Context: an optimization exercise on an open-source flow, tuned for small area and a short achievable clock period. The choices shown serve that exercise and are no tape-out recipe.
At most, simulation tests tie the RTL to the original design; equivalence was not proved.
Some runs may be left out. An edit can pass the tests and still lose a function that they never use.
No functional check of the RTL was part of runs 2 to 5.
Power is estimated from default activity; no workload was simulated.

Fig. 1: run 1, clock distribution
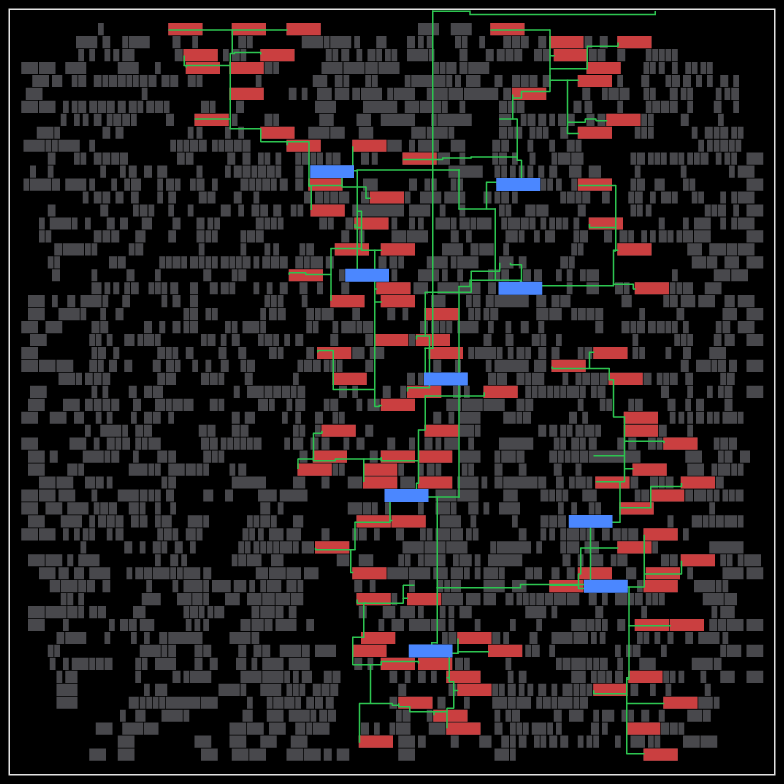
Fig. 2: run 1, floorplan with the power grid
Bar = 50 µm. Pins as bars on the die edge. Tap cells in grey.
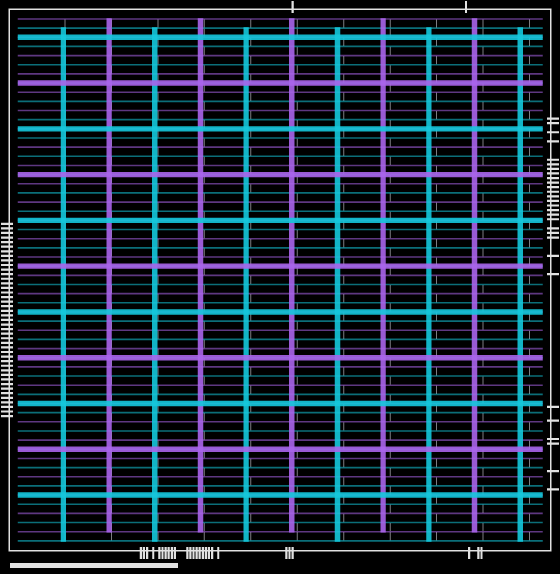
Fig. 3: run 1, cell density map
Bar = 50 µm. The die is cut into 16 by 16 equal tiles; dark purple is low, yellow is high, 0 to 100% covered.
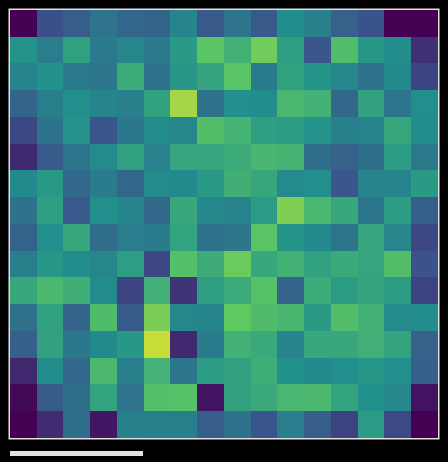
Fig. 4: run 1, ports around the boundary
Bar = 50 µm. Pins as bars across the die edge, other pins in grey.
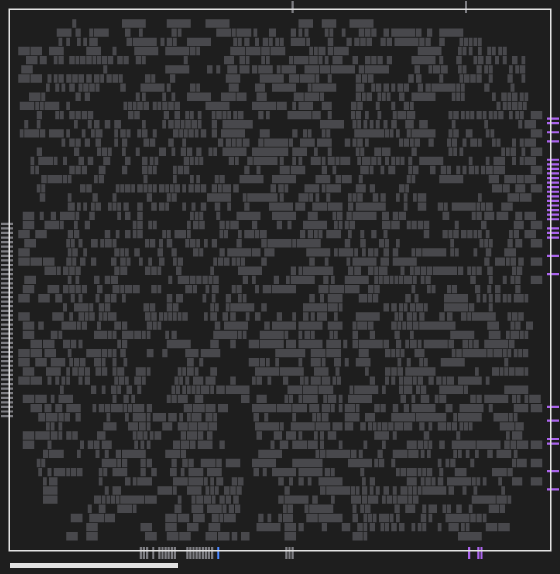
### flow/run.sh
#!/bin/bash
# synth_recipe.tcl (not shown) runs the flow's synth.tcl, then flattens the netlist and writes it again
# the make line also repeats each setting of config.mk as NAME=value (left out here)
make -C /OpenROAD-flow-scripts/flow DESIGN_CONFIG=/design/flow/config.mk WORK_HOME=/design/flow/orfs CLKGATE_MAP_FILE= SYNTH_SCRIPT=/design/flow/synth_recipe.tcl finish
### flow/config.mk
export PLATFORM = sky130hd
export DESIGN_NAME = fpa_with_regisers
export DESIGN_NICKNAME = fpa_with_regisers
export VERILOG_FILES = /design/flow/design.v
export SDC_FILE = /design/flow/constraint.sdc
export NUM_CORES = 4
export LEC_CHECK = 0
export ABC_AREA = 1
export CAP_MARGIN = 20
export CORE_MARGIN = 2
export CORE_UTILIZATION = 45
export SLEW_MARGIN = 20
### flow/constraint.sdc
create_clock -name core_clock -period 11.0 [get_ports {clk}]
set_input_delay 2.2000 -clock core_clock [delete_from_list [all_inputs] [get_ports {clk}]]
set_output_delay 2.2000 -clock core_clock [all_outputs]
set_load 0.01 [all_outputs]
### flow/design.v
module CLA_adder (x, y, s, cout);
  input  [23:0] x, y;
  output [23:0] s;
  output cout;
  wire [5:0] g, p;
  wire [6:0] c;
  assign c[0] = 1'b0;
  genvar j;
  generate
    for (j = 0; j < 6; j = j + 1) begin : grp
      wire [3:0] a = x[4*j+3:4*j];
      wire [3:0] b = y[4*j+3:4*j];
      wire [3:0] o = a | b;
      assign g[j] = (a[3] & b[3]) | (a[2] & b[2] & o[3]) | (a[0] & b[0] & o[3] & o[2]);
      assign p[j] = &o;
      assign c[j+1] = g[j] | (p[j] & c[j]);
      assign s[4*j+3:4*j] = a + b + {3'd0, c[j]};
    end
  endgenerate
  assign cout = c[6];
endmodule
module fpa_with_regisers (clk, reset, en, inputA, inputB, result, OF);
  input clk, reset, en;
  input [31:0] inputA, inputB;
  output [31:0] result;
  output OF;
  wire [59:0] st_in, st_zero;
  reg  [59:0] st;      
  wire [36:0] pr_in;
  reg  [36:0] pr;      
  fpa_align al_in   (.A(inputA), .B(inputB), .st(st_in));
  fpa_align al_zero (.A(32'd0),  .B(32'd0),  .st(st_zero));
  always @(posedge clk) begin
    if (reset) begin
      st <= st_zero;
      pr <= 37'd0;
    end else if (en) begin
      st <= st_in;
      pr <= pr_in;
    end
  end
  fpa_add  ad (.st(st), .pr(pr_in), .OF(OF));
  fpa_norm nm (.pr(pr), .O(result));
endmodule
module fpa_align (A, B, st);
  input  [31:0] A, B;
  output [59:0] st;
  wire [7:0]  ea_raw = A[30:23];
  wire [7:0]  eb_raw = B[30:23];
  wire        ha = |ea_raw;
  wire        hb = |eb_raw;
  wire        a_zero = ~ha & ~|A[22:0];
  wire        b_zero = ~hb & ~|B[22:0];
  wire        sel_a = (&ea_raw) | b_zero;
  wire        sel_b = (&eb_raw) | a_zero;
  wire [7:0]  ea = {ea_raw[7:1], ea_raw[0] | ~ha};
  wire [7:0]  eb = {eb_raw[7:1], eb_raw[0] | ~hb};
  wire        swap = (A[30:0] <= B[30:0]) & ~sel_a;
  wire [7:0]  e_big   = swap ? eb_raw : ea_raw;
  wire [23:0] m_big   = swap ? {hb, B[22:0]} : {ha, A[22:0]};
  wire [23:0] m_small = swap ? {ha, A[22:0]} : {hb, B[22:0]};
  wire        sign    = swap ? B[31] : A[31];
  wire        sub     = A[31] ^ B[31];
  wire [8:0]  dab = {1'b0, ea} - {1'b0, eb};
  wire [7:0]  dba = eb - ea;
  wire [7:0]  d   = dab[8] ? dba : dab[7:0];
  wire        eqexp = (ea == eb);
  wire [23:0] t = m_small >> d;
  assign st = {sel_a | sel_b, sign, eqexp & ~sub, sub, e_big, m_big, t};
endmodule
module fpa_add (st, pr, OF);
  input  [59:0] st;
  output [36:0] pr;
  output OF;
  wire        special = st[59];
  wire        sign    = st[58];
  wire        shr_eq  = st[57];
  wire        sub     = st[56];
  wire [7:0]  e_raw   = st[55:48];
  wire [23:0] x       = st[47:24];
  wire [23:0] t       = st[23:0];
  wire [7:0]  e_big   = {e_raw[7:1], e_raw[0] | ~x[23]};
  wire [23:0] y       = sub ? ~t : t;
  wire [24:0] s;
  CLA_adder add (.x(x), .y(y), .s(s[23:0]), .cout(s[24]));
  assign OF = ~(x[23] ^ y[23]) & (x[23] ^ s[23]);
  wire        shr = shr_eq | (~sub & s[24]);
  reg  [4:0]  z;
  integer i;
  always @(*) begin
    z = 5'd0;
    for (i = 0; i <= 22; i = i + 1)
      if (s[i]) z = 5'd22 - i[4:0];
  end
  wire        nz = |s[22:3];
  reg [7:0]  o_e;
  reg [22:0] o_m;
  reg [4:0]  o_z;
  always @(*) begin
    o_z = 5'd0;
    if (special) begin
      o_e = e_raw;
      o_m = x[22:0];
    end else if (shr) begin
      o_e = e_big + 8'd1;
      o_m = s[23:1];
    end else if (~s[23] & nz) begin
      o_e = e_big - 8'd1;
      o_m = {s[21:0], 1'b0};
      o_z = z;
    end else begin
      o_e = e_big;
      o_m = s[22:0];
    end
  end
  assign pr = {sign, o_e, o_m, o_z};
endmodule
module fpa_norm (pr, O);
  input  [36:0] pr;
  output [31:0] O;
  wire [4:0] z = pr[4:0];
  assign O = {pr[36], pr[35:28] - {3'd0, z}, pr[27:5] << z};
endmodule
==> results.yml, run 1 <==
setup_path:
  endpoint: "OF"
  r2r-start: "st[56]$_SDFFE_PP0P_"
  worstReg2RegEnd: "pr[34]$_SDFFE_PP0P_"
  ff2ff_path_depth: 31
  cpMostUsedCell: "nand2_1"
  cp-start-kind: "register"
  required_ns: 8.80
  critPathCaptureType: "primary output"
  crit_type: "reg2out"
  crit_chain: "buf_4 > xor2_1 > inv_1 > ha_1 > nor4_1 > nand2_1 > nand3_1 > nand2_1 > nand2_1 > nand2_1 > nand2_1 > nand2_1 > nand2_1 > inv_1 > fa_1 > nor2_1 > a211oi_1 > xor2_1 > nor2_1 > clkdlybuf4s50_1"
  path_max_fanout: 26
  crit_path_start: "st[56]$_SDFFE_PP0P_"
  max_stage_delay_ns: 0.56
grt:
  antenna_found_initial: 0
  track_usage: 0.285
  grt_pass1_vias: 11027
  grt_max_degree: 88
  grt_pass1_wl_mm: 59.2
timing:
  finalSetupTns_ns: 0
  post-route-min-period_ns: 6.45
  worstMarginPinSlew_ns: 1.04
  max_freq_mhz: 155
  period_share: 0.586
  max-slew-margin-rel: 0.305
  hold_violations: 0
  timing.hold.ws_ns: 0.473
  finalWorstSetupSlack_ns: 4.55
  finalSetupViolCount: 0
place:
  place_area_um2: 12000
  port_buffers: 99
  gp_congestion: 0.955
  placed_cells: 2144
  dpl.hpwl_mm: 29.6
cts:
  cts_tree: "yes"
  clock_path_buffers: 2
  cts.sinks: 97
  hold_buffers: 0
  worstSkewPairLatency_ns: 0.35
  cts_setup_buffers: 0
  htree_levels: 3
yosys:
  synth-xor-area-share: 0.0492
  yosys.area.top_type: "dfxtp_1"
  synth_adder_area_share: 0.131
  netlist_area_um2: 11000
  yosys_warnings: 2
  synthTopCellsByArea: "dfxtp_1 18%, nand2_1 16%, ha_1 11%"
  synth.distinct_cells: 48
  synth-compound-area-share: 0.201
  synth_edf_count: 0
  yosysTopAreaCellShare: 0.176
  synth_ff_type: "dfxtp_1"
  synth_nets: 1984
  yosys.area_share.simple: 0.322
  async_reset_ff_frac: 0
die:
  num_rows: 57
  die_area_um2: 25700
  io_pins: 100
power:
  comb_power_share: 0.523
  switching_power_uw: 704
  power.group.top: "combinational logic"
  power.density_nw_per_um2: 127
  p_seq_uw: 408
  p_comb_uw: 819
  switching_share: 0.450
  p_seq_frac: 0.261
  p_clk_frac: 0.216
  power.leakage_nw: 5.69
cells_and_area:
  antennaDiodeCount: 0
  drive_above_1_share: 0.0332
  regArea_um2: 1940
  final_cells: 2160
  layout_common_cells: "455 x nand2_1, 216 x inv_1, 193 x a21oi_1"
  area_growth_pct: 12.2
  mostFrequentLayoutCell: "nand2_1"
  fin_area_um2: 12400
  multi_input_area_um2: 7780
flow_run:
  cap_viol_max_count: 0
route:
  drcViolationCount: 0
  drt_first_pass_iters: 5
  wirelength_mm: 36.9
  drtAntennaViolNets: 0
  vias: 11976
  via_per_inst: 5.54
status:
  status: "finished clean"
Back to the opening pictures, Fig. 1:
Key: clock wires = green [length 1320 µm]; flip-flops = red [count 97]; cells driving clock nets = blue [count 9]
There are 10 routed clock nets.
clk pwr: 338 µW
clock skew: 0.00632 ns

Back to the opening pictures, Fig. 2:
Key: VSS = cyan; VDD = purple
100 signal pins sit on the boundary. 58 met1 rails follow the rows.
Die W: 160 µm
die height: 160 µm
core area: 24200 µm²
worst vdd ir: 0.0762 mV

Back to the opening pictures, Fig. 3:
The fullest tile reaches 91%. 2.7% of the tiles are over 75% full. 2.0% of the tiles are nearly empty.
starting density of the core: 0.455
final core occ: 0.511

Back to the opening pictures, Fig. 4:
Key: en = blue [pins 1, direction input, edge bottom]; result = purple [pins 32, direction output, edge 29 right, 3 bottom]

==> run 1: cell type report <==
| type | instances | area share |
|---|---|---|
| multi-input combinational | 1389 | 0.630 |
| sequential | 97 | 0.157 |
| timing repair buffer | 111 | 0.0867 |
| inverter | 223 | 0.0679 |
| tap | 324 | 0.0328 |
| clock buffer | 12 | 0.0191 |
| clock inverter | 4 | 0.00618 |
==> run 1: worst max-delay path, delay by kind of cell (launching register included) <==
kind            cells  cell delay [ns]
compound gates      1             0.09
xor+xnor            2             0.52
fa+ha+maj           2             0.59
flops               1             0.31
simple gates       11             1.30
buf+inv             4             1.07
==> run 1: per-layer routing <==
| layer | track usage | share of wire | up-vias | wire length [µm] |
|---|---|---|---|---|
| met2 | 0.495 | 0.48 | 387 | 17700 |
| li1 | - | - | 6048 | - |
| met3 | 0.0279 | 0.043 | 78 | 1580 |
| met1 | 0.367 | 0.44 | 5463 | 16300 |
| met4 | 0.104 | 0.034 | 0 | 1270 |
| met5 | 0 | 0 | - | 0 |
==> run 1: synth_stat cells, types with 2 or more instances <==
master      n
a211oi_1    5
a21o_1      5
a21oi_1   193
a21oi_2     4
a221oi_1    2
a31oi_1     5
buf_1      11
buf_2      16
buf_4       5
buf_6       4
clkbuf_1   65
clkinv_1    3
dfxtp_1    97
fa_1       14
ha_1       93
inv_1     216
inv_2       4
mux2i_1     4
nand2_1   455
nand2_2    11
nand2_4     4
nand3_1   188
nand3_2     3
nand4_1    31
nor2_1     88
nor3_1     10
nor4_1     18
o211ai_1   26
o21ai_0   131
o21ai_2     2
o21bai_1    4
o221ai_1    9
o22ai_1    11
xnor2_1    33
xor2_1     27
==> run 1: sequential cells by signal (all words and copies together) (netlist names) <==
name,count
st,60
pr,37
==> run 1: worst min path at each step <==
stage	start	to	slack, ns	depth (start not counted)
after global routing	st[17]$_SDFFE_PP0P_	st[17]$_SDFFE_PP0P_	0.50	2
final	st[58]$_SDFFE_PP0P_	st[58]$_SDFFE_PP0P_	0.47	2
after floorplan	st[58]$_SDFFE_PP0P_	st[58]$_SDFFE_PP0P_	0.45	2
after global placement	st[58]$_SDFFE_PP0P_	st[58]$_SDFFE_PP0P_	0.46	2
after CTS	st[58]$_SDFFE_PP0P_	st[58]$_SDFFE_PP0P_	0.47	2
after detailed placement	st[58]$_SDFFE_PP0P_	st[58]$_SDFFE_PP0P_	0.46	2
--- run 2 (diff from run 1) ---
==> flow/design.v (replaced) <==
module CLA_adder (x, y, s, cout);
  input  [23:0] x, y;
  output [23:0] s;
  output cout;
  wire [5:0] g, p;
  wire [6:0] c;
  assign c[0] = 1'b0;
  genvar j;
  generate
    for (j = 0; j < 6; j = j + 1) begin : grp
      wire [3:0] a = x[4*j+3:4*j];
      wire [3:0] b = y[4*j+3:4*j];
      wire [3:0] o = a | b;
      assign g[j] = (a[3] & b[3]) | (a[2] & b[2] & o[3]) | (a[0] & b[0] & o[3] & o[2]);
      assign p[j] = &o;
      assign c[j+1] = g[j] | (p[j] & c[j]);
      assign s[4*j+3:4*j] = a + b + {3'd0, c[j]};
    end
  endgenerate
  assign cout = c[6];
endmodule
module fpa_with_regisers (clk, reset, en, inputA, inputB, result, OF);
  input clk, reset, en;
  input [31:0] inputA, inputB;
  output reg [31:0] result;
  output OF;
  reg  [31:0] A_reg, B_reg;
  wire [31:0] out;
  always @(posedge clk) begin
    if (reset) begin
      A_reg  <= 32'd0;
      B_reg  <= 32'd0;
      result <= 32'd0;
    end else if (en) begin
      A_reg  <= inputA;
      B_reg  <= inputB;
      result <= out;
    end
  end
  fpa fpa_obj (.A(A_reg), .B(B_reg), .O(out), .OF(OF));
endmodule
module fpa (A, B, O, OF);
  input  [31:0] A, B;
  output [31:0] O;
  output OF;
  wire [7:0]  ea_raw = A[30:23];
  wire [7:0]  eb_raw = B[30:23];
  wire        ha = |ea_raw;
  wire        hb = |eb_raw;
  wire        a_zero = ~ha & ~|A[22:0];
  wire        b_zero = ~hb & ~|B[22:0];
  wire        sel_a = (&ea_raw) | b_zero;
  wire        sel_b = (&eb_raw) | a_zero;
  wire [7:0]  ea = {ea_raw[7:1], ea_raw[0] | ~ha};
  wire [7:0]  eb = {eb_raw[7:1], eb_raw[0] | ~hb};
  wire        swap = (A[30:0] <= B[30:0]);
  wire [7:0]  e_big   = swap ? eb : ea;
  wire [7:0]  e_small = swap ? ea : eb;
  wire [23:0] m_big   = swap ? {hb, B[22:0]} : {ha, A[22:0]};
  wire [23:0] m_small = swap ? {ha, A[22:0]} : {hb, B[22:0]};
  wire        sign    = swap ? B[31] : A[31];
  wire        sub     = A[31] ^ B[31];
  wire [7:0]  d       = e_big - e_small;
  wire        eqexp   = (ea == eb);
  wire [23:0] t = m_small >> d;
  wire [23:0] y = sub ? ~t : t;
  wire [24:0] s;
  CLA_adder add (.x(m_big), .y(y), .s(s[23:0]), .cout(s[24]));
  assign OF = ~(m_big[23] ^ y[23]) & (m_big[23] ^ s[23]);
  wire        shr = ~sub & (eqexp | s[24]);
  reg  [4:0]  z;
  integer i;
  always @(*) begin
    z = 5'd0;
    for (i = 0; i <= 22; i = i + 1)
      if (s[i]) z = 5'd22 - i[4:0];
  end
  wire [22:0] nm = {s[21:0], 1'b0} << z;
  wire        nz = |s[22:3];
  reg [7:0]  o_e;
  reg [22:0] o_m;
  always @(*) begin
    if (shr) begin
      o_e = e_big + 8'd1;
      o_m = s[23:1];
    end else if (~s[23] & nz) begin
      o_e = e_big - 8'd1 - {3'd0, z};
      o_m = nm;
    end else begin
      o_e = e_big;
      o_m = s[22:0];
    end
  end
  assign O = sel_a ? A : sel_b ? B : {sign, o_e, o_m};
endmodule
--- a/flow/config.mk
+++ b/flow/config.mk
@@ -7,3 +7,2 @@
 export LEC_CHECK = 0
-export ABC_AREA = 1
 export CAP_MARGIN = 20
Fig. 5: run 2, cell density map
Bar = 50 µm. The die is cut into 16 by 16 equal tiles; dark purple is low, yellow is high, 0 to 100% covered.
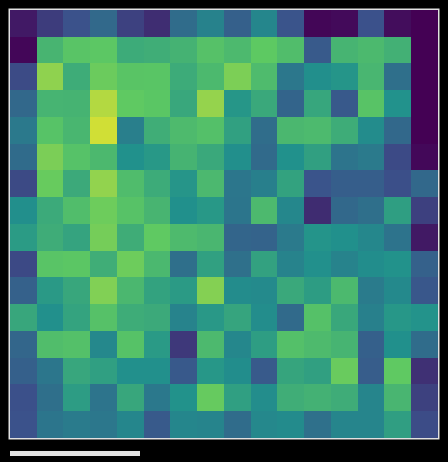
The densest ninth of the die: left middle. 2.7% of the tiles are nearly empty. 7.4% of the tiles are over 75% full. The fullest tile reaches 93%.

==> results.yml, run 2 <==
yosys:
  yosysTopAreaCellShare: 0.165
  synth.most_common_cell: "nor2_1"
  yosys.area.top_type: "dfxtp_1"
  netlist_area_um2: 11600
  yosys_warnings: 2
  synth_edf_count: 0
  synth.distinct_cells: 89
  synthTopCellsByArea: "dfxtp_1 17%, mux2i_1 11%, ha_1 9.3%"
  synth_ff_type: "dfxtp_1"
  synth_nets: 1606
  async_reset_ff_frac: 0
die:
  io_pins: 100
  dieHeight_um: 165
  num_rows: 58
  coreArea_um2: 25300
  die_area_um2: 27100
setup_path:
  cp_num_cells: 47
  worstReg2RegEnd: "result[30]$_SDFFE_PP0P_"
  endpoint: "result[30]$_SDFFE_PP0P_"
  r2r-start: "B_reg[26]$_SDFFE_PP0P_"
  critPathTopFamily: "compound AO/OA/AOI/OAI gates"
  required_ns: 11.25
  path_max_fanout: 10
  crit_type: "reg2reg"
  cp_num_buf_inv: 8
  ff2ff_path_depth: 47
  max_stage_delay_ns: 0.53
  crit_path_start: "B_reg[26]$_SDFFE_PP0P_"
  critPathCaptureType: "register"
power:
  power.density_nw_per_um2: 199
  power.leakage_nw: 5.87
cts:
  htree_levels: 3
  cts_tree: "yes"
  clock_path_buffers: 2
  cts.sinks: 96
  clk_pin_slew_ns: 0.08
  worstSkewPairLatency_ns: 0.36
timing:
  timing.hold.ws_ns: 0.489
  post-route-min-period_ns: 10.41
  worstMarginPinSlew_ns: 1.06
  clock_skew_ns: 0.0146
  period_share: 0.947
  finalSetupTns_ns: 0
  max_freq_mhz: 96.0
  finalSetupViolCount: 0
place:
  gp_congestion: 1.00
  port_buffers: 99
  placed_cells: 1869
  place_area_um2: 13400
cells_and_area:
  mostFrequentLayoutCell: "nor2_1"
  area_growth_pct: 20.0
  layout_common_cells: "164 x nor2_1, 130 x mux2i_1, 110 x buf_4"
  final_cells: 1904
  fin_area_um2: 14000
  drive_above_1_share: 0.161
grt:
  track_usage: 0.365
  antenna_found_initial: 0
  grt_pass1_vias: 11556
  grt_max_degree: 67
route:
  drcViolationCount: 0
  via_per_inst: 6.51
  vias: 12386
  wirelength_mm: 50.0
flow_run:
  cap_viol_max_count: 0
status:
  status: "finished clean"
min_path:
  hold_end: "result[1]$_SDFFE_PP0P_"
  whs_path_depth: 2
Fig. 6: run 2, routing congestion
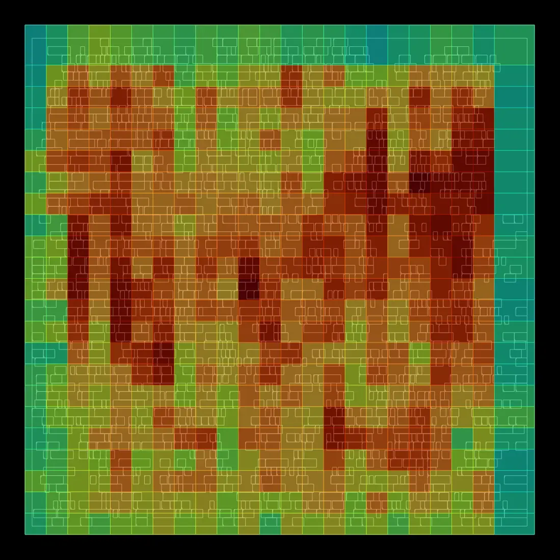
GRT met1 Usage: 0.520
met2 usage: 0.545

-- run 2: cell types whose count changed after synthesis, moves of 75 or more --
cell     before  now
inv_1       216   81
nand3_1     188   32
mux2i_1       4  130
nor2_1       88  164
o21ai_0     131   56
nand2_1     455   96
a21oi_1     193   73
-- run 2: timing repair --
action | CTS | global route
hold endpoints to repair | 0 | 0
resized for setup | 0 | 22
hold buffers | 0 | 0
setup buffers | 0 | 16
setup endpoints to repair | 0 | 12
-- run 2: power breakdown --
group / leakage, nW / total [mW] / switching [mW] / internal, mW
clock: 0.148 / 0.328 / 0.162 / 0.166
combinational: 4.93 / 2.02 / 1.23 / 0.797
sequential: 0.794 / 0.430 / 0.0375 / 0.393
-- run 2: kinds of logic (layout without fill, tap and decap cells) --
| group | after synthesis | count (layout) | synth area share |
|---|---|---|---|
| xor+xnor | 75 | 76 | 0.0565 |
| compound gates | 352 | 352 | 0.215 |
| other cells | 0 | 1 | 0 |
| mux | 192 | 192 | 0.197 |
| fa+ha+maj | 98 | 98 | 0.113 |
| flops | 96 | 96 | 0.165 |
| simple gates | 447 | 447 | 0.187 |
| buf+inv | 181 | 312 | 0.0656 |
-- run 2: per-layer routing --
| layer | share of wire | up-vias | GRT usage |
|---|---|---|---|
| met1 | 0.43 | 5894 | 0.520 |
| met5 | 0 | - | 0 |
| met2 | 0.42 | 775 | 0.545 |
| met4 | 0.050 | 0 | 0.162 |
| met3 | 0.096 | 132 | 0.0558 |
| li1 | - | 5585 | - |
-- run 2: through the flow --
step,util,setup WS (ns)
after floorplan,-,0.0628
after global placement,0.530,0.122
after detailed placement,0.530,0.341
after CTS,0.542,0.279
after global routing,0.553,-0.0241
final,0.553,0.586
-- run 2: layout make-up --
cell class / instances / area [µm²] / share of cell area
Multi-Input combinational cell: 1165 / 9120 / 0.654
Timing Repair inverter: 1 / 7.51 / 0.000538
Sequential cell: 96 / 1920 / 0.138
Clock inverter: 6 / 62.6 / 0.00448
Antenna cell: 1 / 2.50 / 0.000179
Tap cell: 330 / 413 / 0.0296
Clock buffer: 10 / 239 / 0.0171
Timing Repair Buffer: 212 / 1870 / 0.134
Inverter: 83 / 319 / 0.0229
-- run 2: worst min-delay path, delay by kind of cell, from the launching register on --
kind	cells	cell delay (ns)
DFF	1	0.32
AOI/OAI and AO/OA	1	0.06
and+or+nand+nor	1	0.07
==> run 3: a larger rewrite; changed files in full <==
==> flow/design.v <==
module CLA_adder (x, y, s, cout, c23);
  input  [23:0] x, y;
  output [23:0] s;
  output cout;
  output c23;           
  wire [23:0] h = x ^ y;
  wire [23:0] a = x & y;
  wire [23:0] o = x | y;
  wire [5:0] g, p;
  genvar j;
  generate
    for (j = 0; j < 6; j = j + 1) begin : gp
      assign g[j] = a[4*j+3] | (a[4*j+2] & o[4*j+3]) | (a[4*j] & o[4*j+3] & o[4*j+2]);
      assign p[j] = &o[4*j+3:4*j];
    end
  endgenerate
  wire [6:0] c;
  assign c[0] = 1'b0;
  assign c[1] = g[0];
  assign c[2] = g[1] | (p[1] & g[0]);
  wire   g30 = g[3] | (p[3] & g[2]);
  wire   p30 = p[3] & p[2];
  assign c[3] = g[2] | (p[2] & c[2]);
  assign c[4] = g30 | (p30 & c[2]);
  assign c[5] = g[4] | (p[4] & c[4]);
  wire   g54 = g[5] | (p[5] & g[4]);
  wire   p54 = p[5] & p[4];
  assign c[6] = g54 | (p54 & c[4]);
  assign cout = c[6];
  generate
    for (j = 0; j < 6; j = j + 1) begin : sm
      wire ci = c[j];
      wire k0 = ci;
      wire k1 = a[4*j]   | (h[4*j] & ci);
      wire k2 = a[4*j+1] | (h[4*j+1] & a[4*j]) | (h[4*j+1] & h[4*j] & ci);
      wire k3 = a[4*j+2] | (h[4*j+2] & a[4*j+1]) | (h[4*j+2] & h[4*j+1] & a[4*j])
              | (h[4*j+2] & h[4*j+1] & h[4*j] & ci);
      assign s[4*j+3:4*j] = h[4*j+3:4*j] ^ {k3, k2, k1, k0};
      if (j == 5) begin : top
        assign c23 = k3;
      end
    end
  endgenerate
endmodule
module fpa_with_regisers (clk, reset, en, inputA, inputB, result, OF);
  input clk, reset, en;
  input [31:0] inputA, inputB;
  output [31:0] result;
  output OF;
  wire [60:0] st_in;
  wire        ofa_in;
  reg  [60:0] st;      
  reg         ofa;     
  reg         fresh;
  wire [36:0] pr_in;
  reg  [36:0] pr;      
  fpa_align al (.A(inputA), .B(inputB), .st(st_in), .ofa(ofa_in));
  always @(posedge clk) begin
    if (en)
      st <= st_in;
    if (reset) begin
      ofa   <= 1'b0;
      fresh <= 1'b1;
      pr    <= 37'd0;
    end else if (en) begin
      ofa   <= ofa_in;
      fresh <= 1'b0;
      pr    <= fresh ? 37'd0 : pr_in;
    end
  end
  fpa_add  ad (.st(st), .ofa(ofa), .pr(pr_in), .OF(OF));
  fpa_norm nm (.pr(pr), .O(result));
endmodule
module fpa_align (A, B, st, ofa);
  input  [31:0] A, B;
  output [60:0] st;
  output ofa;
  wire [7:0]  ea_raw = A[30:23];
  wire [7:0]  eb_raw = B[30:23];
  wire        ha = |ea_raw;
  wire        hb = |eb_raw;
  wire        a_zero = ~ha & ~|A[22:0];
  wire        b_zero = ~hb & ~|B[22:0];
  wire        sel_a = (&ea_raw) | b_zero;
  wire        sel_b = (&eb_raw) | a_zero;
  wire [7:0]  ea = {ea_raw[7:1], ea_raw[0] | ~ha};
  wire [7:0]  eb = {eb_raw[7:1], eb_raw[0] | ~hb};
  wire        sub = A[31] ^ B[31];
  wire        swap = (A[30:0] <= B[30:0]) & ~sel_a;
  wire [7:0]  e_big   = swap ? eb_raw : ea_raw;
  wire [23:0] m_big   = swap ? {hb, B[22:0]} : {ha, A[22:0]};
  wire [23:0] m_small = swap ? {ha, A[22:0]} ^ {24{sub}} : {hb, B[22:0]} ^ {24{sub}};
  wire        h_small = swap ? ha : hb;
  wire        sign    = swap ? B[31] : A[31];
  wire [8:0]  dab = {1'b0, ea} - {1'b0, eb};
  wire [7:0]  dba = eb - ea;
  wire [7:0]  d   = dab[8] ? dba : dab[7:0];
  wire        eqexp = (ea == eb);
  wire        far = (|d[7:5]) | (d[4] & d[3]);    
  wire [47:0] ext = {{24{sub}}, m_small} >> {d[4:1], 1'b0};
  wire [23:0] yp  = far ? {24{sub}} : ext[23:0];
  wire        y23 = sub ^ (eqexp & h_small);
  assign ofa = ~(m_big[23] ^ y23);
  assign st = {sel_a | sel_b, sign, eqexp & ~sub, sub, e_big, m_big, yp, d[0]};
endmodule
module fpa_add (st, ofa, pr, OF);
  input  [60:0] st;
  input  ofa;
  output [36:0] pr;
  output OF;
  wire        special = st[60];
  wire        sign    = st[59];
  wire        shr_eq  = st[58];
  wire        sub     = st[57];
  wire [7:0]  e_raw   = st[56:49];
  wire [23:0] x       = st[48:25];
  wire [23:0] yp      = st[24:1];
  wire        d0      = st[0];
  wire [7:0]  e_big   = {e_raw[7:1], e_raw[0] | ~x[23]};
  wire [23:0] y       = d0 ? {sub, yp[23:1]} : yp;
  wire [23:0] s;
  wire        cout, c23;
  CLA_adder add (.x(x), .y(y), .s(s), .cout(cout), .c23(c23));
  assign OF = ofa & (x[23] ^ c23);
  wire        shr = shr_eq | (~sub & cout);
  reg  [4:0]  z;
  integer i;
  always @(*) begin
    z = 5'd0;
    for (i = 0; i <= 22; i = i + 1)
      if (s[i]) z = 5'd22 - i[4:0];
  end
  wire        nz = |s[22:3];
  reg [7:0]  o_e;
  reg [22:0] o_m;
  reg [4:0]  o_z;
  always @(*) begin
    o_z = 5'd0;
    if (special) begin
      o_e = e_raw;
      o_m = x[22:0];
    end else if (shr) begin
      o_e = e_big + 8'd1;
      o_m = s[23:1];
    end else if (~s[23] & nz) begin
      o_e = e_big - 8'd1 - {3'd0, z};
      o_m = {s[21:0], 1'b0};
      o_z = z;
    end else begin
      o_e = e_big;
      o_m = s[22:0];
    end
  end
  assign pr = {sign, o_e, o_m, o_z};
endmodule
module fpa_norm (pr, O);
  input  [36:0] pr;
  output [31:0] O;
  assign O = {pr[36:28], pr[27:5] << pr[4:0]};
endmodule
==> flow/config.mk <==
export PLATFORM = sky130hd
export DESIGN_NAME = fpa_with_regisers
export DESIGN_NICKNAME = fpa_with_regisers
export VERILOG_FILES = /design/flow/design.v
export SDC_FILE = /design/flow/constraint.sdc
export NUM_CORES = 4
export LEC_CHECK = 0
export ABC_AREA = 1
export CAP_MARGIN = 20
export CORE_MARGIN = 2
export CORE_UTILIZATION = 45
export SLEW_MARGIN = 20
==> results.yml, run 3 <==
cells_and_area:
  drive_above_1_share: 0.0414
  layout_common_cells: "572 x nand2_1, 260 x nand3_1, 201 x inv_1"
  multi_input_area_um2: 7350
  area_growth_pct: 13.2
  mostFrequentLayoutCell: "nand2_1"
  final_cells: 2162
  fin_area_um2: 12600
power:
  power.density_nw_per_um2: 156
  power.leakage_nw: 5.93
  switching_power_uw: 952
  peakVddDrop_mv: 0.0981
  intPower_mw: 1.02
cts:
  htree_levels: 3
  clock_path_buffers: 2
  hold_buffers: 0
  cts_resized: 0
  clk_pin_slew_ns: 0.08
  cts.sinks: 100
  cts_setup_buffers: 0
yosys:
  synth_ff_type: "edfxtp_1"
  yosys_warnings: 2
  async_reset_ff_frac: 0
  yosysTopAreaCellShare: 0.193
  yosys.area.top_type: "nand2_1"
  synth.distinct_cells: 52
  synthTopCellsByArea: "nand2_1 19%, edfxtp_1 16%, nand3_1 12%"
  synth_nets: 1963
  synth_common_cells: "572 x nand2_1, 260 x nand3_1, 201 x inv_1, 131 x a21oi_1, 99 x o21ai_0"
  syn_avg_cell_area_um2: 6.21
  synth.most_common_cell: "nand2_1"
  synth_edf_count: 61
  netlist_area_um2: 11100
flow_run:
  cap_viol_max_count: 0
timing:
  worstMarginPinSlew_ns: 0.877
  max_freq_mhz: 145
  finalWorstSetupSlack_ns: 4.10
  post-route-min-period_ns: 6.90
  finalSetupViolCount: 0
  finalSetupTns_ns: 0
die:
  coreArea_um2: 24300
  die_area_um2: 26000
  num_rows: 57
  dieHeight_um: 161
  io_pins: 100
place:
  gp_congestion: 0.906
  place_ws_ns: 3.78
  port_buffers: 99
  placed_cells: 2145
  place_area_um2: 12300
grt:
  grt_pass1_vias: 11165
  track_usage: 0.293
  grt_max_degree: 64
  antenna_found_initial: 1
setup_path:
  path_max_fanout: 30
  ff2ff_path_depth: 27
  max_stage_delay_ns: 0.59
  cp_num_buf_inv: 6
  critPathTopFamily: "simple AND/OR/NAND/NOR gates"
  critPathCaptureType: "register"
  required_ns: 11.08
  r2r-start: "st[0]$_DFFE_PP_"
status:
  status: "finished clean"
route:
  via_per_inst: 5.46
  drt_iter0_drc: 1235
  drcViolationCount: 0
  wirelength_mm: 37.6
min_path:
  whs_path_depth: 2
run 3: cell count changes in the layout (fill, tap and decap cells not counted), sizes merged, moves of 28 or more:
cell / before / now
o21ai: 56 / 112
nand2: 97 / 580
mux2i: 130 / 5
xor2: 38 / 10
a21oi: 74 / 131
buf: 115 / 16
edfxtp: 0 / 61
nor2: 165 / 84
inv: 81 / 218
dfxtp: 96 / 39
nand3: 33 / 262
mux2: 36 / 2
xnor2: 38 / 10
run 3: worst min-delay path, stage by stage, from the launching register on:
cell	delay (ns)
dfxtp_1	0.32
nand2_1	0.06
nand2_1	0.04
run 3: routing by layer:
metal  track usage  vias to the layer above  share of wire  wire [µm]
li1              -                     6004              -          -
met1         0.377                     5407           0.44      16700
met2         0.501                      329           0.47      17700
met3        0.0401                       63          0.049       1840
met4         0.110                        0          0.038       1420
met5             0                        -              0          0
run 3: kinds of logic (layout without fill, tap and decap cells):
group,count (synthesis),count (layout),synth area share
muxes,7,7,0.00651
buffers and inverters,304,346,0.109
xor gates and xnor gates,20,20,0.0174
adders and majority gates,101,101,0.119
other,0,1,0
AOI/OAI and AO/OA,282,282,0.137
DFF,100,100,0.234
and+or+nand+nor,981,981,0.377
run 3: final cells by class:
class                   count  area share
repair buffers            114      0.0871
flip-flops and latches    100       0.207
well taps                 324      0.0321
clock buffers              10      0.0198
inverters                 216      0.0642
multi-input cells        1391       0.583
clock inverters             6     0.00684
diodes                      1    0.000198
run 3: worst max path at each step:
stage | startpoint | to | slack (ns) | cells after the start
6_report | inputB[24] | st[16]$_DFFE_PP_ | 4.10 | 21
5_1_grt | inputB[24] | st[16]$_DFFE_PP_ | 3.65 | 21
4_1_cts | inputB[24] | st[16]$_DFFE_PP_ | 4.13 | 21
3_5_place_dp | inputB[24] | st[16]$_DFFE_PP_ | 3.78 | 21
3_3_place_gp | inputB[24] | st[14]$_DFFE_PP_ | 3.93 | 21
2_1_floorplan | inputB[24] | st[13]$_DFFE_PP_ | 5.56 | 20
run 3: power groups by stage:
| stage | sequential [mW] | combinational (mW) | clock [mW] |
|---|---|---|---|
| global route | 0.490 | 1.29 | 0.376 |
| CTS | 0.486 | 1.12 | 0.362 |
| global placement | 0.494 | 1.11 | 0 |
| floorplan | 0.474 | 0.823 | 0 |
| detailed placement | 0.494 | 1.12 | 0 |
| finish | 0.485 | 1.13 | 0.358 |
Fig. 7: run 3, routing congestion
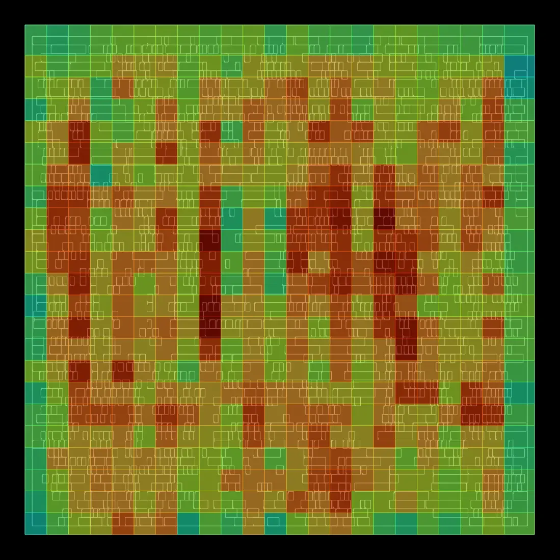
final core occ: 0.519
met2 usage: 0.501
grt met3 use: 0.0401

Fig. 8: run 3, clock distribution
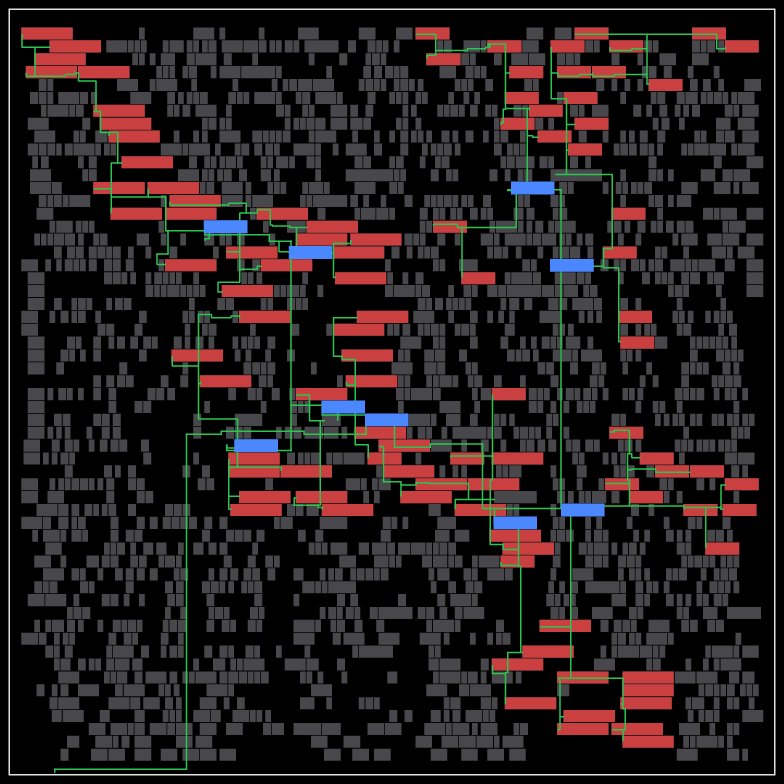
Key: clock wires = green [length 1390 µm]; flip-flops = red [count 100]; cells driving clock nets = blue [count 9]
There are 10 routed clock nets. Position of the flops: all over the die.
clk pwr: 358 µW
Clk pwr share: 0.181
clock latency at the later pin of the worst-skew pair: 0.36 ns
clock skew: 0.0120 ns

--- run 4 (diff from run 3) ---
==> flow/flow/run.sh (new file) <==
#!/bin/bash
# Layout flow: the standard ORFS flow, with two settings changed:
#  - no full/half-adder cell extraction in synthesis (ABC maps the arithmetic);
#  - repair_timing aims for a setup slack margin that matches the period this
#    design can reach rather than the design's much longer clock period.
# The SDC, the clock period and every other step are the standard flow's own.
set -uo pipefail
bash standard.sh ADDER_MAP_FILE= SETUP_SLACK_MARGIN=6.0 finish > standard.log 2>&1
==> flow/standard.sh (new file) <==
#!/bin/bash
# synth_recipe.tcl (not shown) runs the flow's synth.tcl, then flattens the netlist and writes it again
# the make line also repeats each setting of config.mk as NAME=value (left out here)
make -C /OpenROAD-flow-scripts/flow DESIGN_CONFIG=/design/flow/config.mk WORK_HOME=/design/flow/orfs CLKGATE_MAP_FILE= SYNTH_SCRIPT=/design/flow/synth_recipe.tcl "${@:-finish}"
removed: flow/run.sh
==> results.yml, run 4 <==
status:
  status: "finished clean"
setup_path:
  crit_path_start: "inputA[14]"
  critPathCaptureType: "register"
  endpoint: "st[2]$_DFFE_PP_"
  path_max_fanout: 7
  ff2ff_path_depth: 27
  r2r-start: "st[0]$_DFFE_PP_"
  required_ns: 11.08
grt:
  antenna_found_initial: 2
  grt_use_met2: 0.524
  grt_max_degree: 65
timing:
  finalSetupViolCount: 0
  worstMarginPinSlew_ns: 0.894
  post-route-min-period_ns: 5.27
  finalWorstSetupSlack_ns: 5.73
place:
  placed_cells: 1990
  port_buffers: 99
  place_ws_ns: 4.11
  gp_congestion: 0.976
power:
  power.density_nw_per_um2: 139
  intPower_mw: 1.04
  peakVddDrop_mv: 0.103
  switching_power_uw: 910
cells_and_area:
  postLayoutCoreUtil: 0.641
  mostFrequentLayoutCell: "nand2_1"
  fin_area_um2: 14100
  antennaDiodeCount: 0
  drive_above_1_share: 0.279
  layout_common_cells: "502 x nand2_1, 169 x inv_1, 141 x buf_4"
  final_cells: 2166
route:
  topRoutingLayerUsed: "met5"
  wl_met3_mm: 2.21
  wirelength_mm: 37.5
  drt_iter0_drc: 1169
  drcViolationCount: 0
  wl_met2_mm: 18.1
yosys:
  synth_ff_type: "edfxtp_1"
  synth_edf_count: 61
  netlist_area_um2: 10200
  synth_common_cells: "546 x nand2_1, 201 x inv_1, 171 x o21ai_0, 126 x nor2_1, 88 x a21oi_1"
  async_reset_ff_frac: 0
  yosys_warnings: 2
  synth.most_common_cell: "nand2_1"
  yosys.area.top_type: "nand2_1"
  yosysTopAreaCellShare: 0.202
  synthTopCellsByArea: "nand2_1 20%, edfxtp_1 18%, o21ai_0 8.4%"
  syn_avg_cell_area_um2: 6.04
cts:
  clk_pin_slew_ns: 0.07
  clock_path_buffers: 2
  cts.sinks: 100
  htree_levels: 3
die:
  die_area_um2: 23800
  io_pins: 100
  num_rows: 54
  dieHeight_um: 154
[run 4: critical path, cell delays in order]
cell	delay, ns
dlygate4sd2_1	0.41
xnor2_2	0.18
nand3_2	0.11
nor3_2	0.28
nand2_1	0.14
o41ai_4	0.41
nand2_4	0.18
buf_12	0.22
buf_16	0.15
o21ai_2	0.14
xor2_1	0.25
nand2_1	0.13
a31oi_2	0.22
nand2_1	0.07
o211ai_1	0.11
o211ai_1	0.13
[run 4: how the worst min path moves through the flow]
stage,cells past startpoint,to,slack [ns],startpoint
after detailed placement,2,pr[30]$_SDFFE_PP0P_,0.46,pr[30]$_SDFFE_PP0P_
after floorplan,2,fresh$_SDFFE_PP1P_,0.42,fresh$_SDFFE_PP1P_
after global routing,2,pr[28]$_SDFFE_PP0P_,0.49,pr[28]$_SDFFE_PP0P_
final,2,fresh$_SDFFE_PP1P_,0.46,fresh$_SDFFE_PP1P_
after CTS,2,pr[30]$_SDFFE_PP0P_,0.47,pr[30]$_SDFFE_PP0P_
after global placement,2,fresh$_SDFFE_PP1P_,0.45,fresh$_SDFFE_PP1P_
[run 4: what timing repair did]
item | 4_1_cts | 5_1_grt
gates cloned | 12 | 5
endpoints found under the setup margin | 63 | 51
gates resized for setup | 407 | 200
pin swaps | 87 | 100
setup buffers | 118 | 25
hold buffers | 0 | 0
[run 4: power groups by stage]
stage | registers, mW | clock network (mW) | logic [mW]
floorplan | 0.473 | 0 | 0.652
global placement | 0.490 | 0 | 0.845
detailed placement | 0.491 | 0 | 0.850
CTS | 0.484 | 0.319 | 1.02
global route | 0.489 | 0.337 | 1.27
finish | 0.485 | 0.313 | 1.15
[run 4: area by class of cell]
cell class / count / area [µm²] / share of cell area
Timing Repair inverter: 1 / 7.51 / 0.000534
Tap cell: 280 / 350 / 0.0249
Multi-Input combinational cell: 1283 / 7490 / 0.532
Inverter: 217 / 858 / 0.0610
Timing Repair Buffer: 269 / 2460 / 0.175
Clock buffer: 9 / 225 / 0.0160
Sequential cell: 100 / 2620 / 0.186
Clock inverter: 7 / 65.1 / 0.00463
[run 4: kinds of logic (layout without fill, tap and decap cells)]
kind of cell	after synthesis	in the layout	synth area share
and+or+nand+nor	825	827	0.337
xor gates and xnor gates	41	41	0.0383
AOI/OAI and AO/OA	399	399	0.230
muxes	16	16	0.0159
buffers and inverters	301	503	0.121
DFF	100	100	0.257
Fig. 9: run 4, routing congestion
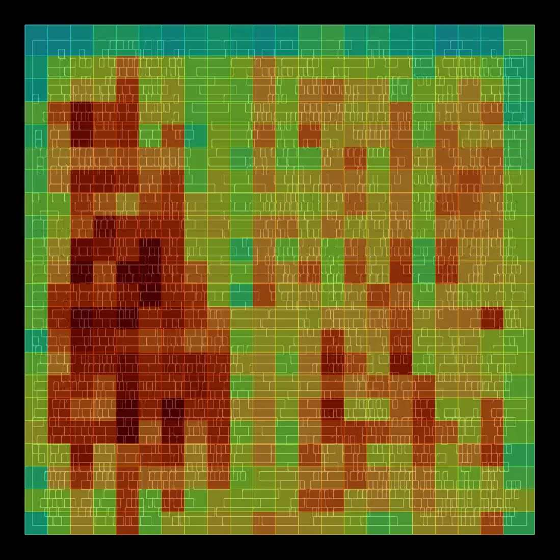
grt met3 use: 0.0389
drt wl/cell: 17.3 µm
GRT met1 Usage: 0.368
total global-route track usage: 0.301
global routing's busiest layer: met2

Fig. 10: run 4, clock distribution
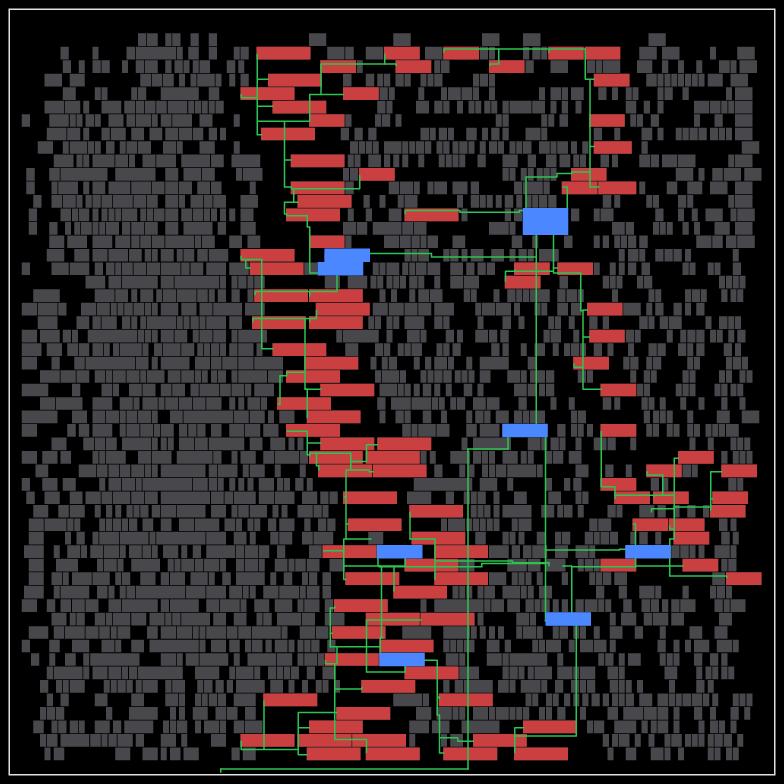
Key: clock wires = green [length 1270 µm]; flip-flops = red [count 100]; cells driving clock nets = blue [count 9]
There are 10 routed clock nets.
clk pwr: 313 µW
clock skew: 0.0157 ns
clock latency at the later pin of the worst-skew pair: 0.35 ns
Clk pwr share: 0.160

Fig. 11: run 4, cell density map
Bar = 50 µm. The die is cut into 15 by 15 equal tiles; dark purple is low, yellow is high, 0 to 100% covered.
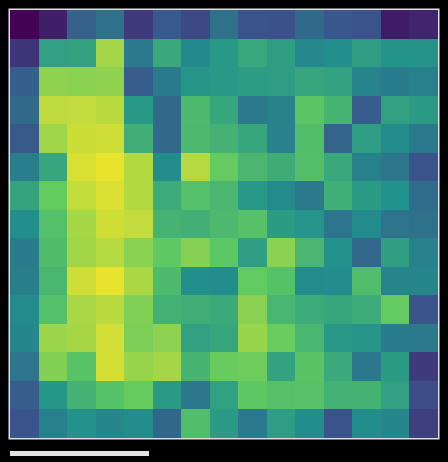

--- run 5 (diff from run 4) ---
--- a/flow/flow/run.sh
+++ b/flow/flow/run.sh
@@ -7,2 +7,2 @@
 set -uo pipefail
-bash standard.sh ADDER_MAP_FILE= SETUP_SLACK_MARGIN=6.0 finish > standard.log 2>&1
+bash standard.sh ADDER_MAP_FILE= SETUP_SLACK_MARGIN=7.0 finish > standard.log 2>&1
Fig. 12: run 5, cell density map
Bar = 50 µm. The die is cut into 15 by 15 equal tiles; dark purple is low, yellow is high, 0 to 100% covered.
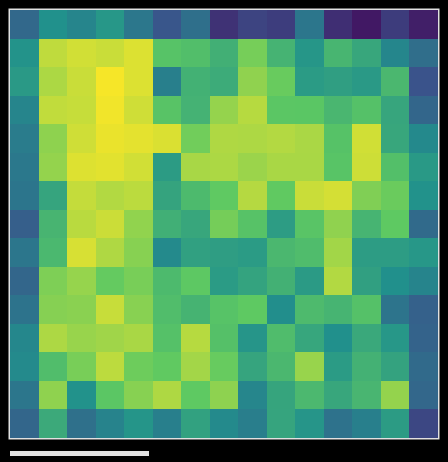
37% of the tiles are over 75% full. The fullest tile reaches 99%. The mean over all tiles is 65%.

==> results.yml, run 5 <==
status:
  status: "finished clean"
grt:
  grt_pass1_vias: 11825
  grt_max_degree: 64
  grt_pass1_wl_mm: 62.8
  grtUsageMet3: 0.0395
  busiest_layer: "met2"
  track_usage: 0.335
  antenna_found_initial: 0
  met1_usage: 0.400
  grt_use_met2: 0.576
  globalRoute.totalOverflow: 0
timing:
  finalSetupTns_ns: 0
  finalSetupViolCount: 0
  hold_violations: 0
  slew_violations: 0
  timing.hold.ws_ns: 0.465
  worstMarginPinSlew_ns: 0.980
  rsz0062_at_grt: "yes"
  clock_skew_ns: 0.0127
  max-slew-margin-rel: 0.345
  post-route-min-period_ns: 5.19
  finalWorstSetupSlack_ns: 5.81
  period_share: 0.472
  max_freq_mhz: 193
cells_and_area:
  final_cells: 2249
  fillers: 1718
  antennaDiodeCount: 0
  layout_common_cells: "445 x nand2_1, 158 x buf_4, 146 x inv_1"
  top_register: "st"
  drive_above_1_share: 0.407
  area_growth_pct: 56.5
  nets: 2031
  mostFrequentLayoutCell: "nand2_1"
  largest_reg_flops: 61
yosys:
  synth.most_common_cell: "nand2_1"
  synth_ff_type: "edfxtp_1"
  yosys_warnings: 2
  synthTopCellsByArea: "nand2_1 20%, edfxtp_1 18%, o21ai_0 8.4%"
  netlist_area_um2: 10200
  syn_avg_cell_area_um2: 6.04
  synthCells: 1682
  synth_edf_count: 61
  async_reset_ff_frac: 0
  yosysSeqAreaShare: 0.257
  yosysTopAreaCellShare: 0.202
  ys_ff_latch: 100
  yosys.area.top_type: "nand2_1"
  synth_nets: 1749
  synth.distinct_cells: 58
  synth_common_cells: "546 x nand2_1, 201 x inv_1, 171 x o21ai_0, 126 x nor2_1, 88 x a21oi_1"
power:
  peakVddDrop_mv: 0.109
  p_seq_frac: 0.216
  comb_power_share: 0.643
  power.leakage_nw: 7.13
  p_clk_frac: 0.141
  power.density_nw_per_um2: 141
  switching_share: 0.478
  intPower_mw: 1.17
  switching_power_mw: 1.07
  total_power_mw: 2.24
cts:
  cts.sinks: 100
  htree_levels: 3
  cts_tree: "yes"
  cts-root-buf: "clkbuf_16"
  numCtsBuffers: 9
  worstSkewPairLatency_ns: 0.36
  clock_path_buffers: 2
  clk_pin_slew_ns: 0.08
route:
  wl_met3_mm: 2.80
  via_per_inst: 5.84
  drcViolationCount: 0
  topRoutingLayerUsed: "met4"
  wl_met2_mm: 20.9
  drt_first_pass_iters: 6
  wl_per_cell_um: 19.5
  met1_length_mm: 17.0
  wirelength_mm: 43.8
  vias: 13143
  drtAntennaViolNets: 0
  drt_iter0_drc: 1248
setup_path:
  slowest_stage: "inv_1"
  crit_type: "in2reg"
  crit_chain: "buf_2 > inv_2 > nand4_1 > nor2_4 > nor2_1 > inv_1 > buf_4 > nor2_2 > inv_1 > a21oi_1 > o21ai_1 > mux2i_2 > or2_4 > buf_4 > nand2_1 > inv_1 > nand2_4 > nand3_4 > nor2_4 > buf_6 > buf_12 > o211ai_1 > o211ai_1"
  cpMostUsedCell: "inv_1"
  max_stage_delay_ns: 0.28
  critPathCaptureType: "register"
  path_max_fanout: 5
  cp-start-kind: "primary input"
  worstPathArrival_ns: 5.29
  required_ns: 11.09
min_path:
  hp-class: "reg2reg"
place:
  placed_cells: 1989
  dpl.hpwl_mm: 25.3
  place_ws_ns: 4.16
  port_buffers: 99
  gp_congestion: 0.964
die:
  initial_core_util: 0.463
  io_pins: 100
  coreArea_um2: 22000
  die_w_um: 154
  dieHeight_um: 154
  num_rows: 54
  die_area_um2: 23800
flow_run:
  cap_viol_max_count: 0
Fig. 13: run 5, clock distribution
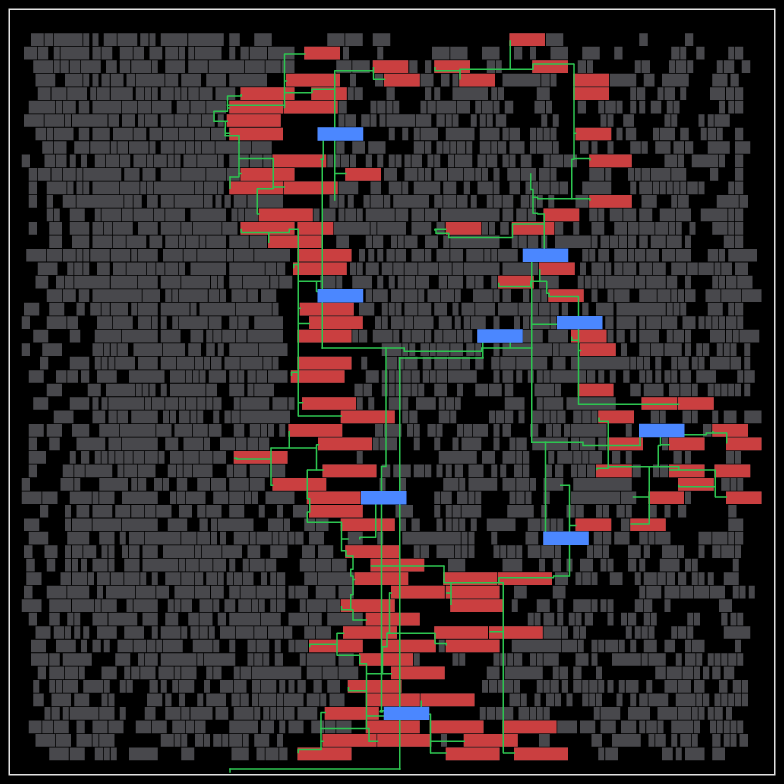
Key: clock wires = green [length 1280 µm]; cells driving clock nets = blue [count 9]; flip-flops = red [count 100]
There are 10 routed clock nets.

==> run 5: cells by family (layout without fill, tap and decap cells) <==
family | count (synthesis) | count (layout) | synth area share
DFF | 100 | 100 | 0.257
and+or+nand+nor | 825 | 843 | 0.337
buffers and inverters | 301 | 570 | 0.121
AOI/OAI and AO/OA | 399 | 399 | 0.230
muxes | 16 | 16 | 0.0159
xor gates and xnor gates | 41 | 41 | 0.0383
==> run 5: layout make-up <==
type	count	area, µm²	share of cell area
Sequential cell	100	2620	0.165
Clock inverter	7	62.6	0.00394
Clock buffer	9	225	0.0142
Tap cell	280	350	0.0220
Inverter	217	937	0.0590
Multi-Input combinational cell	1299	8510	0.536
Timing Repair inverter	10	85.1	0.00535
Timing Repair Buffer	327	3100	0.195
==> run 5: timing repair <==
| item | 4_1_cts | 5_1_grt |
|---|---|---|
| hold buffers | 0 | 0 |
| gates resized for setup | 641 | 396 |
| endpoints found under the setup margin | 118 | 119 |
| setup buffers | 138 | 65 |
| pin swaps | 105 | 142 |
| cloned | 37 | 4 |
==> run 5: final timing paths <==
check	start	end	slack [ns]	depth (start not counted)
max	inputB[28]	st[2]$_DFFE_PP_	5.81	23
min	fresh$_SDFFE_PP1P_	fresh$_SDFFE_PP1P_	0.47	2
max reg2reg	st[0]$_DFFE_PP_	pr[27]$_SDFFE_PP0P_	6.26	34
min reg2reg	fresh$_SDFFE_PP1P_	fresh$_SDFFE_PP1P_	0.47	2
==> run 5: metrics by stage <==
| step | instance area, µm² | util |
|---|---|---|
| floorplan | 10400 | - |
| CTS | 14200 | 0.648 |
| detailed placement | 11300 | 0.517 |
| global placement | 11300 | 0.517 |
| global route | 15900 | 0.724 |
| finish | 15900 | 0.724 |
==> run 5: worst max-delay path, delay by kind of cell <==
kind,cells,cell delay (ns)
compound gates,4,0.63
buf+inv,9,1.24
mux,1,0.21
simple gates,9,0.99
==> run 5: power by group through the flow <==
stage	clock network (mW)	logic (mW)	registers (mW)
after floorplan	0	0.676	0.473
after global placement	0	0.861	0.490
after detailed placement	0	0.865	0.491
after CTS	0.319	1.17	0.482
after global routing	0.332	1.54	0.489
final	0.316	1.44	0.484
--- run 6 (diff from run 5) ---
--- a/flow/design.v
+++ b/flow/design.v
@@ -49,9 +49,9 @@
   output OF;
-  wire [60:0] st_in;
+  wire [59:0] st_in;
   wire        ofa_in;
-  reg  [60:0] st;      
+  reg  [59:0] st;      
   reg         ofa;     
   reg         fresh;
-  wire [36:0] pr_in;
-  reg  [36:0] pr;      
+  wire [34:0] pr_in;
+  reg  [34:0] pr;      
   fpa_align al (.A(inputA), .B(inputB), .st(st_in), .ofa(ofa_in));
@@ -63,3 +63,2 @@
       fresh <= 1'b1;
-      pr    <= 37'd0;
     end else if (en) begin
@@ -67,4 +66,7 @@
       fresh <= 1'b0;
-      pr    <= fresh ? 37'd0 : pr_in;
     end
+    if (reset | (en & fresh))
+      pr <= 35'd0;
+    else if (en)
+      pr <= pr_in;
   end
@@ -75,3 +77,3 @@
   input  [31:0] A, B;
-  output [60:0] st;
+  output [59:0] st;
   output ofa;
@@ -99,23 +101,21 @@
   wire        far = (|d[7:5]) | (d[4] & d[3]);    
-  wire [47:0] ext = {{24{sub}}, m_small} >> {d[4:1], 1'b0};
-  wire [23:0] yp  = far ? {24{sub}} : ext[23:0];
+  wire [47:0] ext = {{24{sub}}, m_small} >> d[4:0];
+  wire [23:0] y   = far ? {24{sub}} : ext[23:0];
   wire        y23 = sub ^ (eqexp & h_small);
   assign ofa = ~(m_big[23] ^ y23);
-  assign st = {sel_a | sel_b, sign, eqexp & ~sub, sub, e_big, m_big, yp, d[0]};
+  assign st = {sel_a | sel_b, sign, eqexp & ~sub, sub, e_big, m_big, y};
 endmodule
 module fpa_add (st, ofa, pr, OF);
-  input  [60:0] st;
+  input  [59:0] st;
   input  ofa;
-  output [36:0] pr;
+  output [34:0] pr;
   output OF;
-  wire        special = st[60];
-  wire        sign    = st[59];
-  wire        shr_eq  = st[58];
-  wire        sub     = st[57];
-  wire [7:0]  e_raw   = st[56:49];
-  wire [23:0] x       = st[48:25];
-  wire [23:0] yp      = st[24:1];
-  wire        d0      = st[0];
+  wire        special = st[59];
+  wire        sign    = st[58];
+  wire        shr_eq  = st[57];
+  wire        sub     = st[56];
+  wire [7:0]  e_raw   = st[55:48];
+  wire [23:0] x       = st[47:24];
+  wire [23:0] y       = st[23:0];
   wire [7:0]  e_big   = {e_raw[7:1], e_raw[0] | ~x[23]};
-  wire [23:0] y       = d0 ? {sub, yp[23:1]} : yp;
   wire [23:0] s;
@@ -132,8 +132,9 @@
   end
-  wire        nz = |s[22:3];
+  wire        norm = ~s[23] & (|s[22:3]);
+  wire [22:0] sc = {s[21:0], 1'b0} << {z[4:3], 3'b000};
   reg [7:0]  o_e;
   reg [22:0] o_m;
-  reg [4:0]  o_z;
+  reg [2:0]  o_z;
   always @(*) begin
-    o_z = 5'd0;
+    o_z = 3'd0;
     if (special) begin
@@ -144,6 +145,6 @@
       o_m = s[23:1];
-    end else if (~s[23] & nz) begin
+    end else if (norm) begin
       o_e = e_big - 8'd1 - {3'd0, z};
-      o_m = {s[21:0], 1'b0};
-      o_z = z;
+      o_m = sc;
+      o_z = z[2:0];
     end else begin
@@ -156,5 +157,5 @@
 module fpa_norm (pr, O);
-  input  [36:0] pr;
+  input  [34:0] pr;
   output [31:0] O;
-  assign O = {pr[36:28], pr[27:5] << pr[4:0]};
+  assign O = {pr[34:26], pr[25:3] << pr[2:0]};
 endmodule
--- a/flow/flow/run.sh
+++ b/flow/flow/run.sh
@@ -7,2 +7,2 @@
 set -uo pipefail
-bash standard.sh ADDER_MAP_FILE= SETUP_SLACK_MARGIN=7.0 finish > standard.log 2>&1
+bash standard.sh ADDER_MAP_FILE= SETUP_SLACK_MARGIN=5.5 finish > standard.log 2>&1
Fig. 14: run 6, floorplan with the power grid
Bar = 50 µm. Pins as bars on the die edge. Tap cells in grey.
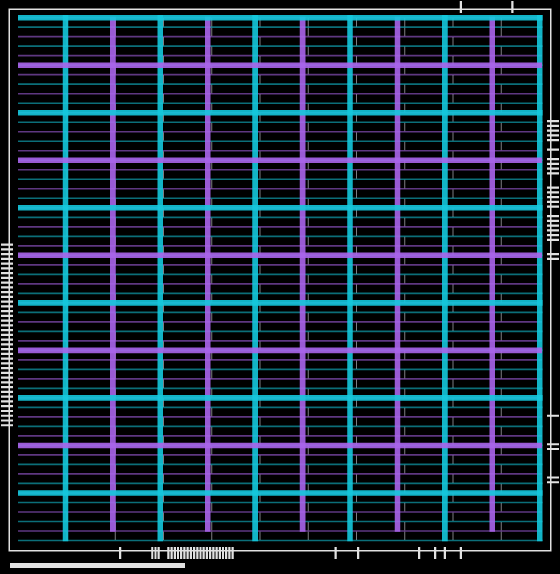
Key: VDD = purple; VSS = cyan
100 signal pins sit on the boundary. 11 straps on met5. The core has 55 rows.
die height: 155 µm
Die W: 155 µm
worst vdd ir: 0.0968 mV

==> results.yml, run 6 <==
route:
  drcViolationCount: 0
  met1_length_mm: 15.4
  drt_first_pass_iters: 6
  via_per_inst: 5.67
  wl_met3_mm: 2.07
  wl_met2_mm: 17.3
  vias: 11760
  drtAntennaViolNets: 0
  drt_iter0_drc: 1183
  wirelength_mm: 36.2
  topRoutingLayerUsed: "met4"
cells_and_area:
  drive_above_1_share: 0.122
  fin_area_um2: 12500
  multi_input_area_um2: 7060
  layout_common_cells: "423 x nand2_1, 219 x nand3_1, 156 x inv_1"
  top_register: "st"
  fillers: 2306
  mostFrequentLayoutCell: "nand2_1"
cts:
  cts-root-buf: "clkbuf_16"
  cts.sinks: 97
  numCtsBuffers: 9
  clock_path_buffers: 2
  htree_levels: 3
setup_path:
  critPathCaptureType: "register"
  crit_type: "in2reg"
  ff2ff_path_depth: 26
  worstPathArrival_ns: 5.47
  cp-start-kind: "primary input"
  crit_path_start: "inputA[15]"
grt:
  grt_pass1_vias: 10488
  grt_pass1_wl_mm: 55.6
  grt_max_degree: 60
  busiest_layer: "met2"
  grt_use_met2: 0.503
  met1_usage: 0.384
  globalRoute.totalOverflow: 0
  track_usage: 0.293
min_path:
  whs_path_depth: 2
  hp-class: "reg2reg"
  hold_end: "fresh$_SDFFE_PP1P_"
place:
  gp_congestion: 0.970
  place_area_um2: 11300
  dpl.hpwl_mm: 27.2
  port_buffers: 99
yosys:
  yosys.area.top_type: "edfxtp_1"
  synth_nets: 1770
  yosys_warnings: 2
  async_reset_ff_frac: 0
  yosysTopAreaCellShare: 0.177
  synth_edf_count: 60
  synthTopCellsByArea: "edfxtp_1 18%, nand2_1 16%, nand3_1 12%"
  synthCells: 1703
  ys_ff_latch: 97
status:
  status: "finished clean"
die:
  die_area_um2: 23900
  coreArea_um2: 22400
timing:
  hold_violations: 0
  finalSetupViolCount: 0
  rsz0062_at_grt: "no"
  period_share: 0.488
  max-slew-margin-rel: 0.356
  clock_skew_ns: 0.0141
  slew_violations: 0
  post-route-min-period_ns: 5.37
  max_freq_mhz: 186
flow_run:
  cap_viol_max_count: 0
power:
  power.density_nw_per_um2: 148
  power.leakage_nw: 5.60
Fig. 15: run 6, cell density map
Bar = 50 µm. The die is cut into 15 by 15 equal tiles; dark purple is low, yellow is high, 0 to 100% covered.
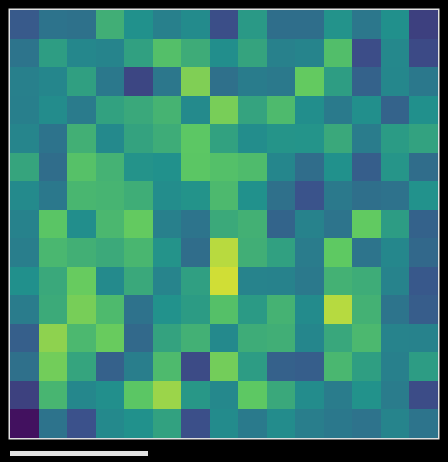
The mean over all tiles is 51%. 6.7% of the tiles are over 75% full. The fullest tile reaches 93%.

==> run 6: changes by cell type in the layout (fill, tap and decap cells not counted), sizes merged, moves of 19 or more <==
| cell | before | now |
|---|---|---|
| buf | 282 | 45 |
| nand3 | 69 | 244 |
| nand2 | 589 | 456 |
| clkdlybuf4s50 | 12 | 75 |
| inv | 220 | 179 |
| a21oi | 88 | 115 |
| nor2 | 133 | 160 |
| dlymetal6s2s | 0 | 23 |
| xor2 | 39 | 16 |
| o221ai | 24 | 5 |
==> run 6: final cells by class <==
cell class | count | share of cell area
timing repair buffer | 147 | 0.119
clock buffer | 9 | 0.0181
inverter | 182 | 0.0561
multi-input combinational | 1344 | 0.566
clock inverter | 7 | 0.00692
tap | 285 | 0.0286
sequential | 97 | 0.204
timing repair inverter | 2 | 0.00120
==> run 6: logic make-up after synthesis <==
group / after synthesis / share of synthesized area
compound gates: 370 / 0.203
xor+xnor: 24 / 0.0228
buf+inv: 270 / 0.106
flops: 97 / 0.249
mux: 10 / 0.0101
simple gates: 932 / 0.409
==> run 6: critical path, stage by stage <==
cell and delay [ns]:
clkdlybuf4s50_1 0.45, inv_1 0.15, nor2_1 0.08, or4_1 0.51
nor2_2 0.17, nand3_2 0.10, o31ai_4 0.31, buf_12 0.21
nand2_8 0.11, nand2_4 0.13, o21ai_1 0.07, or2_1 0.23
nand3_1 0.09, nand3_1 0.11, nand3_1 0.09, nand2_1 0.08
o211ai_1 0.30, nand2_1 0.08
==> run 6: timing repair <==
| action | 4_1_cts | 5_1_grt |
|---|---|---|
| buffers inserted | 13 | 18 |
| pin swaps | 6 | 25 |
| setup endpoints to repair | 25 | 27 |
| cloned | 7 | 6 |
| gates resized for setup | 30 | 108 |
==> run 6: through the flow <==
| step | std cells | util | worst slack (ns) | power (mW) |
|---|---|---|---|---|
| after floorplan | 1703 | - | 6.06 | 1.14 |
| after global placement | 2013 | 0.502 | 3.64 | 1.40 |
| after detailed placement | 2013 | 0.502 | 4.08 | 1.40 |
| after CTS | 2049 | 0.530 | 5.49 | 1.78 |
| after global routing | 2073 | 0.556 | 5.49 | 1.97 |
| final | 2073 | 0.556 | 5.63 | 1.84 |
==> run 6: power by group <==
group          total [mW]  internal (mW)  switching, mW  leakage (nW)
sequential          0.473          0.439         0.0338         0.890
combinational        1.04          0.361          0.676          4.56
clock               0.330          0.181          0.149         0.150
Fig. 16: run 6, clock distribution
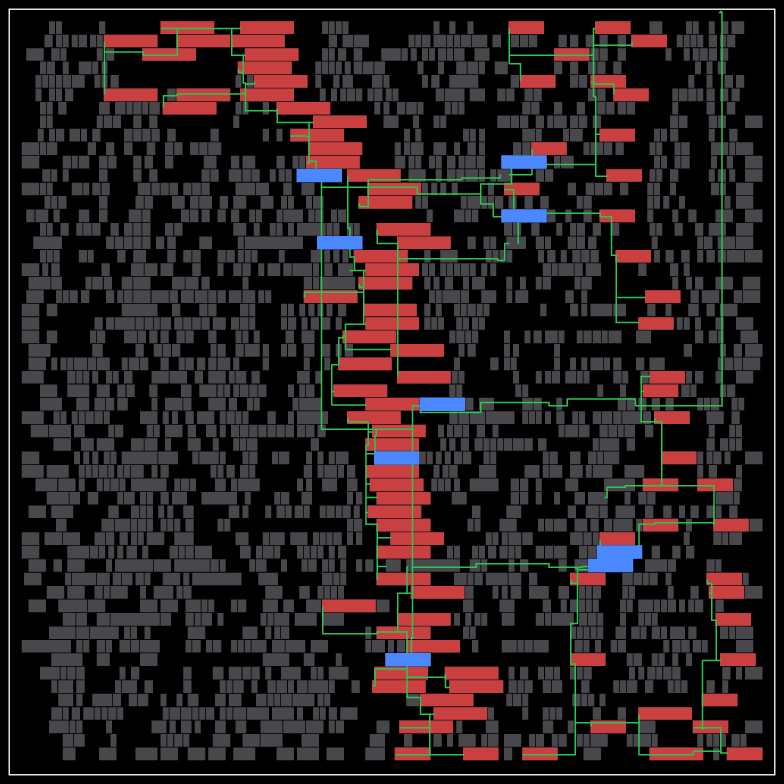

--- run 7 (diff from run 6) ---
--- a/flow/config.mk
+++ b/flow/config.mk
@@ -10,3 +10,3 @@
 export CORE_MARGIN = 2
-export CORE_UTILIZATION = 45
+export CORE_UTILIZATION = 30
 export SLEW_MARGIN = 20
Fig. 17: run 7, clock distribution
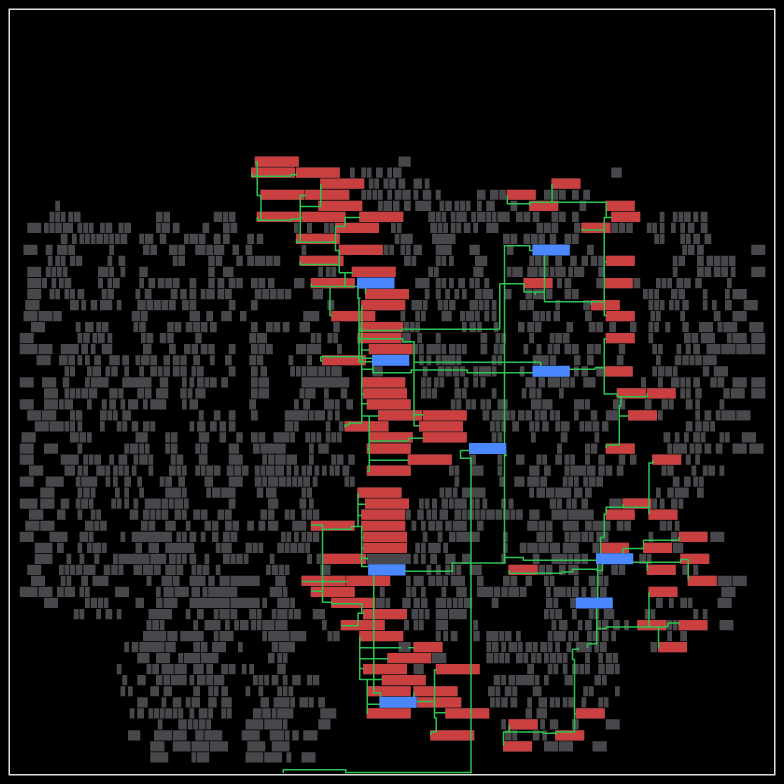
Key: clock wires = green [length 1340 µm]; flip-flops = red [count 97]; cells driving clock nets = blue [count 9]
There are 10 routed clock nets.

Fig. 18: run 7, floorplan with the power grid
Bar = 50 µm. Pins as bars on the die edge. Tap cells in grey.
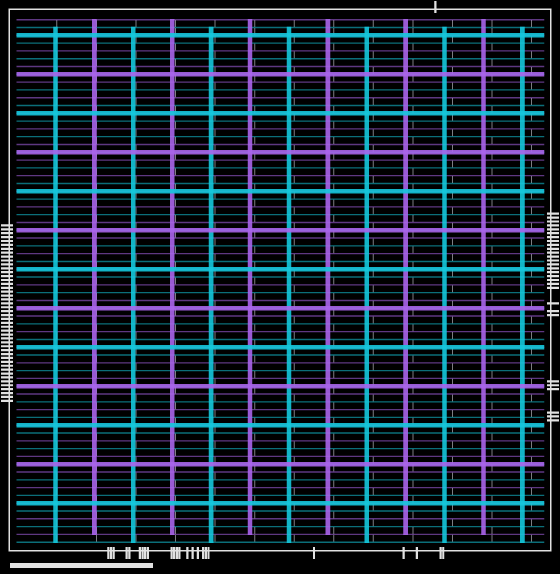
Key: VSS = cyan; VDD = purple
13 straps on met5. The core has 67 rows.
Die W: 188 µm
core area: 33500 µm²
die height: 188 µm
worst vdd ir: 0.0701 mV

==> results.yml, run 7 <==
cts:
  cts.sinks: 97
  numCtsBuffers: 9
  htree_levels: 3
  clock_path_buffers: 2
  cts-root-buf: "clkbuf_16"
setup_path:
  worstPathArrival_ns: 5.48
  cp-start-kind: "primary input"
  crit_path_start: "inputA[28]"
  reg2reg_setup_slack_ns: 7.11
  crit_type: "in2reg"
  critPathCaptureType: "register"
yosys:
  ys_ff_latch: 97
  synth_ff_type: "edfxtp_1"
  synthCells: 1703
  netlist_area_um2: 10200
  async_reset_ff_frac: 0
  yosysTopAreaCellShare: 0.177
  synthTopCellsByArea: "edfxtp_1 18%, nand2_1 16%, nand3_1 12%"
  yosys_warnings: 2
  synth_nets: 1770
  yosys.area.top_type: "edfxtp_1"
power:
  switching_power_uw: 852
  intPower_uw: 966
  total_power_mw: 1.82
  p_clk_frac: 0.184
  switching_share: 0.469
  power.leakage_nw: 5.50
  power.density_nw_per_um2: 146
  powerClk_uw: 335
  p_seq_frac: 0.258
  power.group.top: "combinational logic"
  p_comb_mw: 1.01
  p_seq_uw: 470
  comb_power_share: 0.557
timing:
  period_share: 0.488
  hold_violations: 0
  post-route-min-period_ns: 5.37
  finalWorstSetupSlack_ns: 5.63
  max-slew-margin-rel: 0.406
  max_freq_mhz: 186
  finalSetupViolCount: 0
cells_and_area:
  fin_area_um2: 12500
  top_register: "st"
  layout_common_cells: "428 x nand2_1, 230 x nand3_1, 157 x inv_1"
  fillers: 3668
  drive_above_1_share: 0.106
  postLayoutCoreUtil: 0.372
  mostFrequentLayoutCell: "nand2_1"
  final_cells: 2228
place:
  port_buffers: 99
  placed_cells: 2173
  place_area_um2: 11400
  gp_congestion: 1.00
  place_ws_ns: 4.14
  dpl.hpwl_mm: 26.9
route:
  drt_iter0_drc: 1131
  drt_first_pass_iters: 8
  vias: 11668
  wirelength_mm: 35.7
grt:
  grt_use_met2: 0.314
  grt_pass1_vias: 10471
  grt_max_degree: 56
  grt_pass1_wl_mm: 55.5
  track_usage: 0.194
  globalRoute.totalOverflow: 0
die:
  io_pins: 100
  die_area_um2: 35500
flow_run:
  cap_viol_max_count: 0
status:
  status: "finished clean"
min_path:
  whs_path_depth: 2
## run 7: cell counts after synthesis
No cell type changed its count.
## run 7: worst max-delay path, cell delays in order
cell             delay [ns]
clkdlybuf4s50_1        0.52
inv_1                  0.09
nor2_1                 0.20
inv_1                  0.08
a21oi_1                0.21
a221oi_2               0.09
buf_4                  0.16
buf_12                 0.12
nand2_4                0.13
mux2_2                 0.38
xor2_2                 0.26
buf_6                  0.22
clkinvlp_4             0.20
nand3_1                0.15
nand2_1                0.10
o211ai_1               0.27
nand2_1                0.08
## run 7: area by class of cell
class / instances / area (µm²) / share of cell area
Sequential cell: 97 / 2540 / 0.204
Clock buffer: 9 / 225 / 0.0181
Timing Repair inverter: 3 / 22.5 / 0.00181
Inverter: 182 / 699 / 0.0561
Multi-Input combinational cell: 1340 / 6890 / 0.553
Timing Repair Buffer: 142 / 1430 / 0.115
Tap cell: 448 / 561 / 0.0450
Clock inverter: 7 / 86.3 / 0.00693
## run 7: cells by family (layout without fill, tap and decap cells)
group / Yosys count / in the layout / synth area share
simple gates: 932 / 936 / 0.409
compound gates: 370 / 370 / 0.203
buf+inv: 270 / 343 / 0.106
flops: 97 / 97 / 0.249
xor+xnor: 24 / 24 / 0.0228
mux: 10 / 10 / 0.0101
## run 7: repair_timing
| item | 4_1_cts | 5_1_grt |
|---|---|---|
| cloned | 8 | 2 |
| setup endpoints to repair | 24 | 24 |
| pin swaps | 7 | 18 |
| setup buffers | 15 | 14 |
| gates resized for setup | 41 | 64 |
## run 7: routing by layer
metal | vias up | part of all wire
met5 | - | 0
met4 | 0 | 0.028
met3 | 60 | 0.062
met2 | 445 | 0.45
met1 | 5267 | 0.46
li1 | 5896 | -
## run 7: worst min path at each step
stage / start / end / slack (ns)
finish: fresh$_SDFFE_PP1P_ / fresh$_SDFFE_PP1P_ / 0.45
global route: fresh$_SDFFE_PP1P_ / fresh$_SDFFE_PP1P_ / 0.47
CTS: fresh$_SDFFE_PP1P_ / fresh$_SDFFE_PP1P_ / 0.45
detailed placement: fresh$_SDFFE_PP1P_ / fresh$_SDFFE_PP1P_ / 0.44
global placement: fresh$_SDFFE_PP1P_ / fresh$_SDFFE_PP1P_ / 0.43
floorplan: fresh$_SDFFE_PP1P_ / fresh$_SDFFE_PP1P_ / 0.42
Fig. 19: run 7, routing congestion
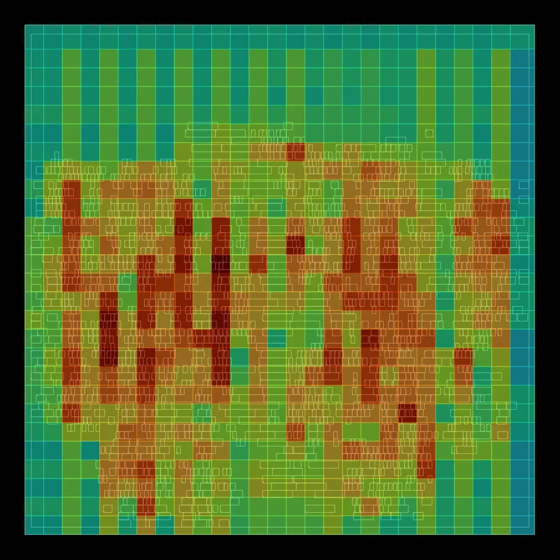

--- run 8 (diff from run 7) ---
--- a/flow/config.mk
+++ b/flow/config.mk
@@ -10,3 +10,3 @@
 export CORE_MARGIN = 2
-export CORE_UTILIZATION = 30
+export CORE_UTILIZATION = 65
 export SLEW_MARGIN = 20
Fig. 20: run 8, routing congestion
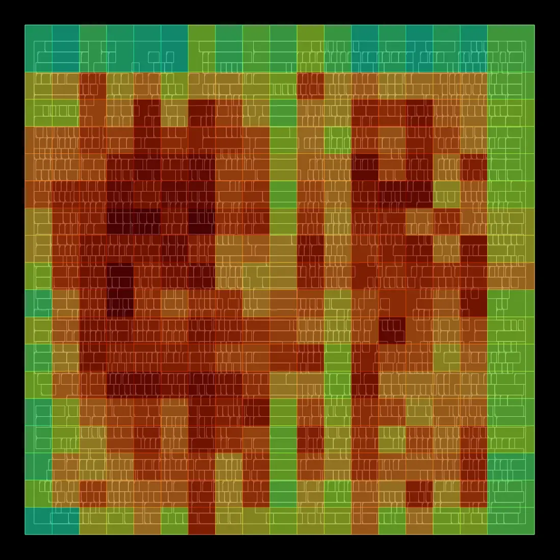
GRT met1 Usage: 0.488
grt met3 use: 0.0574
drt wl/cell: 17.8 µm
total global-route track usage: 0.395

==> results.yml, run 8 <==
die:
  die_area_um2: 16700
  coreArea_um2: 15300
  initial_core_util: 0.668
  die_w_um: 129
  io_pins: 100
  dieHeight_um: 129
cells_and_area:
  drive_above_1_share: 0.125
  fillers: 1112
  largest_reg_flops: 60
  top_register: "st"
  postLayoutCoreUtil: 0.809
  layout_common_cells: "424 x nand2_1, 217 x nand3_1, 154 x inv_1"
  area_growth_pct: 21.0
  mostFrequentLayoutCell: "nand2_1"
  nets: 1854
  final_cells: 2004
cts:
  worstSkewPairLatency_ns: 0.36
  clk_pin_slew_ns: 0.08
  hold_buffers: 0
  clock_path_buffers: 2
  cts.sinks: 97
  numCtsBuffers: 9
  cts_tree: "yes"
  cts-root-buf: "clkbuf_16"
  htree_levels: 3
timing:
  finalSetupViolCount: 0
  rsz0062_at_grt: "no"
  max-slew-margin-rel: 0.372
  max_freq_mhz: 182
  finalSetupTns_ns: 0
  hold_violations: 0
  worstMarginPinSlew_ns: 0.942
  finalWorstSetupSlack_ns: 5.52
  post-route-min-period_ns: 5.48
  period_share: 0.498
  slew_violations: 0
yosys:
  yosysSeqAreaShare: 0.249
  synth.most_common_cell: "nand2_1"
  ys_ff_latch: 97
  synth_edf_count: 60
  yosysTopAreaCellShare: 0.177
  synthCells: 1703
  async_reset_ff_frac: 0
  syn_avg_cell_area_um2: 5.99
  netlist_area_um2: 10200
  synth_ff_type: "edfxtp_1"
  yosys.area.top_type: "edfxtp_1"
  synthTopCellsByArea: "edfxtp_1 18%, nand2_1 16%, nand3_1 12%"
  synth_nets: 1770
  yosys_warnings: 2
  synth_common_cells: "433 x nand2_1, 237 x nand3_1, 171 x inv_1, 152 x o21ai_0, 148 x nor2_1"
place:
  port_buffers: 99
  placed_cells: 1937
  dpl.hpwl_mm: 24.7
  gp_congestion: 1.03
  place_ws_ns: 4.23
power:
  intPower_uw: 962
  switching_power_uw: 879
  comb_power_share: 0.579
  total_power_mw: 1.84
  power.leakage_nw: 5.54
  p_seq_frac: 0.259
  peakVddDrop_mv: 0.108
  p_clk_frac: 0.162
  switching_share: 0.477
  power.density_nw_per_um2: 149
route:
  drtAntennaViolNets: 0
  wirelength_mm: 35.7
  via_per_inst: 6.39
  vias: 12801
  drt_first_pass_iters: 7
  drt_iter0_drc: 2122
setup_path:
  slowest_stage: "clkdlybuf4s50_1"
  cpMostUsedCell: "nand2_1"
  crit_chain: "clkdlybuf4s50_1 > o21ai_1 > a211oi_2 > nand2_1 > a21oi_1 > nand2_1 > nand2_1 > o21ai_0 > nand2_1 > nand3_1 > nand2_2 > o31ai_4 > buf_12 > nand2_8 > o21ai_1 > or2_1 > nand3_1 > nand3_2 > nand3_1 > nand2_1 > nand2_1 > nand2_1 > o21ai_1 > nand2_1"
  crit_type: "in2reg"
  max_stage_delay_ns: 0.64
  path_max_fanout: 7
  ff2ff_path_depth: 26
  cp-start-kind: "primary input"
  worstPathArrival_ns: 5.58
  critPathCaptureType: "register"
grt:
  grt_max_degree: 80
  grt_pass1_vias: 10771
  globalRoute.totalOverflow: 0
  grt_pass1_wl_mm: 52.4
  antenna_found_initial: 1
status:
  status: "finished clean"
flow_run:
  cap_viol_max_count: 0
min_path:
  whs_path_depth: 2
  hp-class: "reg2reg"
Fig. 21: run 8, clock distribution
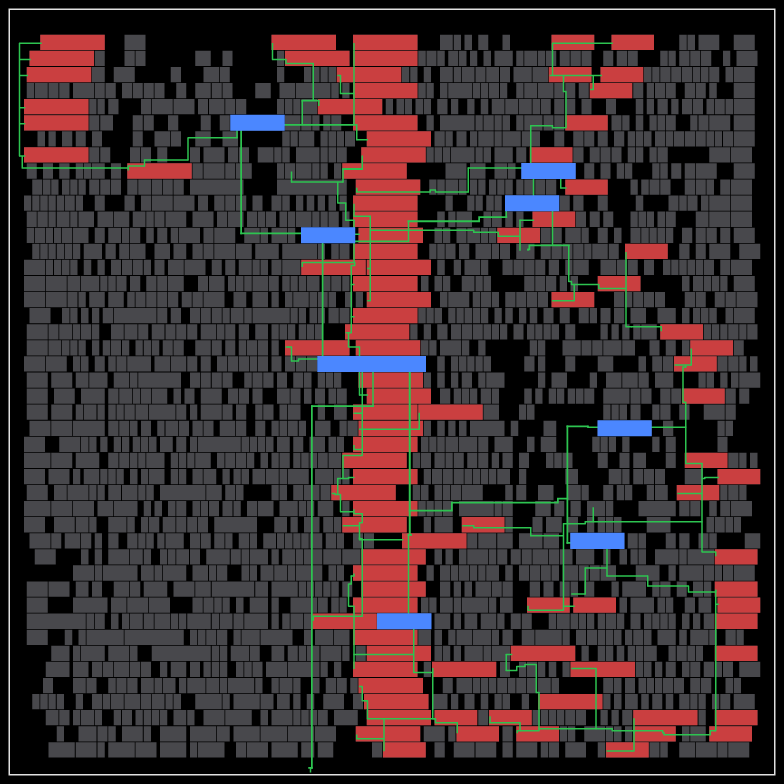
Key: flip-flops = red [count 97]; cells driving clock nets = blue [count 9]; clock wires = green [length 1200 µm]
There are 10 routed clock nets.

==> run 8: cell count changes in the layout (fill, tap and decap cells not counted), sizes merged, moves of 2 or more <==
cell	previous run	this run
clkdlybuf4s50	76	81
dlymetal6s2s	21	17
buf	43	51
clkinv	4	6
nand2	454	456
==> run 8: layout make-up <==
class | count | area (µm²) | share of cell area
inverter | 182 | 701 | 0.0568
multi-input combinational | 1343 | 7040 | 0.571
timing repair inverter | 3 | 22.5 | 0.00183
sequential | 97 | 2540 | 0.206
timing repair buffer | 151 | 1500 | 0.121
clock inverter | 7 | 45.0 | 0.00365
tap | 211 | 264 | 0.0214
antenna | 1 | 2.50 | 0.000203
clock buffer | 9 | 225 | 0.0183
==> run 8: cell families after synthesis <==
group | share of synthesized area
xor+xnor | 0.0228
buf+inv | 0.106
flops | 0.249
simple gates | 0.409
compound gates | 0.203
mux | 0.0101
==> run 8: final timing paths <==
path,start,endpoint,slack (ns)
worst min-delay path,fresh$_SDFFE_PP1P_,fresh$_SDFFE_PP1P_,0.45
worst max-delay path,inputB[7],st[17]$_DFFE_PP_,5.52
worst min register to register,fresh$_SDFFE_PP1P_,fresh$_SDFFE_PP1P_,0.45
worst max register to register,st[34]$_DFFE_PP_,pr[31]$_SDFFE_PP0P_,7.06
==> run 8: stage by stage <==
stage | hold slack, ns | cell area (µm²)
floorplan | 0.419 | 10200
global placement | 0.428 | 11100
detailed placement | 0.440 | 11100
CTS | 0.456 | 11700
global route | 0.473 | 12300
finish | 0.455 | 12300
==> run 8: worst max-delay path: cells and delay by family <==
kind	cells	cell delay, ns
AO/OA/AOI/OAI	7	1.04
buffers and inverters	2	0.81
AND/OR/NAND/NOR	15	1.51
==> run 8: what timing repair did <==
action                     CTS  global route
pin swaps                    5            21
setup buffers               10            26
setup endpoints to repair   24            24
cloned                      10             4
gates resized for setup     31            98
==> run 8: power groups by stage <==
stage          combinational [mW]  sequential [mW]  clock [mW]
3_5_place_dp                0.907            0.481           0
4_1_cts                     0.961            0.474       0.297
5_1_grt                      1.15            0.478       0.308
3_3_place_gp                0.895            0.480           0
2_1_floorplan               0.676            0.464           0
6_report                     1.07            0.476       0.298
==> run 8: layer usage <==
layer	global-route usage	vias up	part of all wire
li1	-	5910	-
met1	0.488	5686	0.36
met2	0.672	967	0.46
met3	0.0574	238	0.11
met4	0.207	0	0.067
met5	0	-	0
--- run 9 (diff from run 8) ---
--- a/flow/flow/run.sh
+++ b/flow/flow/run.sh
@@ -7,2 +7,2 @@
 set -uo pipefail
-bash standard.sh ADDER_MAP_FILE= SETUP_SLACK_MARGIN=5.5 finish > standard.log 2>&1
+bash standard.sh ADDER_MAP_FILE= SETUP_SLACK_MARGIN=6.4 finish > standard.log 2>&1
--- a/flow/config.mk
+++ b/flow/config.mk
@@ -10,3 +10,3 @@
 export CORE_MARGIN = 2
-export CORE_UTILIZATION = 65
+export CORE_UTILIZATION = 45
 export SLEW_MARGIN = 20
Fig. 22: run 9, floorplan with the power grid
Bar = 50 µm. Pins as bars on the die edge. Tap cells in grey.
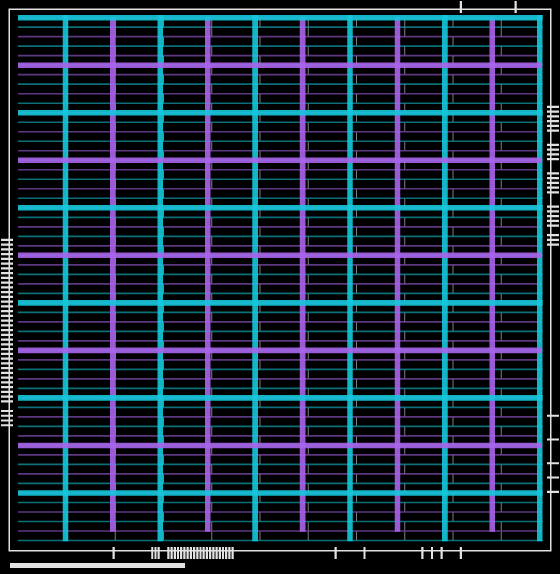
Key: VSS = cyan; VDD = purple
100 signal pins sit on the boundary. 56 met1 rails follow the rows. 11 straps on met5.

Fig. 23: run 9, clock distribution
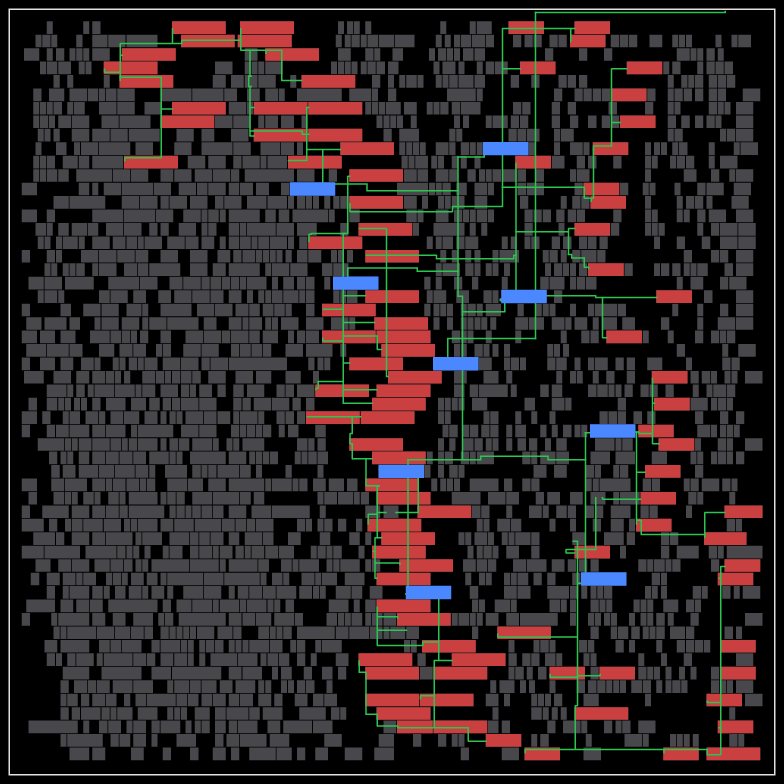
Key: cells driving clock nets = blue [count 9]; flip-flops = red [count 97]; clock wires = green [length 1400 µm]
There are 10 routed clock nets.

==> results.yml, run 9 <==
setup_path:
  ff2ff_path_depth: 27
  slowest_stage: "or2_4"
  cpMostUsedCell: "buf_4"
  max_stage_delay_ns: 0.28
  r2r-start: "st[34]$_DFFE_PP_"
route:
  wl_per_cell_um: 18.8
  via_per_inst: 5.86
  drt_iter0_drc: 1116
  drtAntennaViolNets: 0
  drt_first_pass_iters: 5
cells_and_area:
  drive_above_1_share: 0.323
  mostFrequentLayoutCell: "nand2_1"
  top_register: "st"
  antennaDiodeCount: 0
  largest_reg_flops: 60
  fin_area_um2: 14500
  nets: 1956
grt:
  grt_max_degree: 55
  antenna_found_initial: 1
  grt_pass1_vias: 12074
  globalRoute.totalOverflow: 0
  track_usage: 0.333
timing:
  post-route-min-period_ns: 5.00
  slew_violations: 0
  rsz0062_at_grt: "yes"
  finalWorstSetupSlack_ns: 6.00
  max-slew-margin-rel: 0.365
  finalSetupViolCount: 0
cts:
  cts_tree: "yes"
  cts.sinks: 97
  numCtsBuffers: 9
yosys:
  syn_avg_cell_area_um2: 5.99
  yosys.area.top_type: "edfxtp_1"
  yosys_warnings: 2
  synthCells: 1703
  synth_nets: 1770
  yosysTopAreaCellShare: 0.177
power:
  power.leakage_nw: 6.30
  peakVddDrop_mv: 0.0766
place:
  port_buffers: 99
  place_ws_ns: 4.07
flow_run:
  cap_viol_max_count: 0
die:
  initial_core_util: 0.454
  io_pins: 100
  die_w_um: 155
status:
  status: "finished clean"
min_path:
  hp-class: "reg2reg"
  whs_path_depth: 2
-- run 9: worst max path at each step --
stage / from / to / slack (ns) / depth (start not counted)
floorplan: inputA[18] / st[0]$_DFFE_PP_ / 6.24 / 21
global placement: inputB[26] / st[10]$_DFFE_PP_ / 3.73 / 19
detailed placement: inputB[26] / st[7]$_DFFE_PP_ / 4.07 / 19
CTS: inputB[18] / st[7]$_DFFE_PP_ / 6.13 / 21
global route: inputA[27] / st[19]$_DFFE_PP_ / 5.93 / 27
finish: inputB[18] / st[18]$_DFFE_PP_ / 6.00 / 27
-- run 9: stage by stage --
stage          hold slack [ns]  total power [mW]  utilization  std cells
2_1_floorplan            0.419              1.15            -       1703
3_3_place_gp             0.429              1.41        0.506       2011
3_5_place_dp             0.434              1.41        0.506       2011
4_1_cts                  0.452              1.93        0.610       2156
5_1_grt                  0.489              2.18        0.646       2179
6_report                 0.451              2.05        0.646       2179
-- run 9: cells by family after synthesis --
| logic type | synth area share |
|---|---|
| AND/OR/NAND/NOR | 0.409 |
| AO/OA/AOI/OAI | 0.203 |
| buffers and inverters | 0.106 |
| flip-flops | 0.249 |
| XOR/XNOR | 0.0228 |
| multiplexers | 0.0101 |
-- run 9: metal layers --
layer	GRT usage	vias to the layer above	wire length [µm]
met5	0	-	0
met4	0.172	0	2770
met3	0.0415	204	2520
met2	0.578	627	19600
met1	0.405	5802	16100
li1	-	6132	-
-- run 9: power breakdown --
part           switching, mW  leakage (nW)  internal [mW]
clock                  0.157         0.135          0.158
sequential            0.0336         0.891          0.439
combinational          0.807          5.28          0.460
-- run 9: final cells by class --
class / count / area [µm²]
Multi-Input combinational cell: 1348 / 8380
Timing Repair inverter: 5 / 35.0
Tap cell: 285 / 357
Clock inverter: 7 / 61.3
Timing Repair Buffer: 246 / 2140
Sequential cell: 97 / 2550
Inverter: 182 / 748
Fill cell: 2000 / 7940
Clock buffer: 9 / 225
-- run 9: timing repair --
item | 4_1_cts | 5_1_grt
endpoints found under the setup margin | 79 | 68
cloned | 20 | 0
pin swaps | 117 | 88
setup buffers | 109 | 23
gates resized for setup | 440 | 207
Fig. 24: run 9, cell density map
Bar = 50 µm. The die is cut into 15 by 15 equal tiles; dark purple is low, yellow is high, 0 to 100% covered.
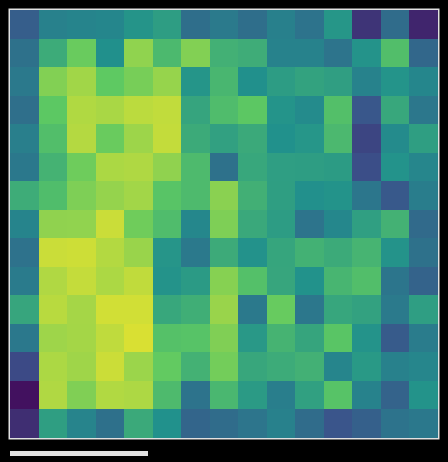

--- run 10 (diff from run 9) ---
--- a/flow/flow/run.sh
+++ b/flow/flow/run.sh
@@ -7,2 +7,2 @@
 set -uo pipefail
-bash standard.sh ADDER_MAP_FILE= SETUP_SLACK_MARGIN=6.4 finish > standard.log 2>&1
+bash standard.sh ADDER_MAP_FILE= SETUP_SLACK_MARGIN=6.0 finish > standard.log 2>&1
Fig. 25: run 10, cell density map
Bar = 50 µm. The die is cut into 15 by 15 equal tiles; dark purple is low, yellow is high, 0 to 100% covered.
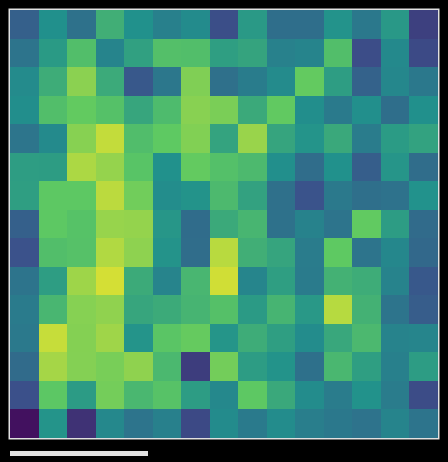
The densest ninth of the die: left middle. The mean over all tiles is 55%. The fullest tile reaches 94%. 17% of the tiles are over 75% full.

==> results.yml, run 10 <==
status:
  status: "finished clean"
place:
  port_buffers: 99
  placed_cells: 2013
  gp_congestion: 0.970
cts:
  hold_buffers: 0
  htree_levels: 3
  cts-root-buf: "clkbuf_16"
  cts.sinks: 97
  cts_tree: "yes"
  numCtsBuffers: 9
  clk_pin_slew_ns: 0.08
cells_and_area:
  top_register: "st"
  fillers: 2205
  multi_input_area_um2: 7770
  final_cells: 2138
  mostFrequentLayoutCell: "nand2_1"
  nets: 1914
  drive_above_1_share: 0.258
  postLayoutCoreUtil: 0.605
  area_growth_pct: 33.1
  layout_common_cells: "402 x nand2_1, 153 x nand3_1, 148 x o21ai_0"
  regArea_um2: 2540
  largest_reg_flops: 60
yosys:
  synth_ff_type: "edfxtp_1"
  syn_avg_cell_area_um2: 5.99
  yosys_warnings: 2
  synth_common_cells: "433 x nand2_1, 237 x nand3_1, 171 x inv_1, 152 x o21ai_0, 148 x nor2_1"
  yosysTopAreaCellShare: 0.177
  yosysSeqAreaShare: 0.249
  yosys.area.top_type: "edfxtp_1"
  synthCells: 1703
  synth.most_common_cell: "nand2_1"
  synth_nets: 1770
  synth_edf_count: 60
timing:
  max-slew-margin-rel: 0.434
  worstMarginPinSlew_ns: 0.845
  post-route-min-period_ns: 4.98
  finalSetupViolCount: 0
  rsz0062_at_grt: "no"
  clock_skew_ns: 0.0147
  hold_violations: 0
  slew_violations: 0
  period_share: 0.453
die:
  io_pins: 100
  die_w_um: 155
  num_rows: 55
  coreArea_um2: 22400
  dieHeight_um: 155
  initial_core_util: 0.454
power:
  total_power_mw: 1.96
  peakVddDrop_mv: 0.0977
  power.leakage_nw: 6.04
setup_path:
  cpMostUsedCell: "buf_4"
  cp-start-kind: "primary input"
  r2r-start: "st[26]$_DFFE_PP_"
  slowest_stage: "o211ai_1"
  path_max_fanout: 7
  max_stage_delay_ns: 0.32
  ff2ff_path_depth: 29
  reg2reg_setup_slack_ns: 7.09
  crit_path_start: "inputB[26]"
grt:
  grt_max_degree: 60
  globalRoute.totalOverflow: 0
  track_usage: 0.305
  antenna_found_initial: 2
  grt_pass1_vias: 11039
route:
  drt_iter0_drc: 1196
  drt_first_pass_iters: 6
  drtAntennaViolNets: 0
  vias: 12271
  via_per_inst: 5.74
  wirelength_mm: 38.1
  wl_per_cell_um: 17.8
min_path:
  hp-class: "reg2reg"
  hold_start: "fresh$_SDFFE_PP1P_"
  whs_path_depth: 2
flow_run:
  cap_viol_max_count: 0
Fig. 26: run 10, clock distribution
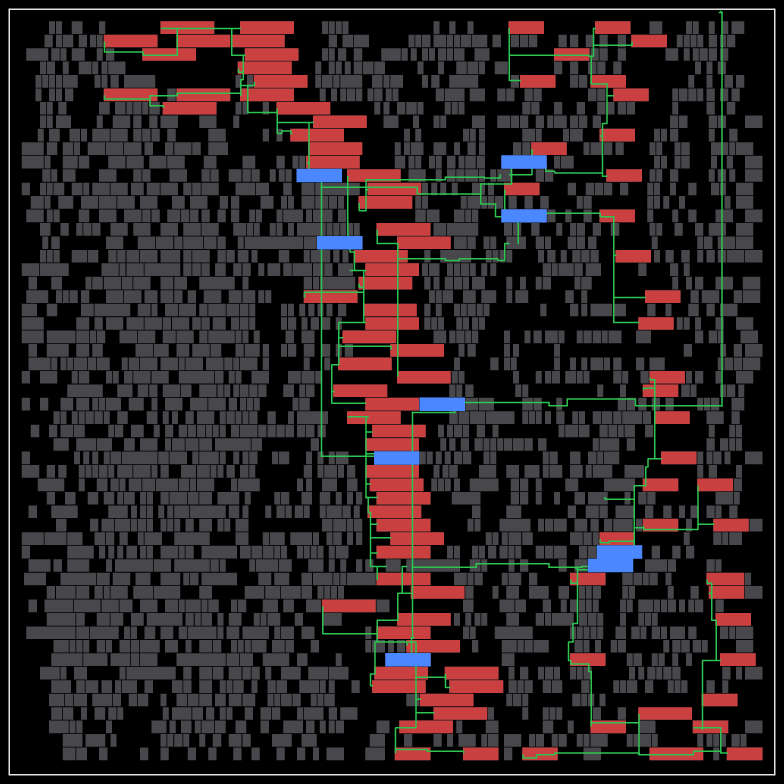
Key: clock wires = green [length 1310 µm]; cells driving clock nets = blue [count 9]; flip-flops = red [count 97]
There are 10 routed clock nets.

[run 10: cell counts after synthesis]
No cell type changed its count.
[run 10: final cells by class]
type / instances / area share
Inverter: 182 / 0.0531
Clock inverter: 7 / 0.00636
Timing Repair Buffer: 208 / 0.136
Tap cell: 285 / 0.0263
Timing Repair inverter: 3 / 0.00148
Sequential cell: 97 / 0.187
Clock buffer: 9 / 0.0166
Multi-Input combinational cell: 1346 / 0.573
Antenna cell: 1 / 0.000184
[run 10: kinds of logic (layout without fill, tap and decap cells)]
logic type,Yosys count,in the layout,synth area share
flip-flops,97,97,0.249
XOR/XNOR,24,24,0.0228
other,0,1,0
multiplexers,10,10,0.0101
AND/OR/NAND/NOR,932,942,0.409
AO/OA/AOI/OAI,370,370,0.203
buffers and inverters,270,409,0.106
[run 10: worst max-delay path by stage]
| stage | to | slack (ns) | cells after the start |
|---|---|---|---|
| floorplan | st[0]$_DFFE_PP_ | 6.06 | 21 |
| global placement | st[9]$_DFFE_PP_ | 3.64 | 21 |
| detailed placement | st[9]$_DFFE_PP_ | 4.08 | 19 |
| CTS | st[9]$_DFFE_PP_ | 6.00 | 23 |
| global route | st[9]$_DFFE_PP_ | 5.95 | 24 |
| finish | st[9]$_DFFE_PP_ | 6.02 | 19 |
[run 10: tightest hold or removal path, delay by kind of cell (launching register included)]
kind             cells  cell delay, ns
and+or+nand+nor      2            0.10
DFF                  1            0.31
[run 10: power by group]
part           total (mW)  switching (mW)  leakage (nW)  internal (mW)
logic                1.16           0.738          5.00          0.417
clock network       0.333           0.151         0.150          0.181
registers           0.472          0.0334         0.890          0.439
total                1.96           0.923          6.04           1.04
[run 10: metrics by stage]
step	worst slack (ns)	instance area, µm²	hold slack [ns]
floorplan	6.06	10200	0.419
global placement	3.64	11300	0.429
detailed placement	4.08	11300	0.434
CTS	6.00	12600	0.453
global route	5.95	13600	0.486
finish	6.02	13600	0.452
[run 10: what timing repair did]
action,in CTS,in global routing
pin swaps,59,94
cloned,12,5
setup endpoints to repair,59,39
gates resized for setup,190,291
buffers inserted,54,37
[run 10: per-layer routing]
layer | track usage | part of all wire | vias up
li1 | - | - | 6042
met1 | 0.390 | 0.41 | 5584
met2 | 0.525 | 0.48 | 521
met3 | 0.0381 | 0.062 | 124
met4 | 0.123 | 0.052 | 0
met5 | 0 | 0 | -
Fig. 27: run 10, ports around the boundary
Bar = 50 µm. Pins as bars across the die edge, other pins in grey.
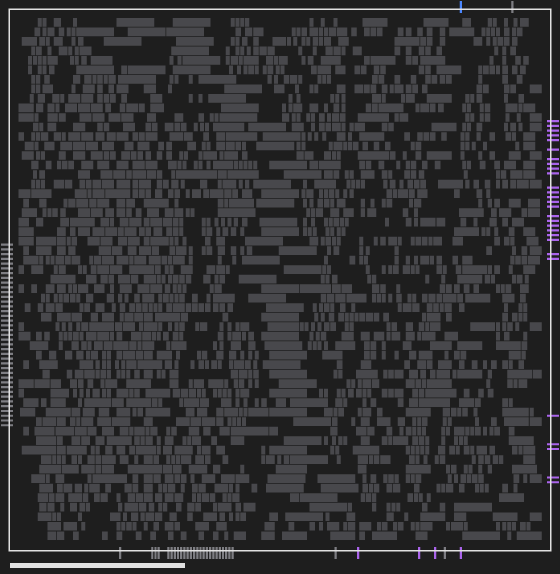

--- run 11 (diff from run 10) ---
--- a/flow/design.v
+++ b/flow/design.v
@@ -54,4 +54,4 @@
   reg         fresh;
-  wire [34:0] pr_in;
-  reg  [34:0] pr;      
+  wire [31:0] res_in;
+  reg  [31:0] result_r;
   fpa_align al (.A(inputA), .B(inputB), .st(st_in), .ofa(ofa_in));
@@ -68,8 +68,8 @@
     if (reset | (en & fresh))
-      pr <= 35'd0;
+      result_r <= 32'd0;
     else if (en)
-      pr <= pr_in;
+      result_r <= res_in;
   end
-  fpa_add  ad (.st(st), .ofa(ofa), .pr(pr_in), .OF(OF));
-  fpa_norm nm (.pr(pr), .O(result));
+  fpa_add  ad (.st(st), .ofa(ofa), .O(res_in), .OF(OF));
+  assign result = result_r;
 endmodule
@@ -107,6 +107,6 @@
 endmodule
-module fpa_add (st, ofa, pr, OF);
+module fpa_add (st, ofa, O, OF);
   input  [59:0] st;
   input  ofa;
-  output [34:0] pr;
+  output [31:0] O;
   output OF;
@@ -133,8 +133,6 @@
   wire        norm = ~s[23] & (|s[22:3]);
-  wire [22:0] sc = {s[21:0], 1'b0} << {z[4:3], 3'b000};
+  wire [22:0] sc = {s[21:0], 1'b0} << z;
   reg [7:0]  o_e;
   reg [22:0] o_m;
-  reg [2:0]  o_z;
   always @(*) begin
-    o_z = 3'd0;
     if (special) begin
@@ -148,3 +146,2 @@
       o_m = sc;
-      o_z = z[2:0];
     end else begin
@@ -154,8 +151,3 @@
   end
-  assign pr = {sign, o_e, o_m, o_z};
+  assign O = {sign, o_e, o_m};
 endmodule
-module fpa_norm (pr, O);
-  input  [34:0] pr;
-  output [31:0] O;
-  assign O = {pr[34:26], pr[25:3] << pr[2:0]};
-endmodule
--- a/flow/config.mk
+++ b/flow/config.mk
@@ -10,3 +10,4 @@
 export CORE_MARGIN = 2
-export CORE_UTILIZATION = 45
+export CORE_UTILIZATION = 30
 export SLEW_MARGIN = 20
+export SYNTH_HIERARCHICAL = 1
Fig. 28: run 11, ports around the boundary
Bar = 50 µm. Pins as bars across the die edge, other pins in grey.
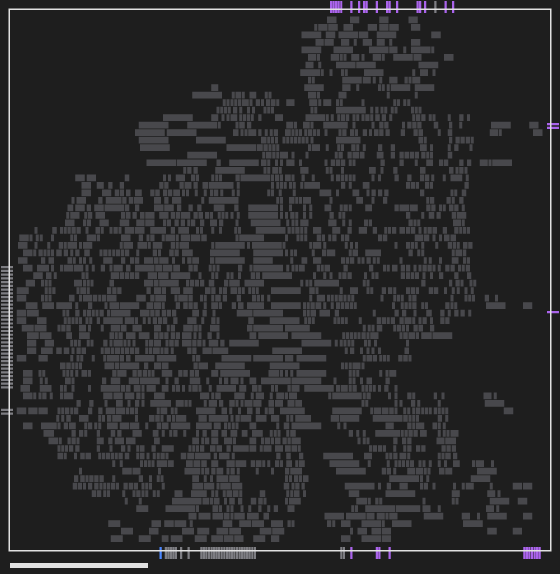
Key: en = blue [pins 1, direction input, edge bottom]; result = purple [pins 32, direction output, edge 18 top, 11 bottom, 3 right]
Die W: 195 µm
die height: 195 µm

Fig. 29: run 11, clock distribution
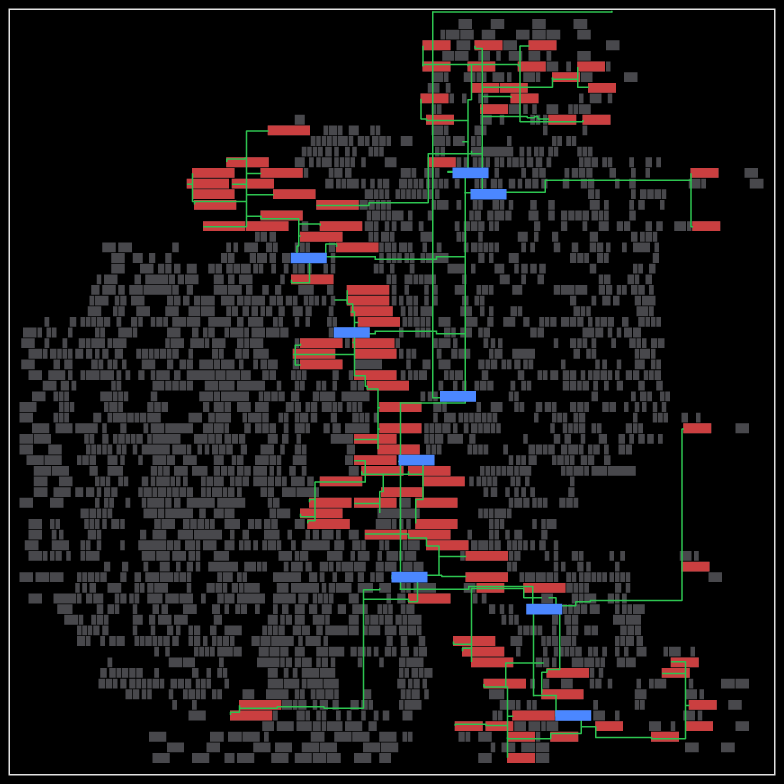
Key: cells driving clock nets = blue [count 9]; flip-flops = red [count 94]; clock wires = green [length 1540 µm]
There are 10 routed clock nets.

==> results.yml, run 11 <==
grt:
  grt_max_degree: 78
  track_usage: 0.221
  antenna_found_initial: 1
  grt_pass1_vias: 11885
die:
  initial_core_util: 0.302
  coreArea_um2: 36300
setup_path:
  path_max_fanout: 7
  cpMostUsedCell: "nand3_1"
cells_and_area:
  mostFrequentLayoutCell: "nand2_1"
  drive_above_1_share: 0.187
  area_growth_pct: 28.5
  largest_reg_flops: 60
  antennaDiodeCount: 0
  final_cells: 2475
  nets: 2069
  fin_area_um2: 14100
  layout_common_cells: "605 x nand2_1, 301 x nand3_1, 156 x inv_1"
route:
  drt_first_pass_iters: 8
  vias: 13374
  wirelength_mm: 44.9
  drt_iter0_drc: 1481
  via_per_inst: 5.40
  drtAntennaViolNets: 0
  wl_per_cell_um: 18.1
power:
  peakVddDrop_mv: 0.0748
  p_seq_frac: 0.193
  p_clk_frac: 0.147
  power.leakage_nw: 6.72
yosys:
  yosys_warnings: 8
  synth_nets: 1956
  synth_common_cells: "624 x nand2_1, 383 x nand3_1, 170 x inv_1, 131 x nor2_1, 72 x a21oi_1"
  synth_edf_count: 60
  synthCells: 1889
timing:
  finalWorstSetupSlack_ns: 6.02
  finalSetupViolCount: 0
  hold_violations: 0
  clock_skew_ns: 0.0193
  rsz0062_at_grt: "yes"
  timing.hold.ws_ns: 0.460
  max-slew-margin-rel: 0.375
cts:
  cts.sinks: 94
  clk_pin_slew_ns: 0.08
  numCtsBuffers: 9
  cts_tree: "yes"
  hold_buffers: 0
  cts-root-buf: "clkbuf_16"
status:
  status: "finished clean"
place:
  gp_congestion: 0.971
  place_ws_ns: 4.76
min_path:
  hp-class: "reg2reg"
[run 11: worst min-delay path: stages, from the launching register on]
cell and delay, ns:
dfxtp_1 0.31, nand2_1 0.06, a21oi_1 0.05
[run 11: cell type report]
class                      count  area [µm²]  share of cell area
sequential                    94        2480               0.176
tap                          468         586              0.0415
clock inverter                 6        91.3             0.00647
timing repair inverter         3        33.8             0.00239
clock buffer                  10         229              0.0162
timing repair buffer         162        1580               0.112
multi-input combinational   1529        8290               0.588
inverter                     203         818              0.0580
[run 11: modules after synthesis (local to each module, per instance)]
module	copies in the design	cell area [µm²]	cells	flops+latches
fpa_align	1	4250	895	0
CLA_adder	1	1100	244	0
fpa_with_regisers	1	3140	209	94
fpa_add	1	2500	541	0
[run 11: cells by family (layout without fill, tap and decap cells)]
logic type             after synthesis  after routing  share of synthesized area
buffers and inverters              285            384                      0.113
AO/OA/AOI/OAI                      226            227                      0.127
flip-flops                          94             94                      0.226
AND/OR/NAND/NOR                   1247           1265                      0.504
XOR/XNOR                            36             36                     0.0287
multiplexers                         1              1                    0.00103
[run 11: power groups by stage]
stage	Sequential (mW)	Combinational [mW]	Clock (mW)
after floorplan	0.460	1.04	0
after global placement	0.470	1.39	0
after detailed placement	0.470	1.38	0
after CTS	0.462	1.43	0.359
after global routing	0.466	1.73	0.373
final	0.461	1.57	0.351
[run 11: final timing paths]
path | startpoint | end | slack, ns | depth (start not counted)
setup / recovery | inputA[22] | st[3]$_DFFE_PP_ | 6.02 | 19
hold / removal | result_r[31]$_SDFFE_PP0P_ | result_r[31]$_SDFFE_PP0P_ | 0.46 | 2
setup reg to reg | st[24]$_DFFE_PP_ | result_r[20]$_SDFFE_PP0P_ | 6.54 | 24
hold reg to reg | result_r[31]$_SDFFE_PP0P_ | result_r[31]$_SDFFE_PP0P_ | 0.46 | 2
[run 11: layer usage]
layer  routed length [µm]  track usage  up-vias
li1                     -            -     6498
met1                18800        0.283     6150
met2                20900        0.372      567
met3                 2910       0.0282      159
met4                 2320       0.0967        0
met5                    0            0        -
[run 11: timing repair]
item / 4_1_cts / 5_1_grt
hold endpoints to repair: 0 / 0
pin swaps: 10 / 59
resized for setup: 38 / 196
endpoints found under the setup margin: 54 / 63
gates cloned: 12 / 10
buffers inserted: 8 / 46
--- run 12 (diff from run 11) ---
--- a/flow/flow/run.sh
+++ b/flow/flow/run.sh
@@ -7,2 +7,2 @@
 set -uo pipefail
-bash standard.sh ADDER_MAP_FILE= SETUP_SLACK_MARGIN=6.0 finish > standard.log 2>&1
+bash standard.sh ADDER_MAP_FILE= SETUP_SLACK_MARGIN=5.5 finish > standard.log 2>&1
--- a/flow/config.mk
+++ b/flow/config.mk
@@ -12,2 +12 @@
 export SLEW_MARGIN = 20
-export SYNTH_HIERARCHICAL = 1
Fig. 30: run 12, clock distribution
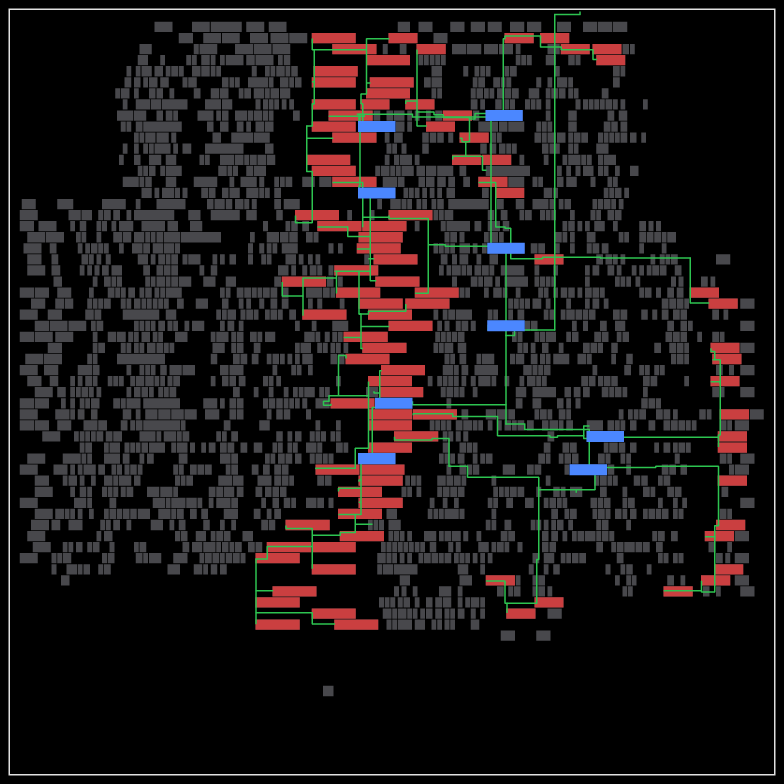
Key: cells driving clock nets = blue [count 9]; flip-flops = red [count 94]; clock wires = green [length 1380 µm]
There are 10 routed clock nets.

==> results.yml, run 12 <==
yosys:
  yosys_warnings: 2
  async_reset_ff_frac: 0
  synth_common_cells: "521 x nand2_1, 239 x nand3_1, 191 x inv_1, 180 x nor2_1, 121 x o21ai_0"
  yosysSeqAreaShare: 0.245
  yosysTopAreaCellShare: 0.193
  synth_nets: 1815
  synth.most_common_cell: "nand2_1"
  synthCells: 1748
  synth.distinct_cells: 55
  synth_edf_count: 60
  synth_ff_type: "edfxtp_1"
  ys_ff_latch: 94
  yosys.area.top_type: "nand2_1"
  netlist_area_um2: 10100
die:
  coreArea_um2: 33400
  io_pins: 100
  dieHeight_um: 188
  num_rows: 67
  die_w_um: 188
  initial_core_util: 0.304
route:
  via_per_inst: 5.23
  wl_per_cell_um: 16.4
  drt_first_pass_iters: 8
  wirelength_mm: 37.7
  vias: 11996
  drtAntennaViolNets: 0
  drt_iter0_drc: 1126
timing:
  period_share: 0.488
  hold_violations: 0
  finalSetupViolCount: 0
  timing.hold.ws_ns: 0.457
  max-slew-margin-rel: 0.325
  clock_skew_ns: 0.0145
  slew_violations: 0
  finalSetupTns_ns: 0
  worstMarginPinSlew_ns: 1.01
  rsz0062_at_grt: "yes"
place:
  dpl.hpwl_mm: 27.7
  gp_congestion: 0.935
  port_buffers: 99
status:
  status: "finished clean"
cells_and_area:
  multi_input_area_um2: 6960
  layout_common_cells: "515 x nand2_1, 232 x nand3_1, 174 x inv_1"
  antennaDiodeCount: 0
  drive_above_1_share: 0.115
  regArea_um2: 2480
  top_register: "st"
  postLayoutCoreUtil: 0.380
  largest_reg_flops: 60
  area_growth_pct: 25.2
  nets: 1908
  fillers: 3636
  mostFrequentLayoutCell: "nand2_1"
setup_path:
  ff2ff_path_depth: 23
  reg2reg_setup_slack_ns: 6.13
  path_max_fanout: 29
  crit_chain: "clkdlybuf4s50_1 > inv_1 > nand4_1 > nor2_4 > nor2_4 > nand2_2 > a21oi_2 > o21ai_1 > nand2_1 > nand2_4 > buf_4 > mux2i_1 > xor2_1 > buf_6 > clkinvlp_4 > nand2_1 > nand2_1 > nand2_1 > nand2_1 > nand2_1 > nand3_1"
  worstPathArrival_ns: 5.46
  required_ns: 11.09
  cpMostUsedCell: "nand2_1"
  cp-start-kind: "primary input"
  max_stage_delay_ns: 0.44
  r2r-start: "st[28]$_DFFE_PP_"
  cp_num_cells: 21
  worstReg2RegEnd: "result_r[1]$_SDFFE_PP0P_"
  critPathCaptureType: "register"
cts:
  cts.sinks: 94
  clk_pin_slew_ns: 0.07
  cts-root-buf: "clkbuf_16"
  numCtsBuffers: 9
  cts_tree: "yes"
min_path:
  hold_start: "fresh$_SDFFE_PP1P_"
  whs_path_depth: 2
  hp-class: "reg2reg"
  hold_end: "fresh$_SDFFE_PP1P_"
grt:
  track_usage: 0.199
  grt_pass1_vias: 10503
  grt_max_degree: 60
  antenna_found_initial: 0
power:
  power.leakage_nw: 6.15
  power.density_nw_per_um2: 170
  peakVddDrop_mv: 0.0845
Fig. 31: run 12, floorplan with the power grid
Bar = 50 µm. Pins as bars on the die edge. Tap cells in grey.
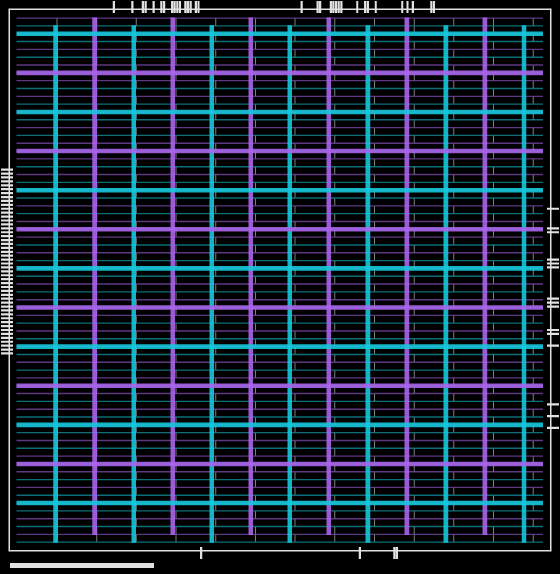
Key: VDD = purple; VSS = cyan
68 met1 rails follow the rows. 100 signal pins sit on the boundary. The core has 67 rows. 448 tap cells. 13 straps on met5.

==> run 12: layout make-up <==
type,instances,share of cell area
clock buffers,11,0.0183
clock inverters,5,0.00532
inverters,203,0.0614
multi-input cells,1384,0.549
flip-flops and latches,94,0.196
well taps,448,0.0442
repair buffers,145,0.124
repair inverters,4,0.00237
==> run 12: cells by family after synthesis <==
kind of cell	share of synthesized area
AO/OA/AOI/OAI	0.153
XOR/XNOR	0.0438
buffers and inverters	0.104
flip-flops	0.245
multiplexers	0.00803
AND/OR/NAND/NOR	0.447
==> run 12: metal layers <==
layer	share of wire	up-vias	global-route usage
li1	-	5944	-
met1	0.44	5445	0.269
met2	0.47	536	0.343
met3	0.059	71	0.0135
met4	0.026	0	0.0509
met5	0	-	0
==> run 12: through the flow <==
stage / std cells / area, µm² / power, mW / setup WS, ns
5_1_grt: 2294 / 12700 / 2.33 / 5.46
4_1_cts: 2274 / 12100 / 2.09 / 5.50
2_1_floorplan: 1748 / 10100 / 1.40 / 6.01
6_report: 2294 / 12700 / 2.16 / 5.63
3_3_place_gp: 2236 / 11500 / 1.73 / 4.13
3_5_place_dp: 2236 / 11500 / 1.73 / 4.04
==> run 12: repair_timing <==
item	in CTS	in global routing
hold buffers	0	0
endpoints found under the setup margin	47	26
pin swaps	7	20
setup buffers	17	11
gates resized for setup	37	142
gates cloned	5	9
==> run 12: how the worst max path moves through the flow <==
stage                          start                to  slack, ns
after floorplan           inputA[24]  st[17]$_DFFE_PP_       6.01
after global placement    inputA[30]   st[5]$_DFFE_PP_       4.13
after detailed placement  inputA[30]   st[5]$_DFFE_PP_       4.04
after CTS                 inputB[27]   st[1]$_DFFE_PP_       5.50
after global routing       inputB[5]   st[3]$_DFFE_PP_       5.46
final                     inputA[25]   st[2]$_DFFE_PP_       5.63
==> run 12: where the power goes <==
part / internal [mW] / switching (mW)
Combinational: 0.443 / 0.923
Clock: 0.180 / 0.148
Sequential: 0.429 / 0.0340
Total: 1.05 / 1.10
==> run 12: worst min-delay path, delay by kind of cell, from the launching register on <==
kind             cells  cell delay [ns]
flip-flops           1             0.31
AND/OR/NAND/NOR      2             0.10

==> gallery <==
Cell density map.
(a)
Bar = 50 µm. The die is cut into 19 by 19 equal tiles; dark purple is low, yellow is high, 0 to 100% covered.
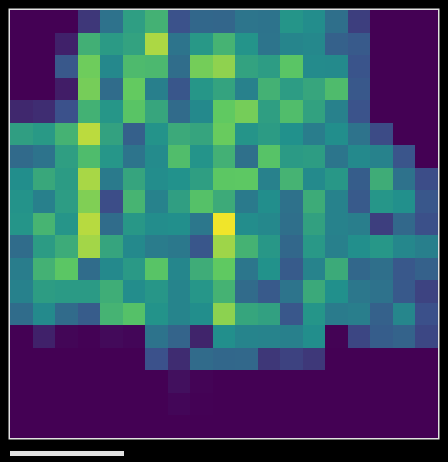
(b)
Bar = 50 µm. The die is cut into 13 by 13 equal tiles; dark purple is low, yellow is high, 0 to 100% covered.
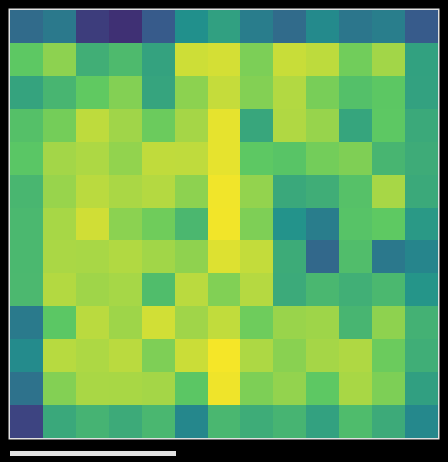
(c)
Bar = 50 µm. The die is cut into 20 by 20 equal tiles; dark purple is low, yellow is high, 0 to 100% covered.
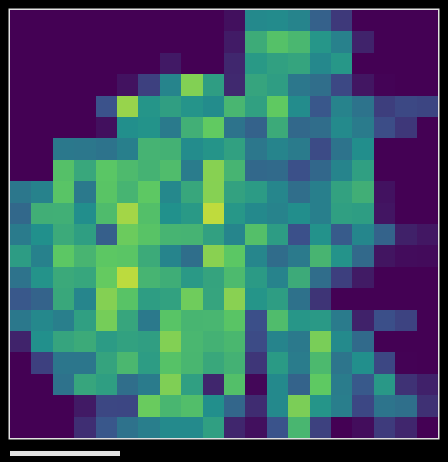
(d)
Bar = 50 µm. The die is cut into 16 by 16 equal tiles; dark purple is low, yellow is high, 0 to 100% covered.
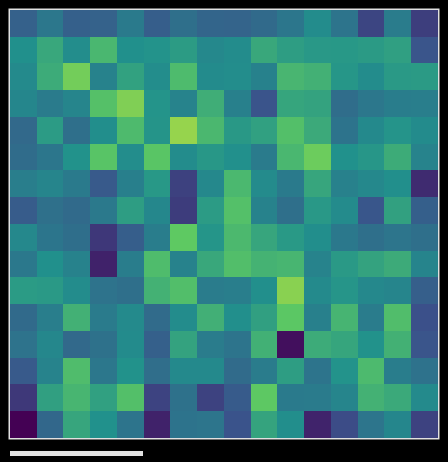
(e)
Bar = 50 µm. The die is cut into 19 by 19 equal tiles; dark purple is low, yellow is high, 0 to 100% covered.
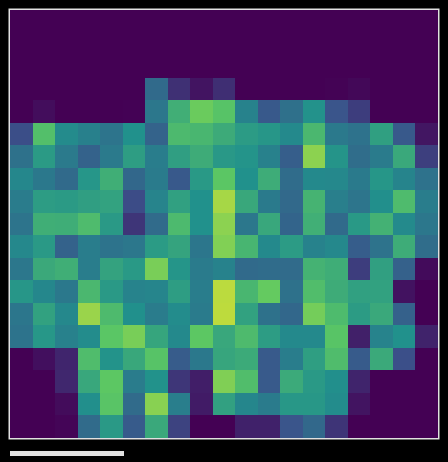
Of these, smallest die: (b)
- run 8 = (b)
- run 11 = (c)
- run 3 = (d)
- run 12 = (a)
- run 7 = (e)

Key to (e):
28% of the tiles are nearly empty. The fullest tile reaches 90%. The densest ninth of the die: middle. The mean over all tiles is 34%.


==> screenshots <==
Ports around the boundary.
Bar = 50 µm. Pins as bars across the die edge, other pins in grey.
picture 1
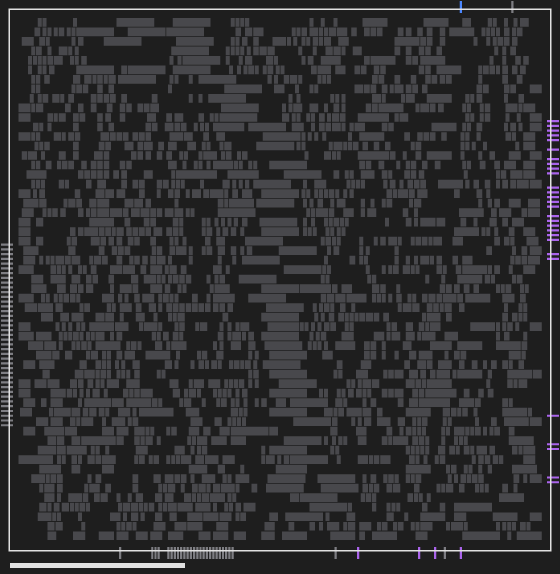
picture 2
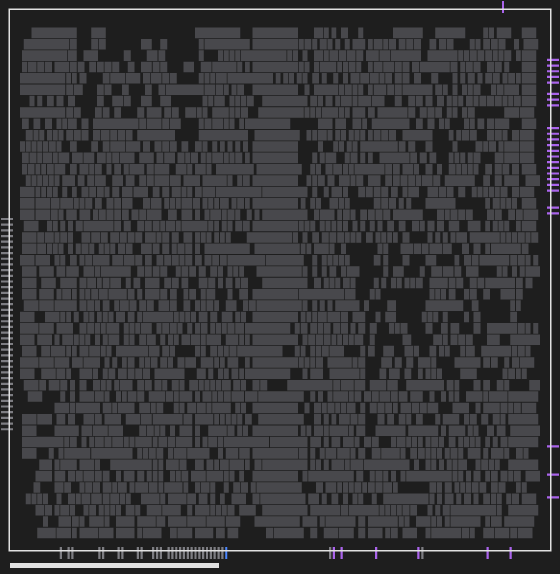
picture 3
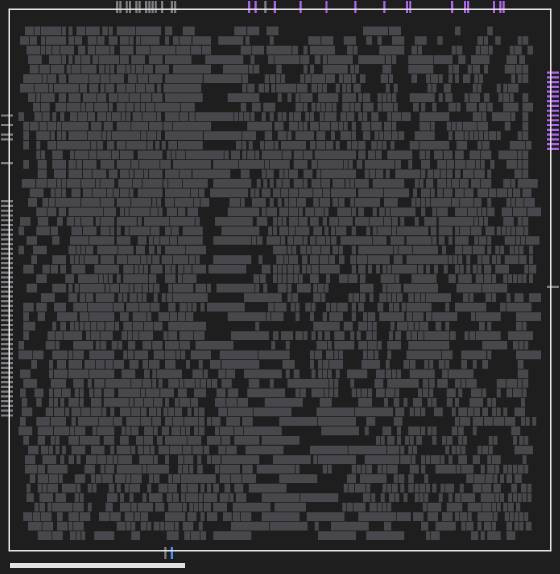
picture 4
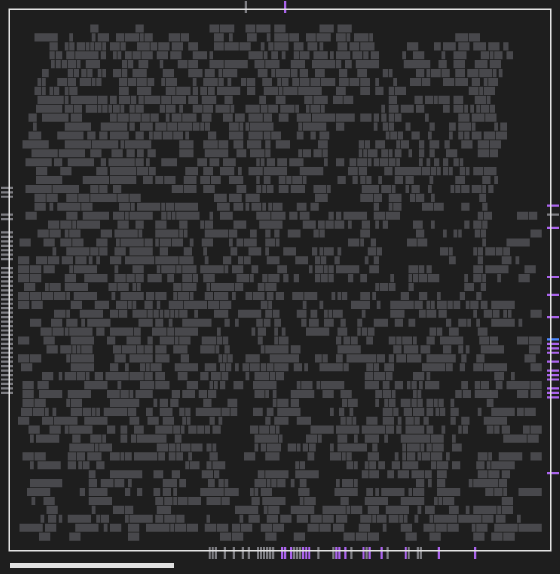
picture 5
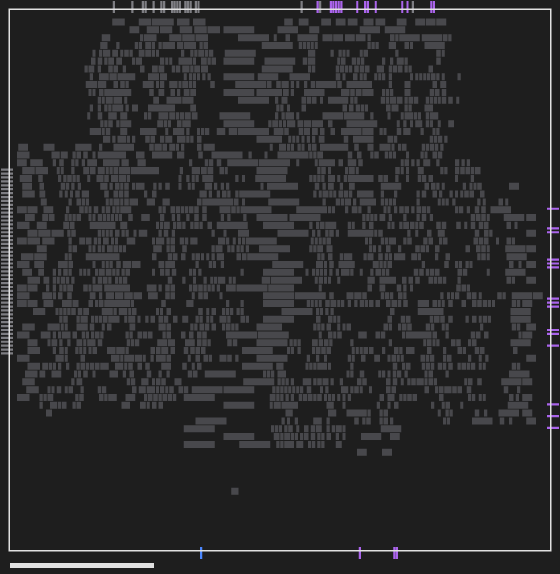
picture 6
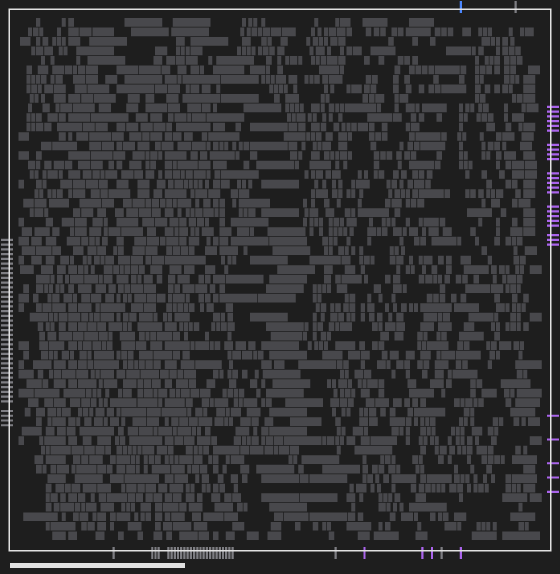
run 5 -> picture 3
run 12 -> picture 5
run 6 -> picture 1
run 2 -> picture 4
run 8 -> picture 2
run 9 -> picture 6
Of these, smallest die: picture 2
Of these, largest die: picture 5

Key to picture 5:
Key: en = blue [pins 1, direction input, edge bottom]; result = purple [pins 32, direction output, edge 15 right, 14 top, 3 bottom]

==> separate check: timing with driven ports <==
How much do the figures lean on ideal ports? The routed layouts below were timed once more, with nothing changed but the port constraints.
Step 1, drivers: a clkbuf_16 drives clk and a buf_2 each remaining input, both assumed.
Step 2 also shifts input and output timing later by t, the mid clock arrival at the registers, as if the neighbouring blocks saw the same clock.
a / b / c = no drivers / after step 1 / after step 2; a / b = the first two.
run	t (ns)	setup WS [ns]	cell pins on the clock port's net
run 1	0.392	4.554 / 4.512 / 4.311	1
run 2	0.407	0.586 / 0.586 / 0.586	1
run 3	0.406	4.103 / 4.127 / 3.721	1
run 4	0.392	5.732 / 5.756 / 5.364	1
run 5	0.403	5.806 / 5.780 / 5.429	1
run 6	0.405	5.630 / 5.659 / 5.255	1
run 7	0.399	5.633 / 5.649 / 5.251	1
run 8	0.390	5.518 / 5.530 / 5.141	1
run 9	0.399	5.995 / 5.988 / 5.589	1
run 10	0.406	6.021 / 6.039 / 5.632	1
run 11	0.409	6.017 / 6.039 / 5.630	1
run 12	0.392	5.629 / 5.649 / 5.258	1
After both steps every run listed still meets setup and hold. For run 9, which loses most, drivers alone change the setup slack by -0.007 ns; drivers and shift together by -0.406 ns.
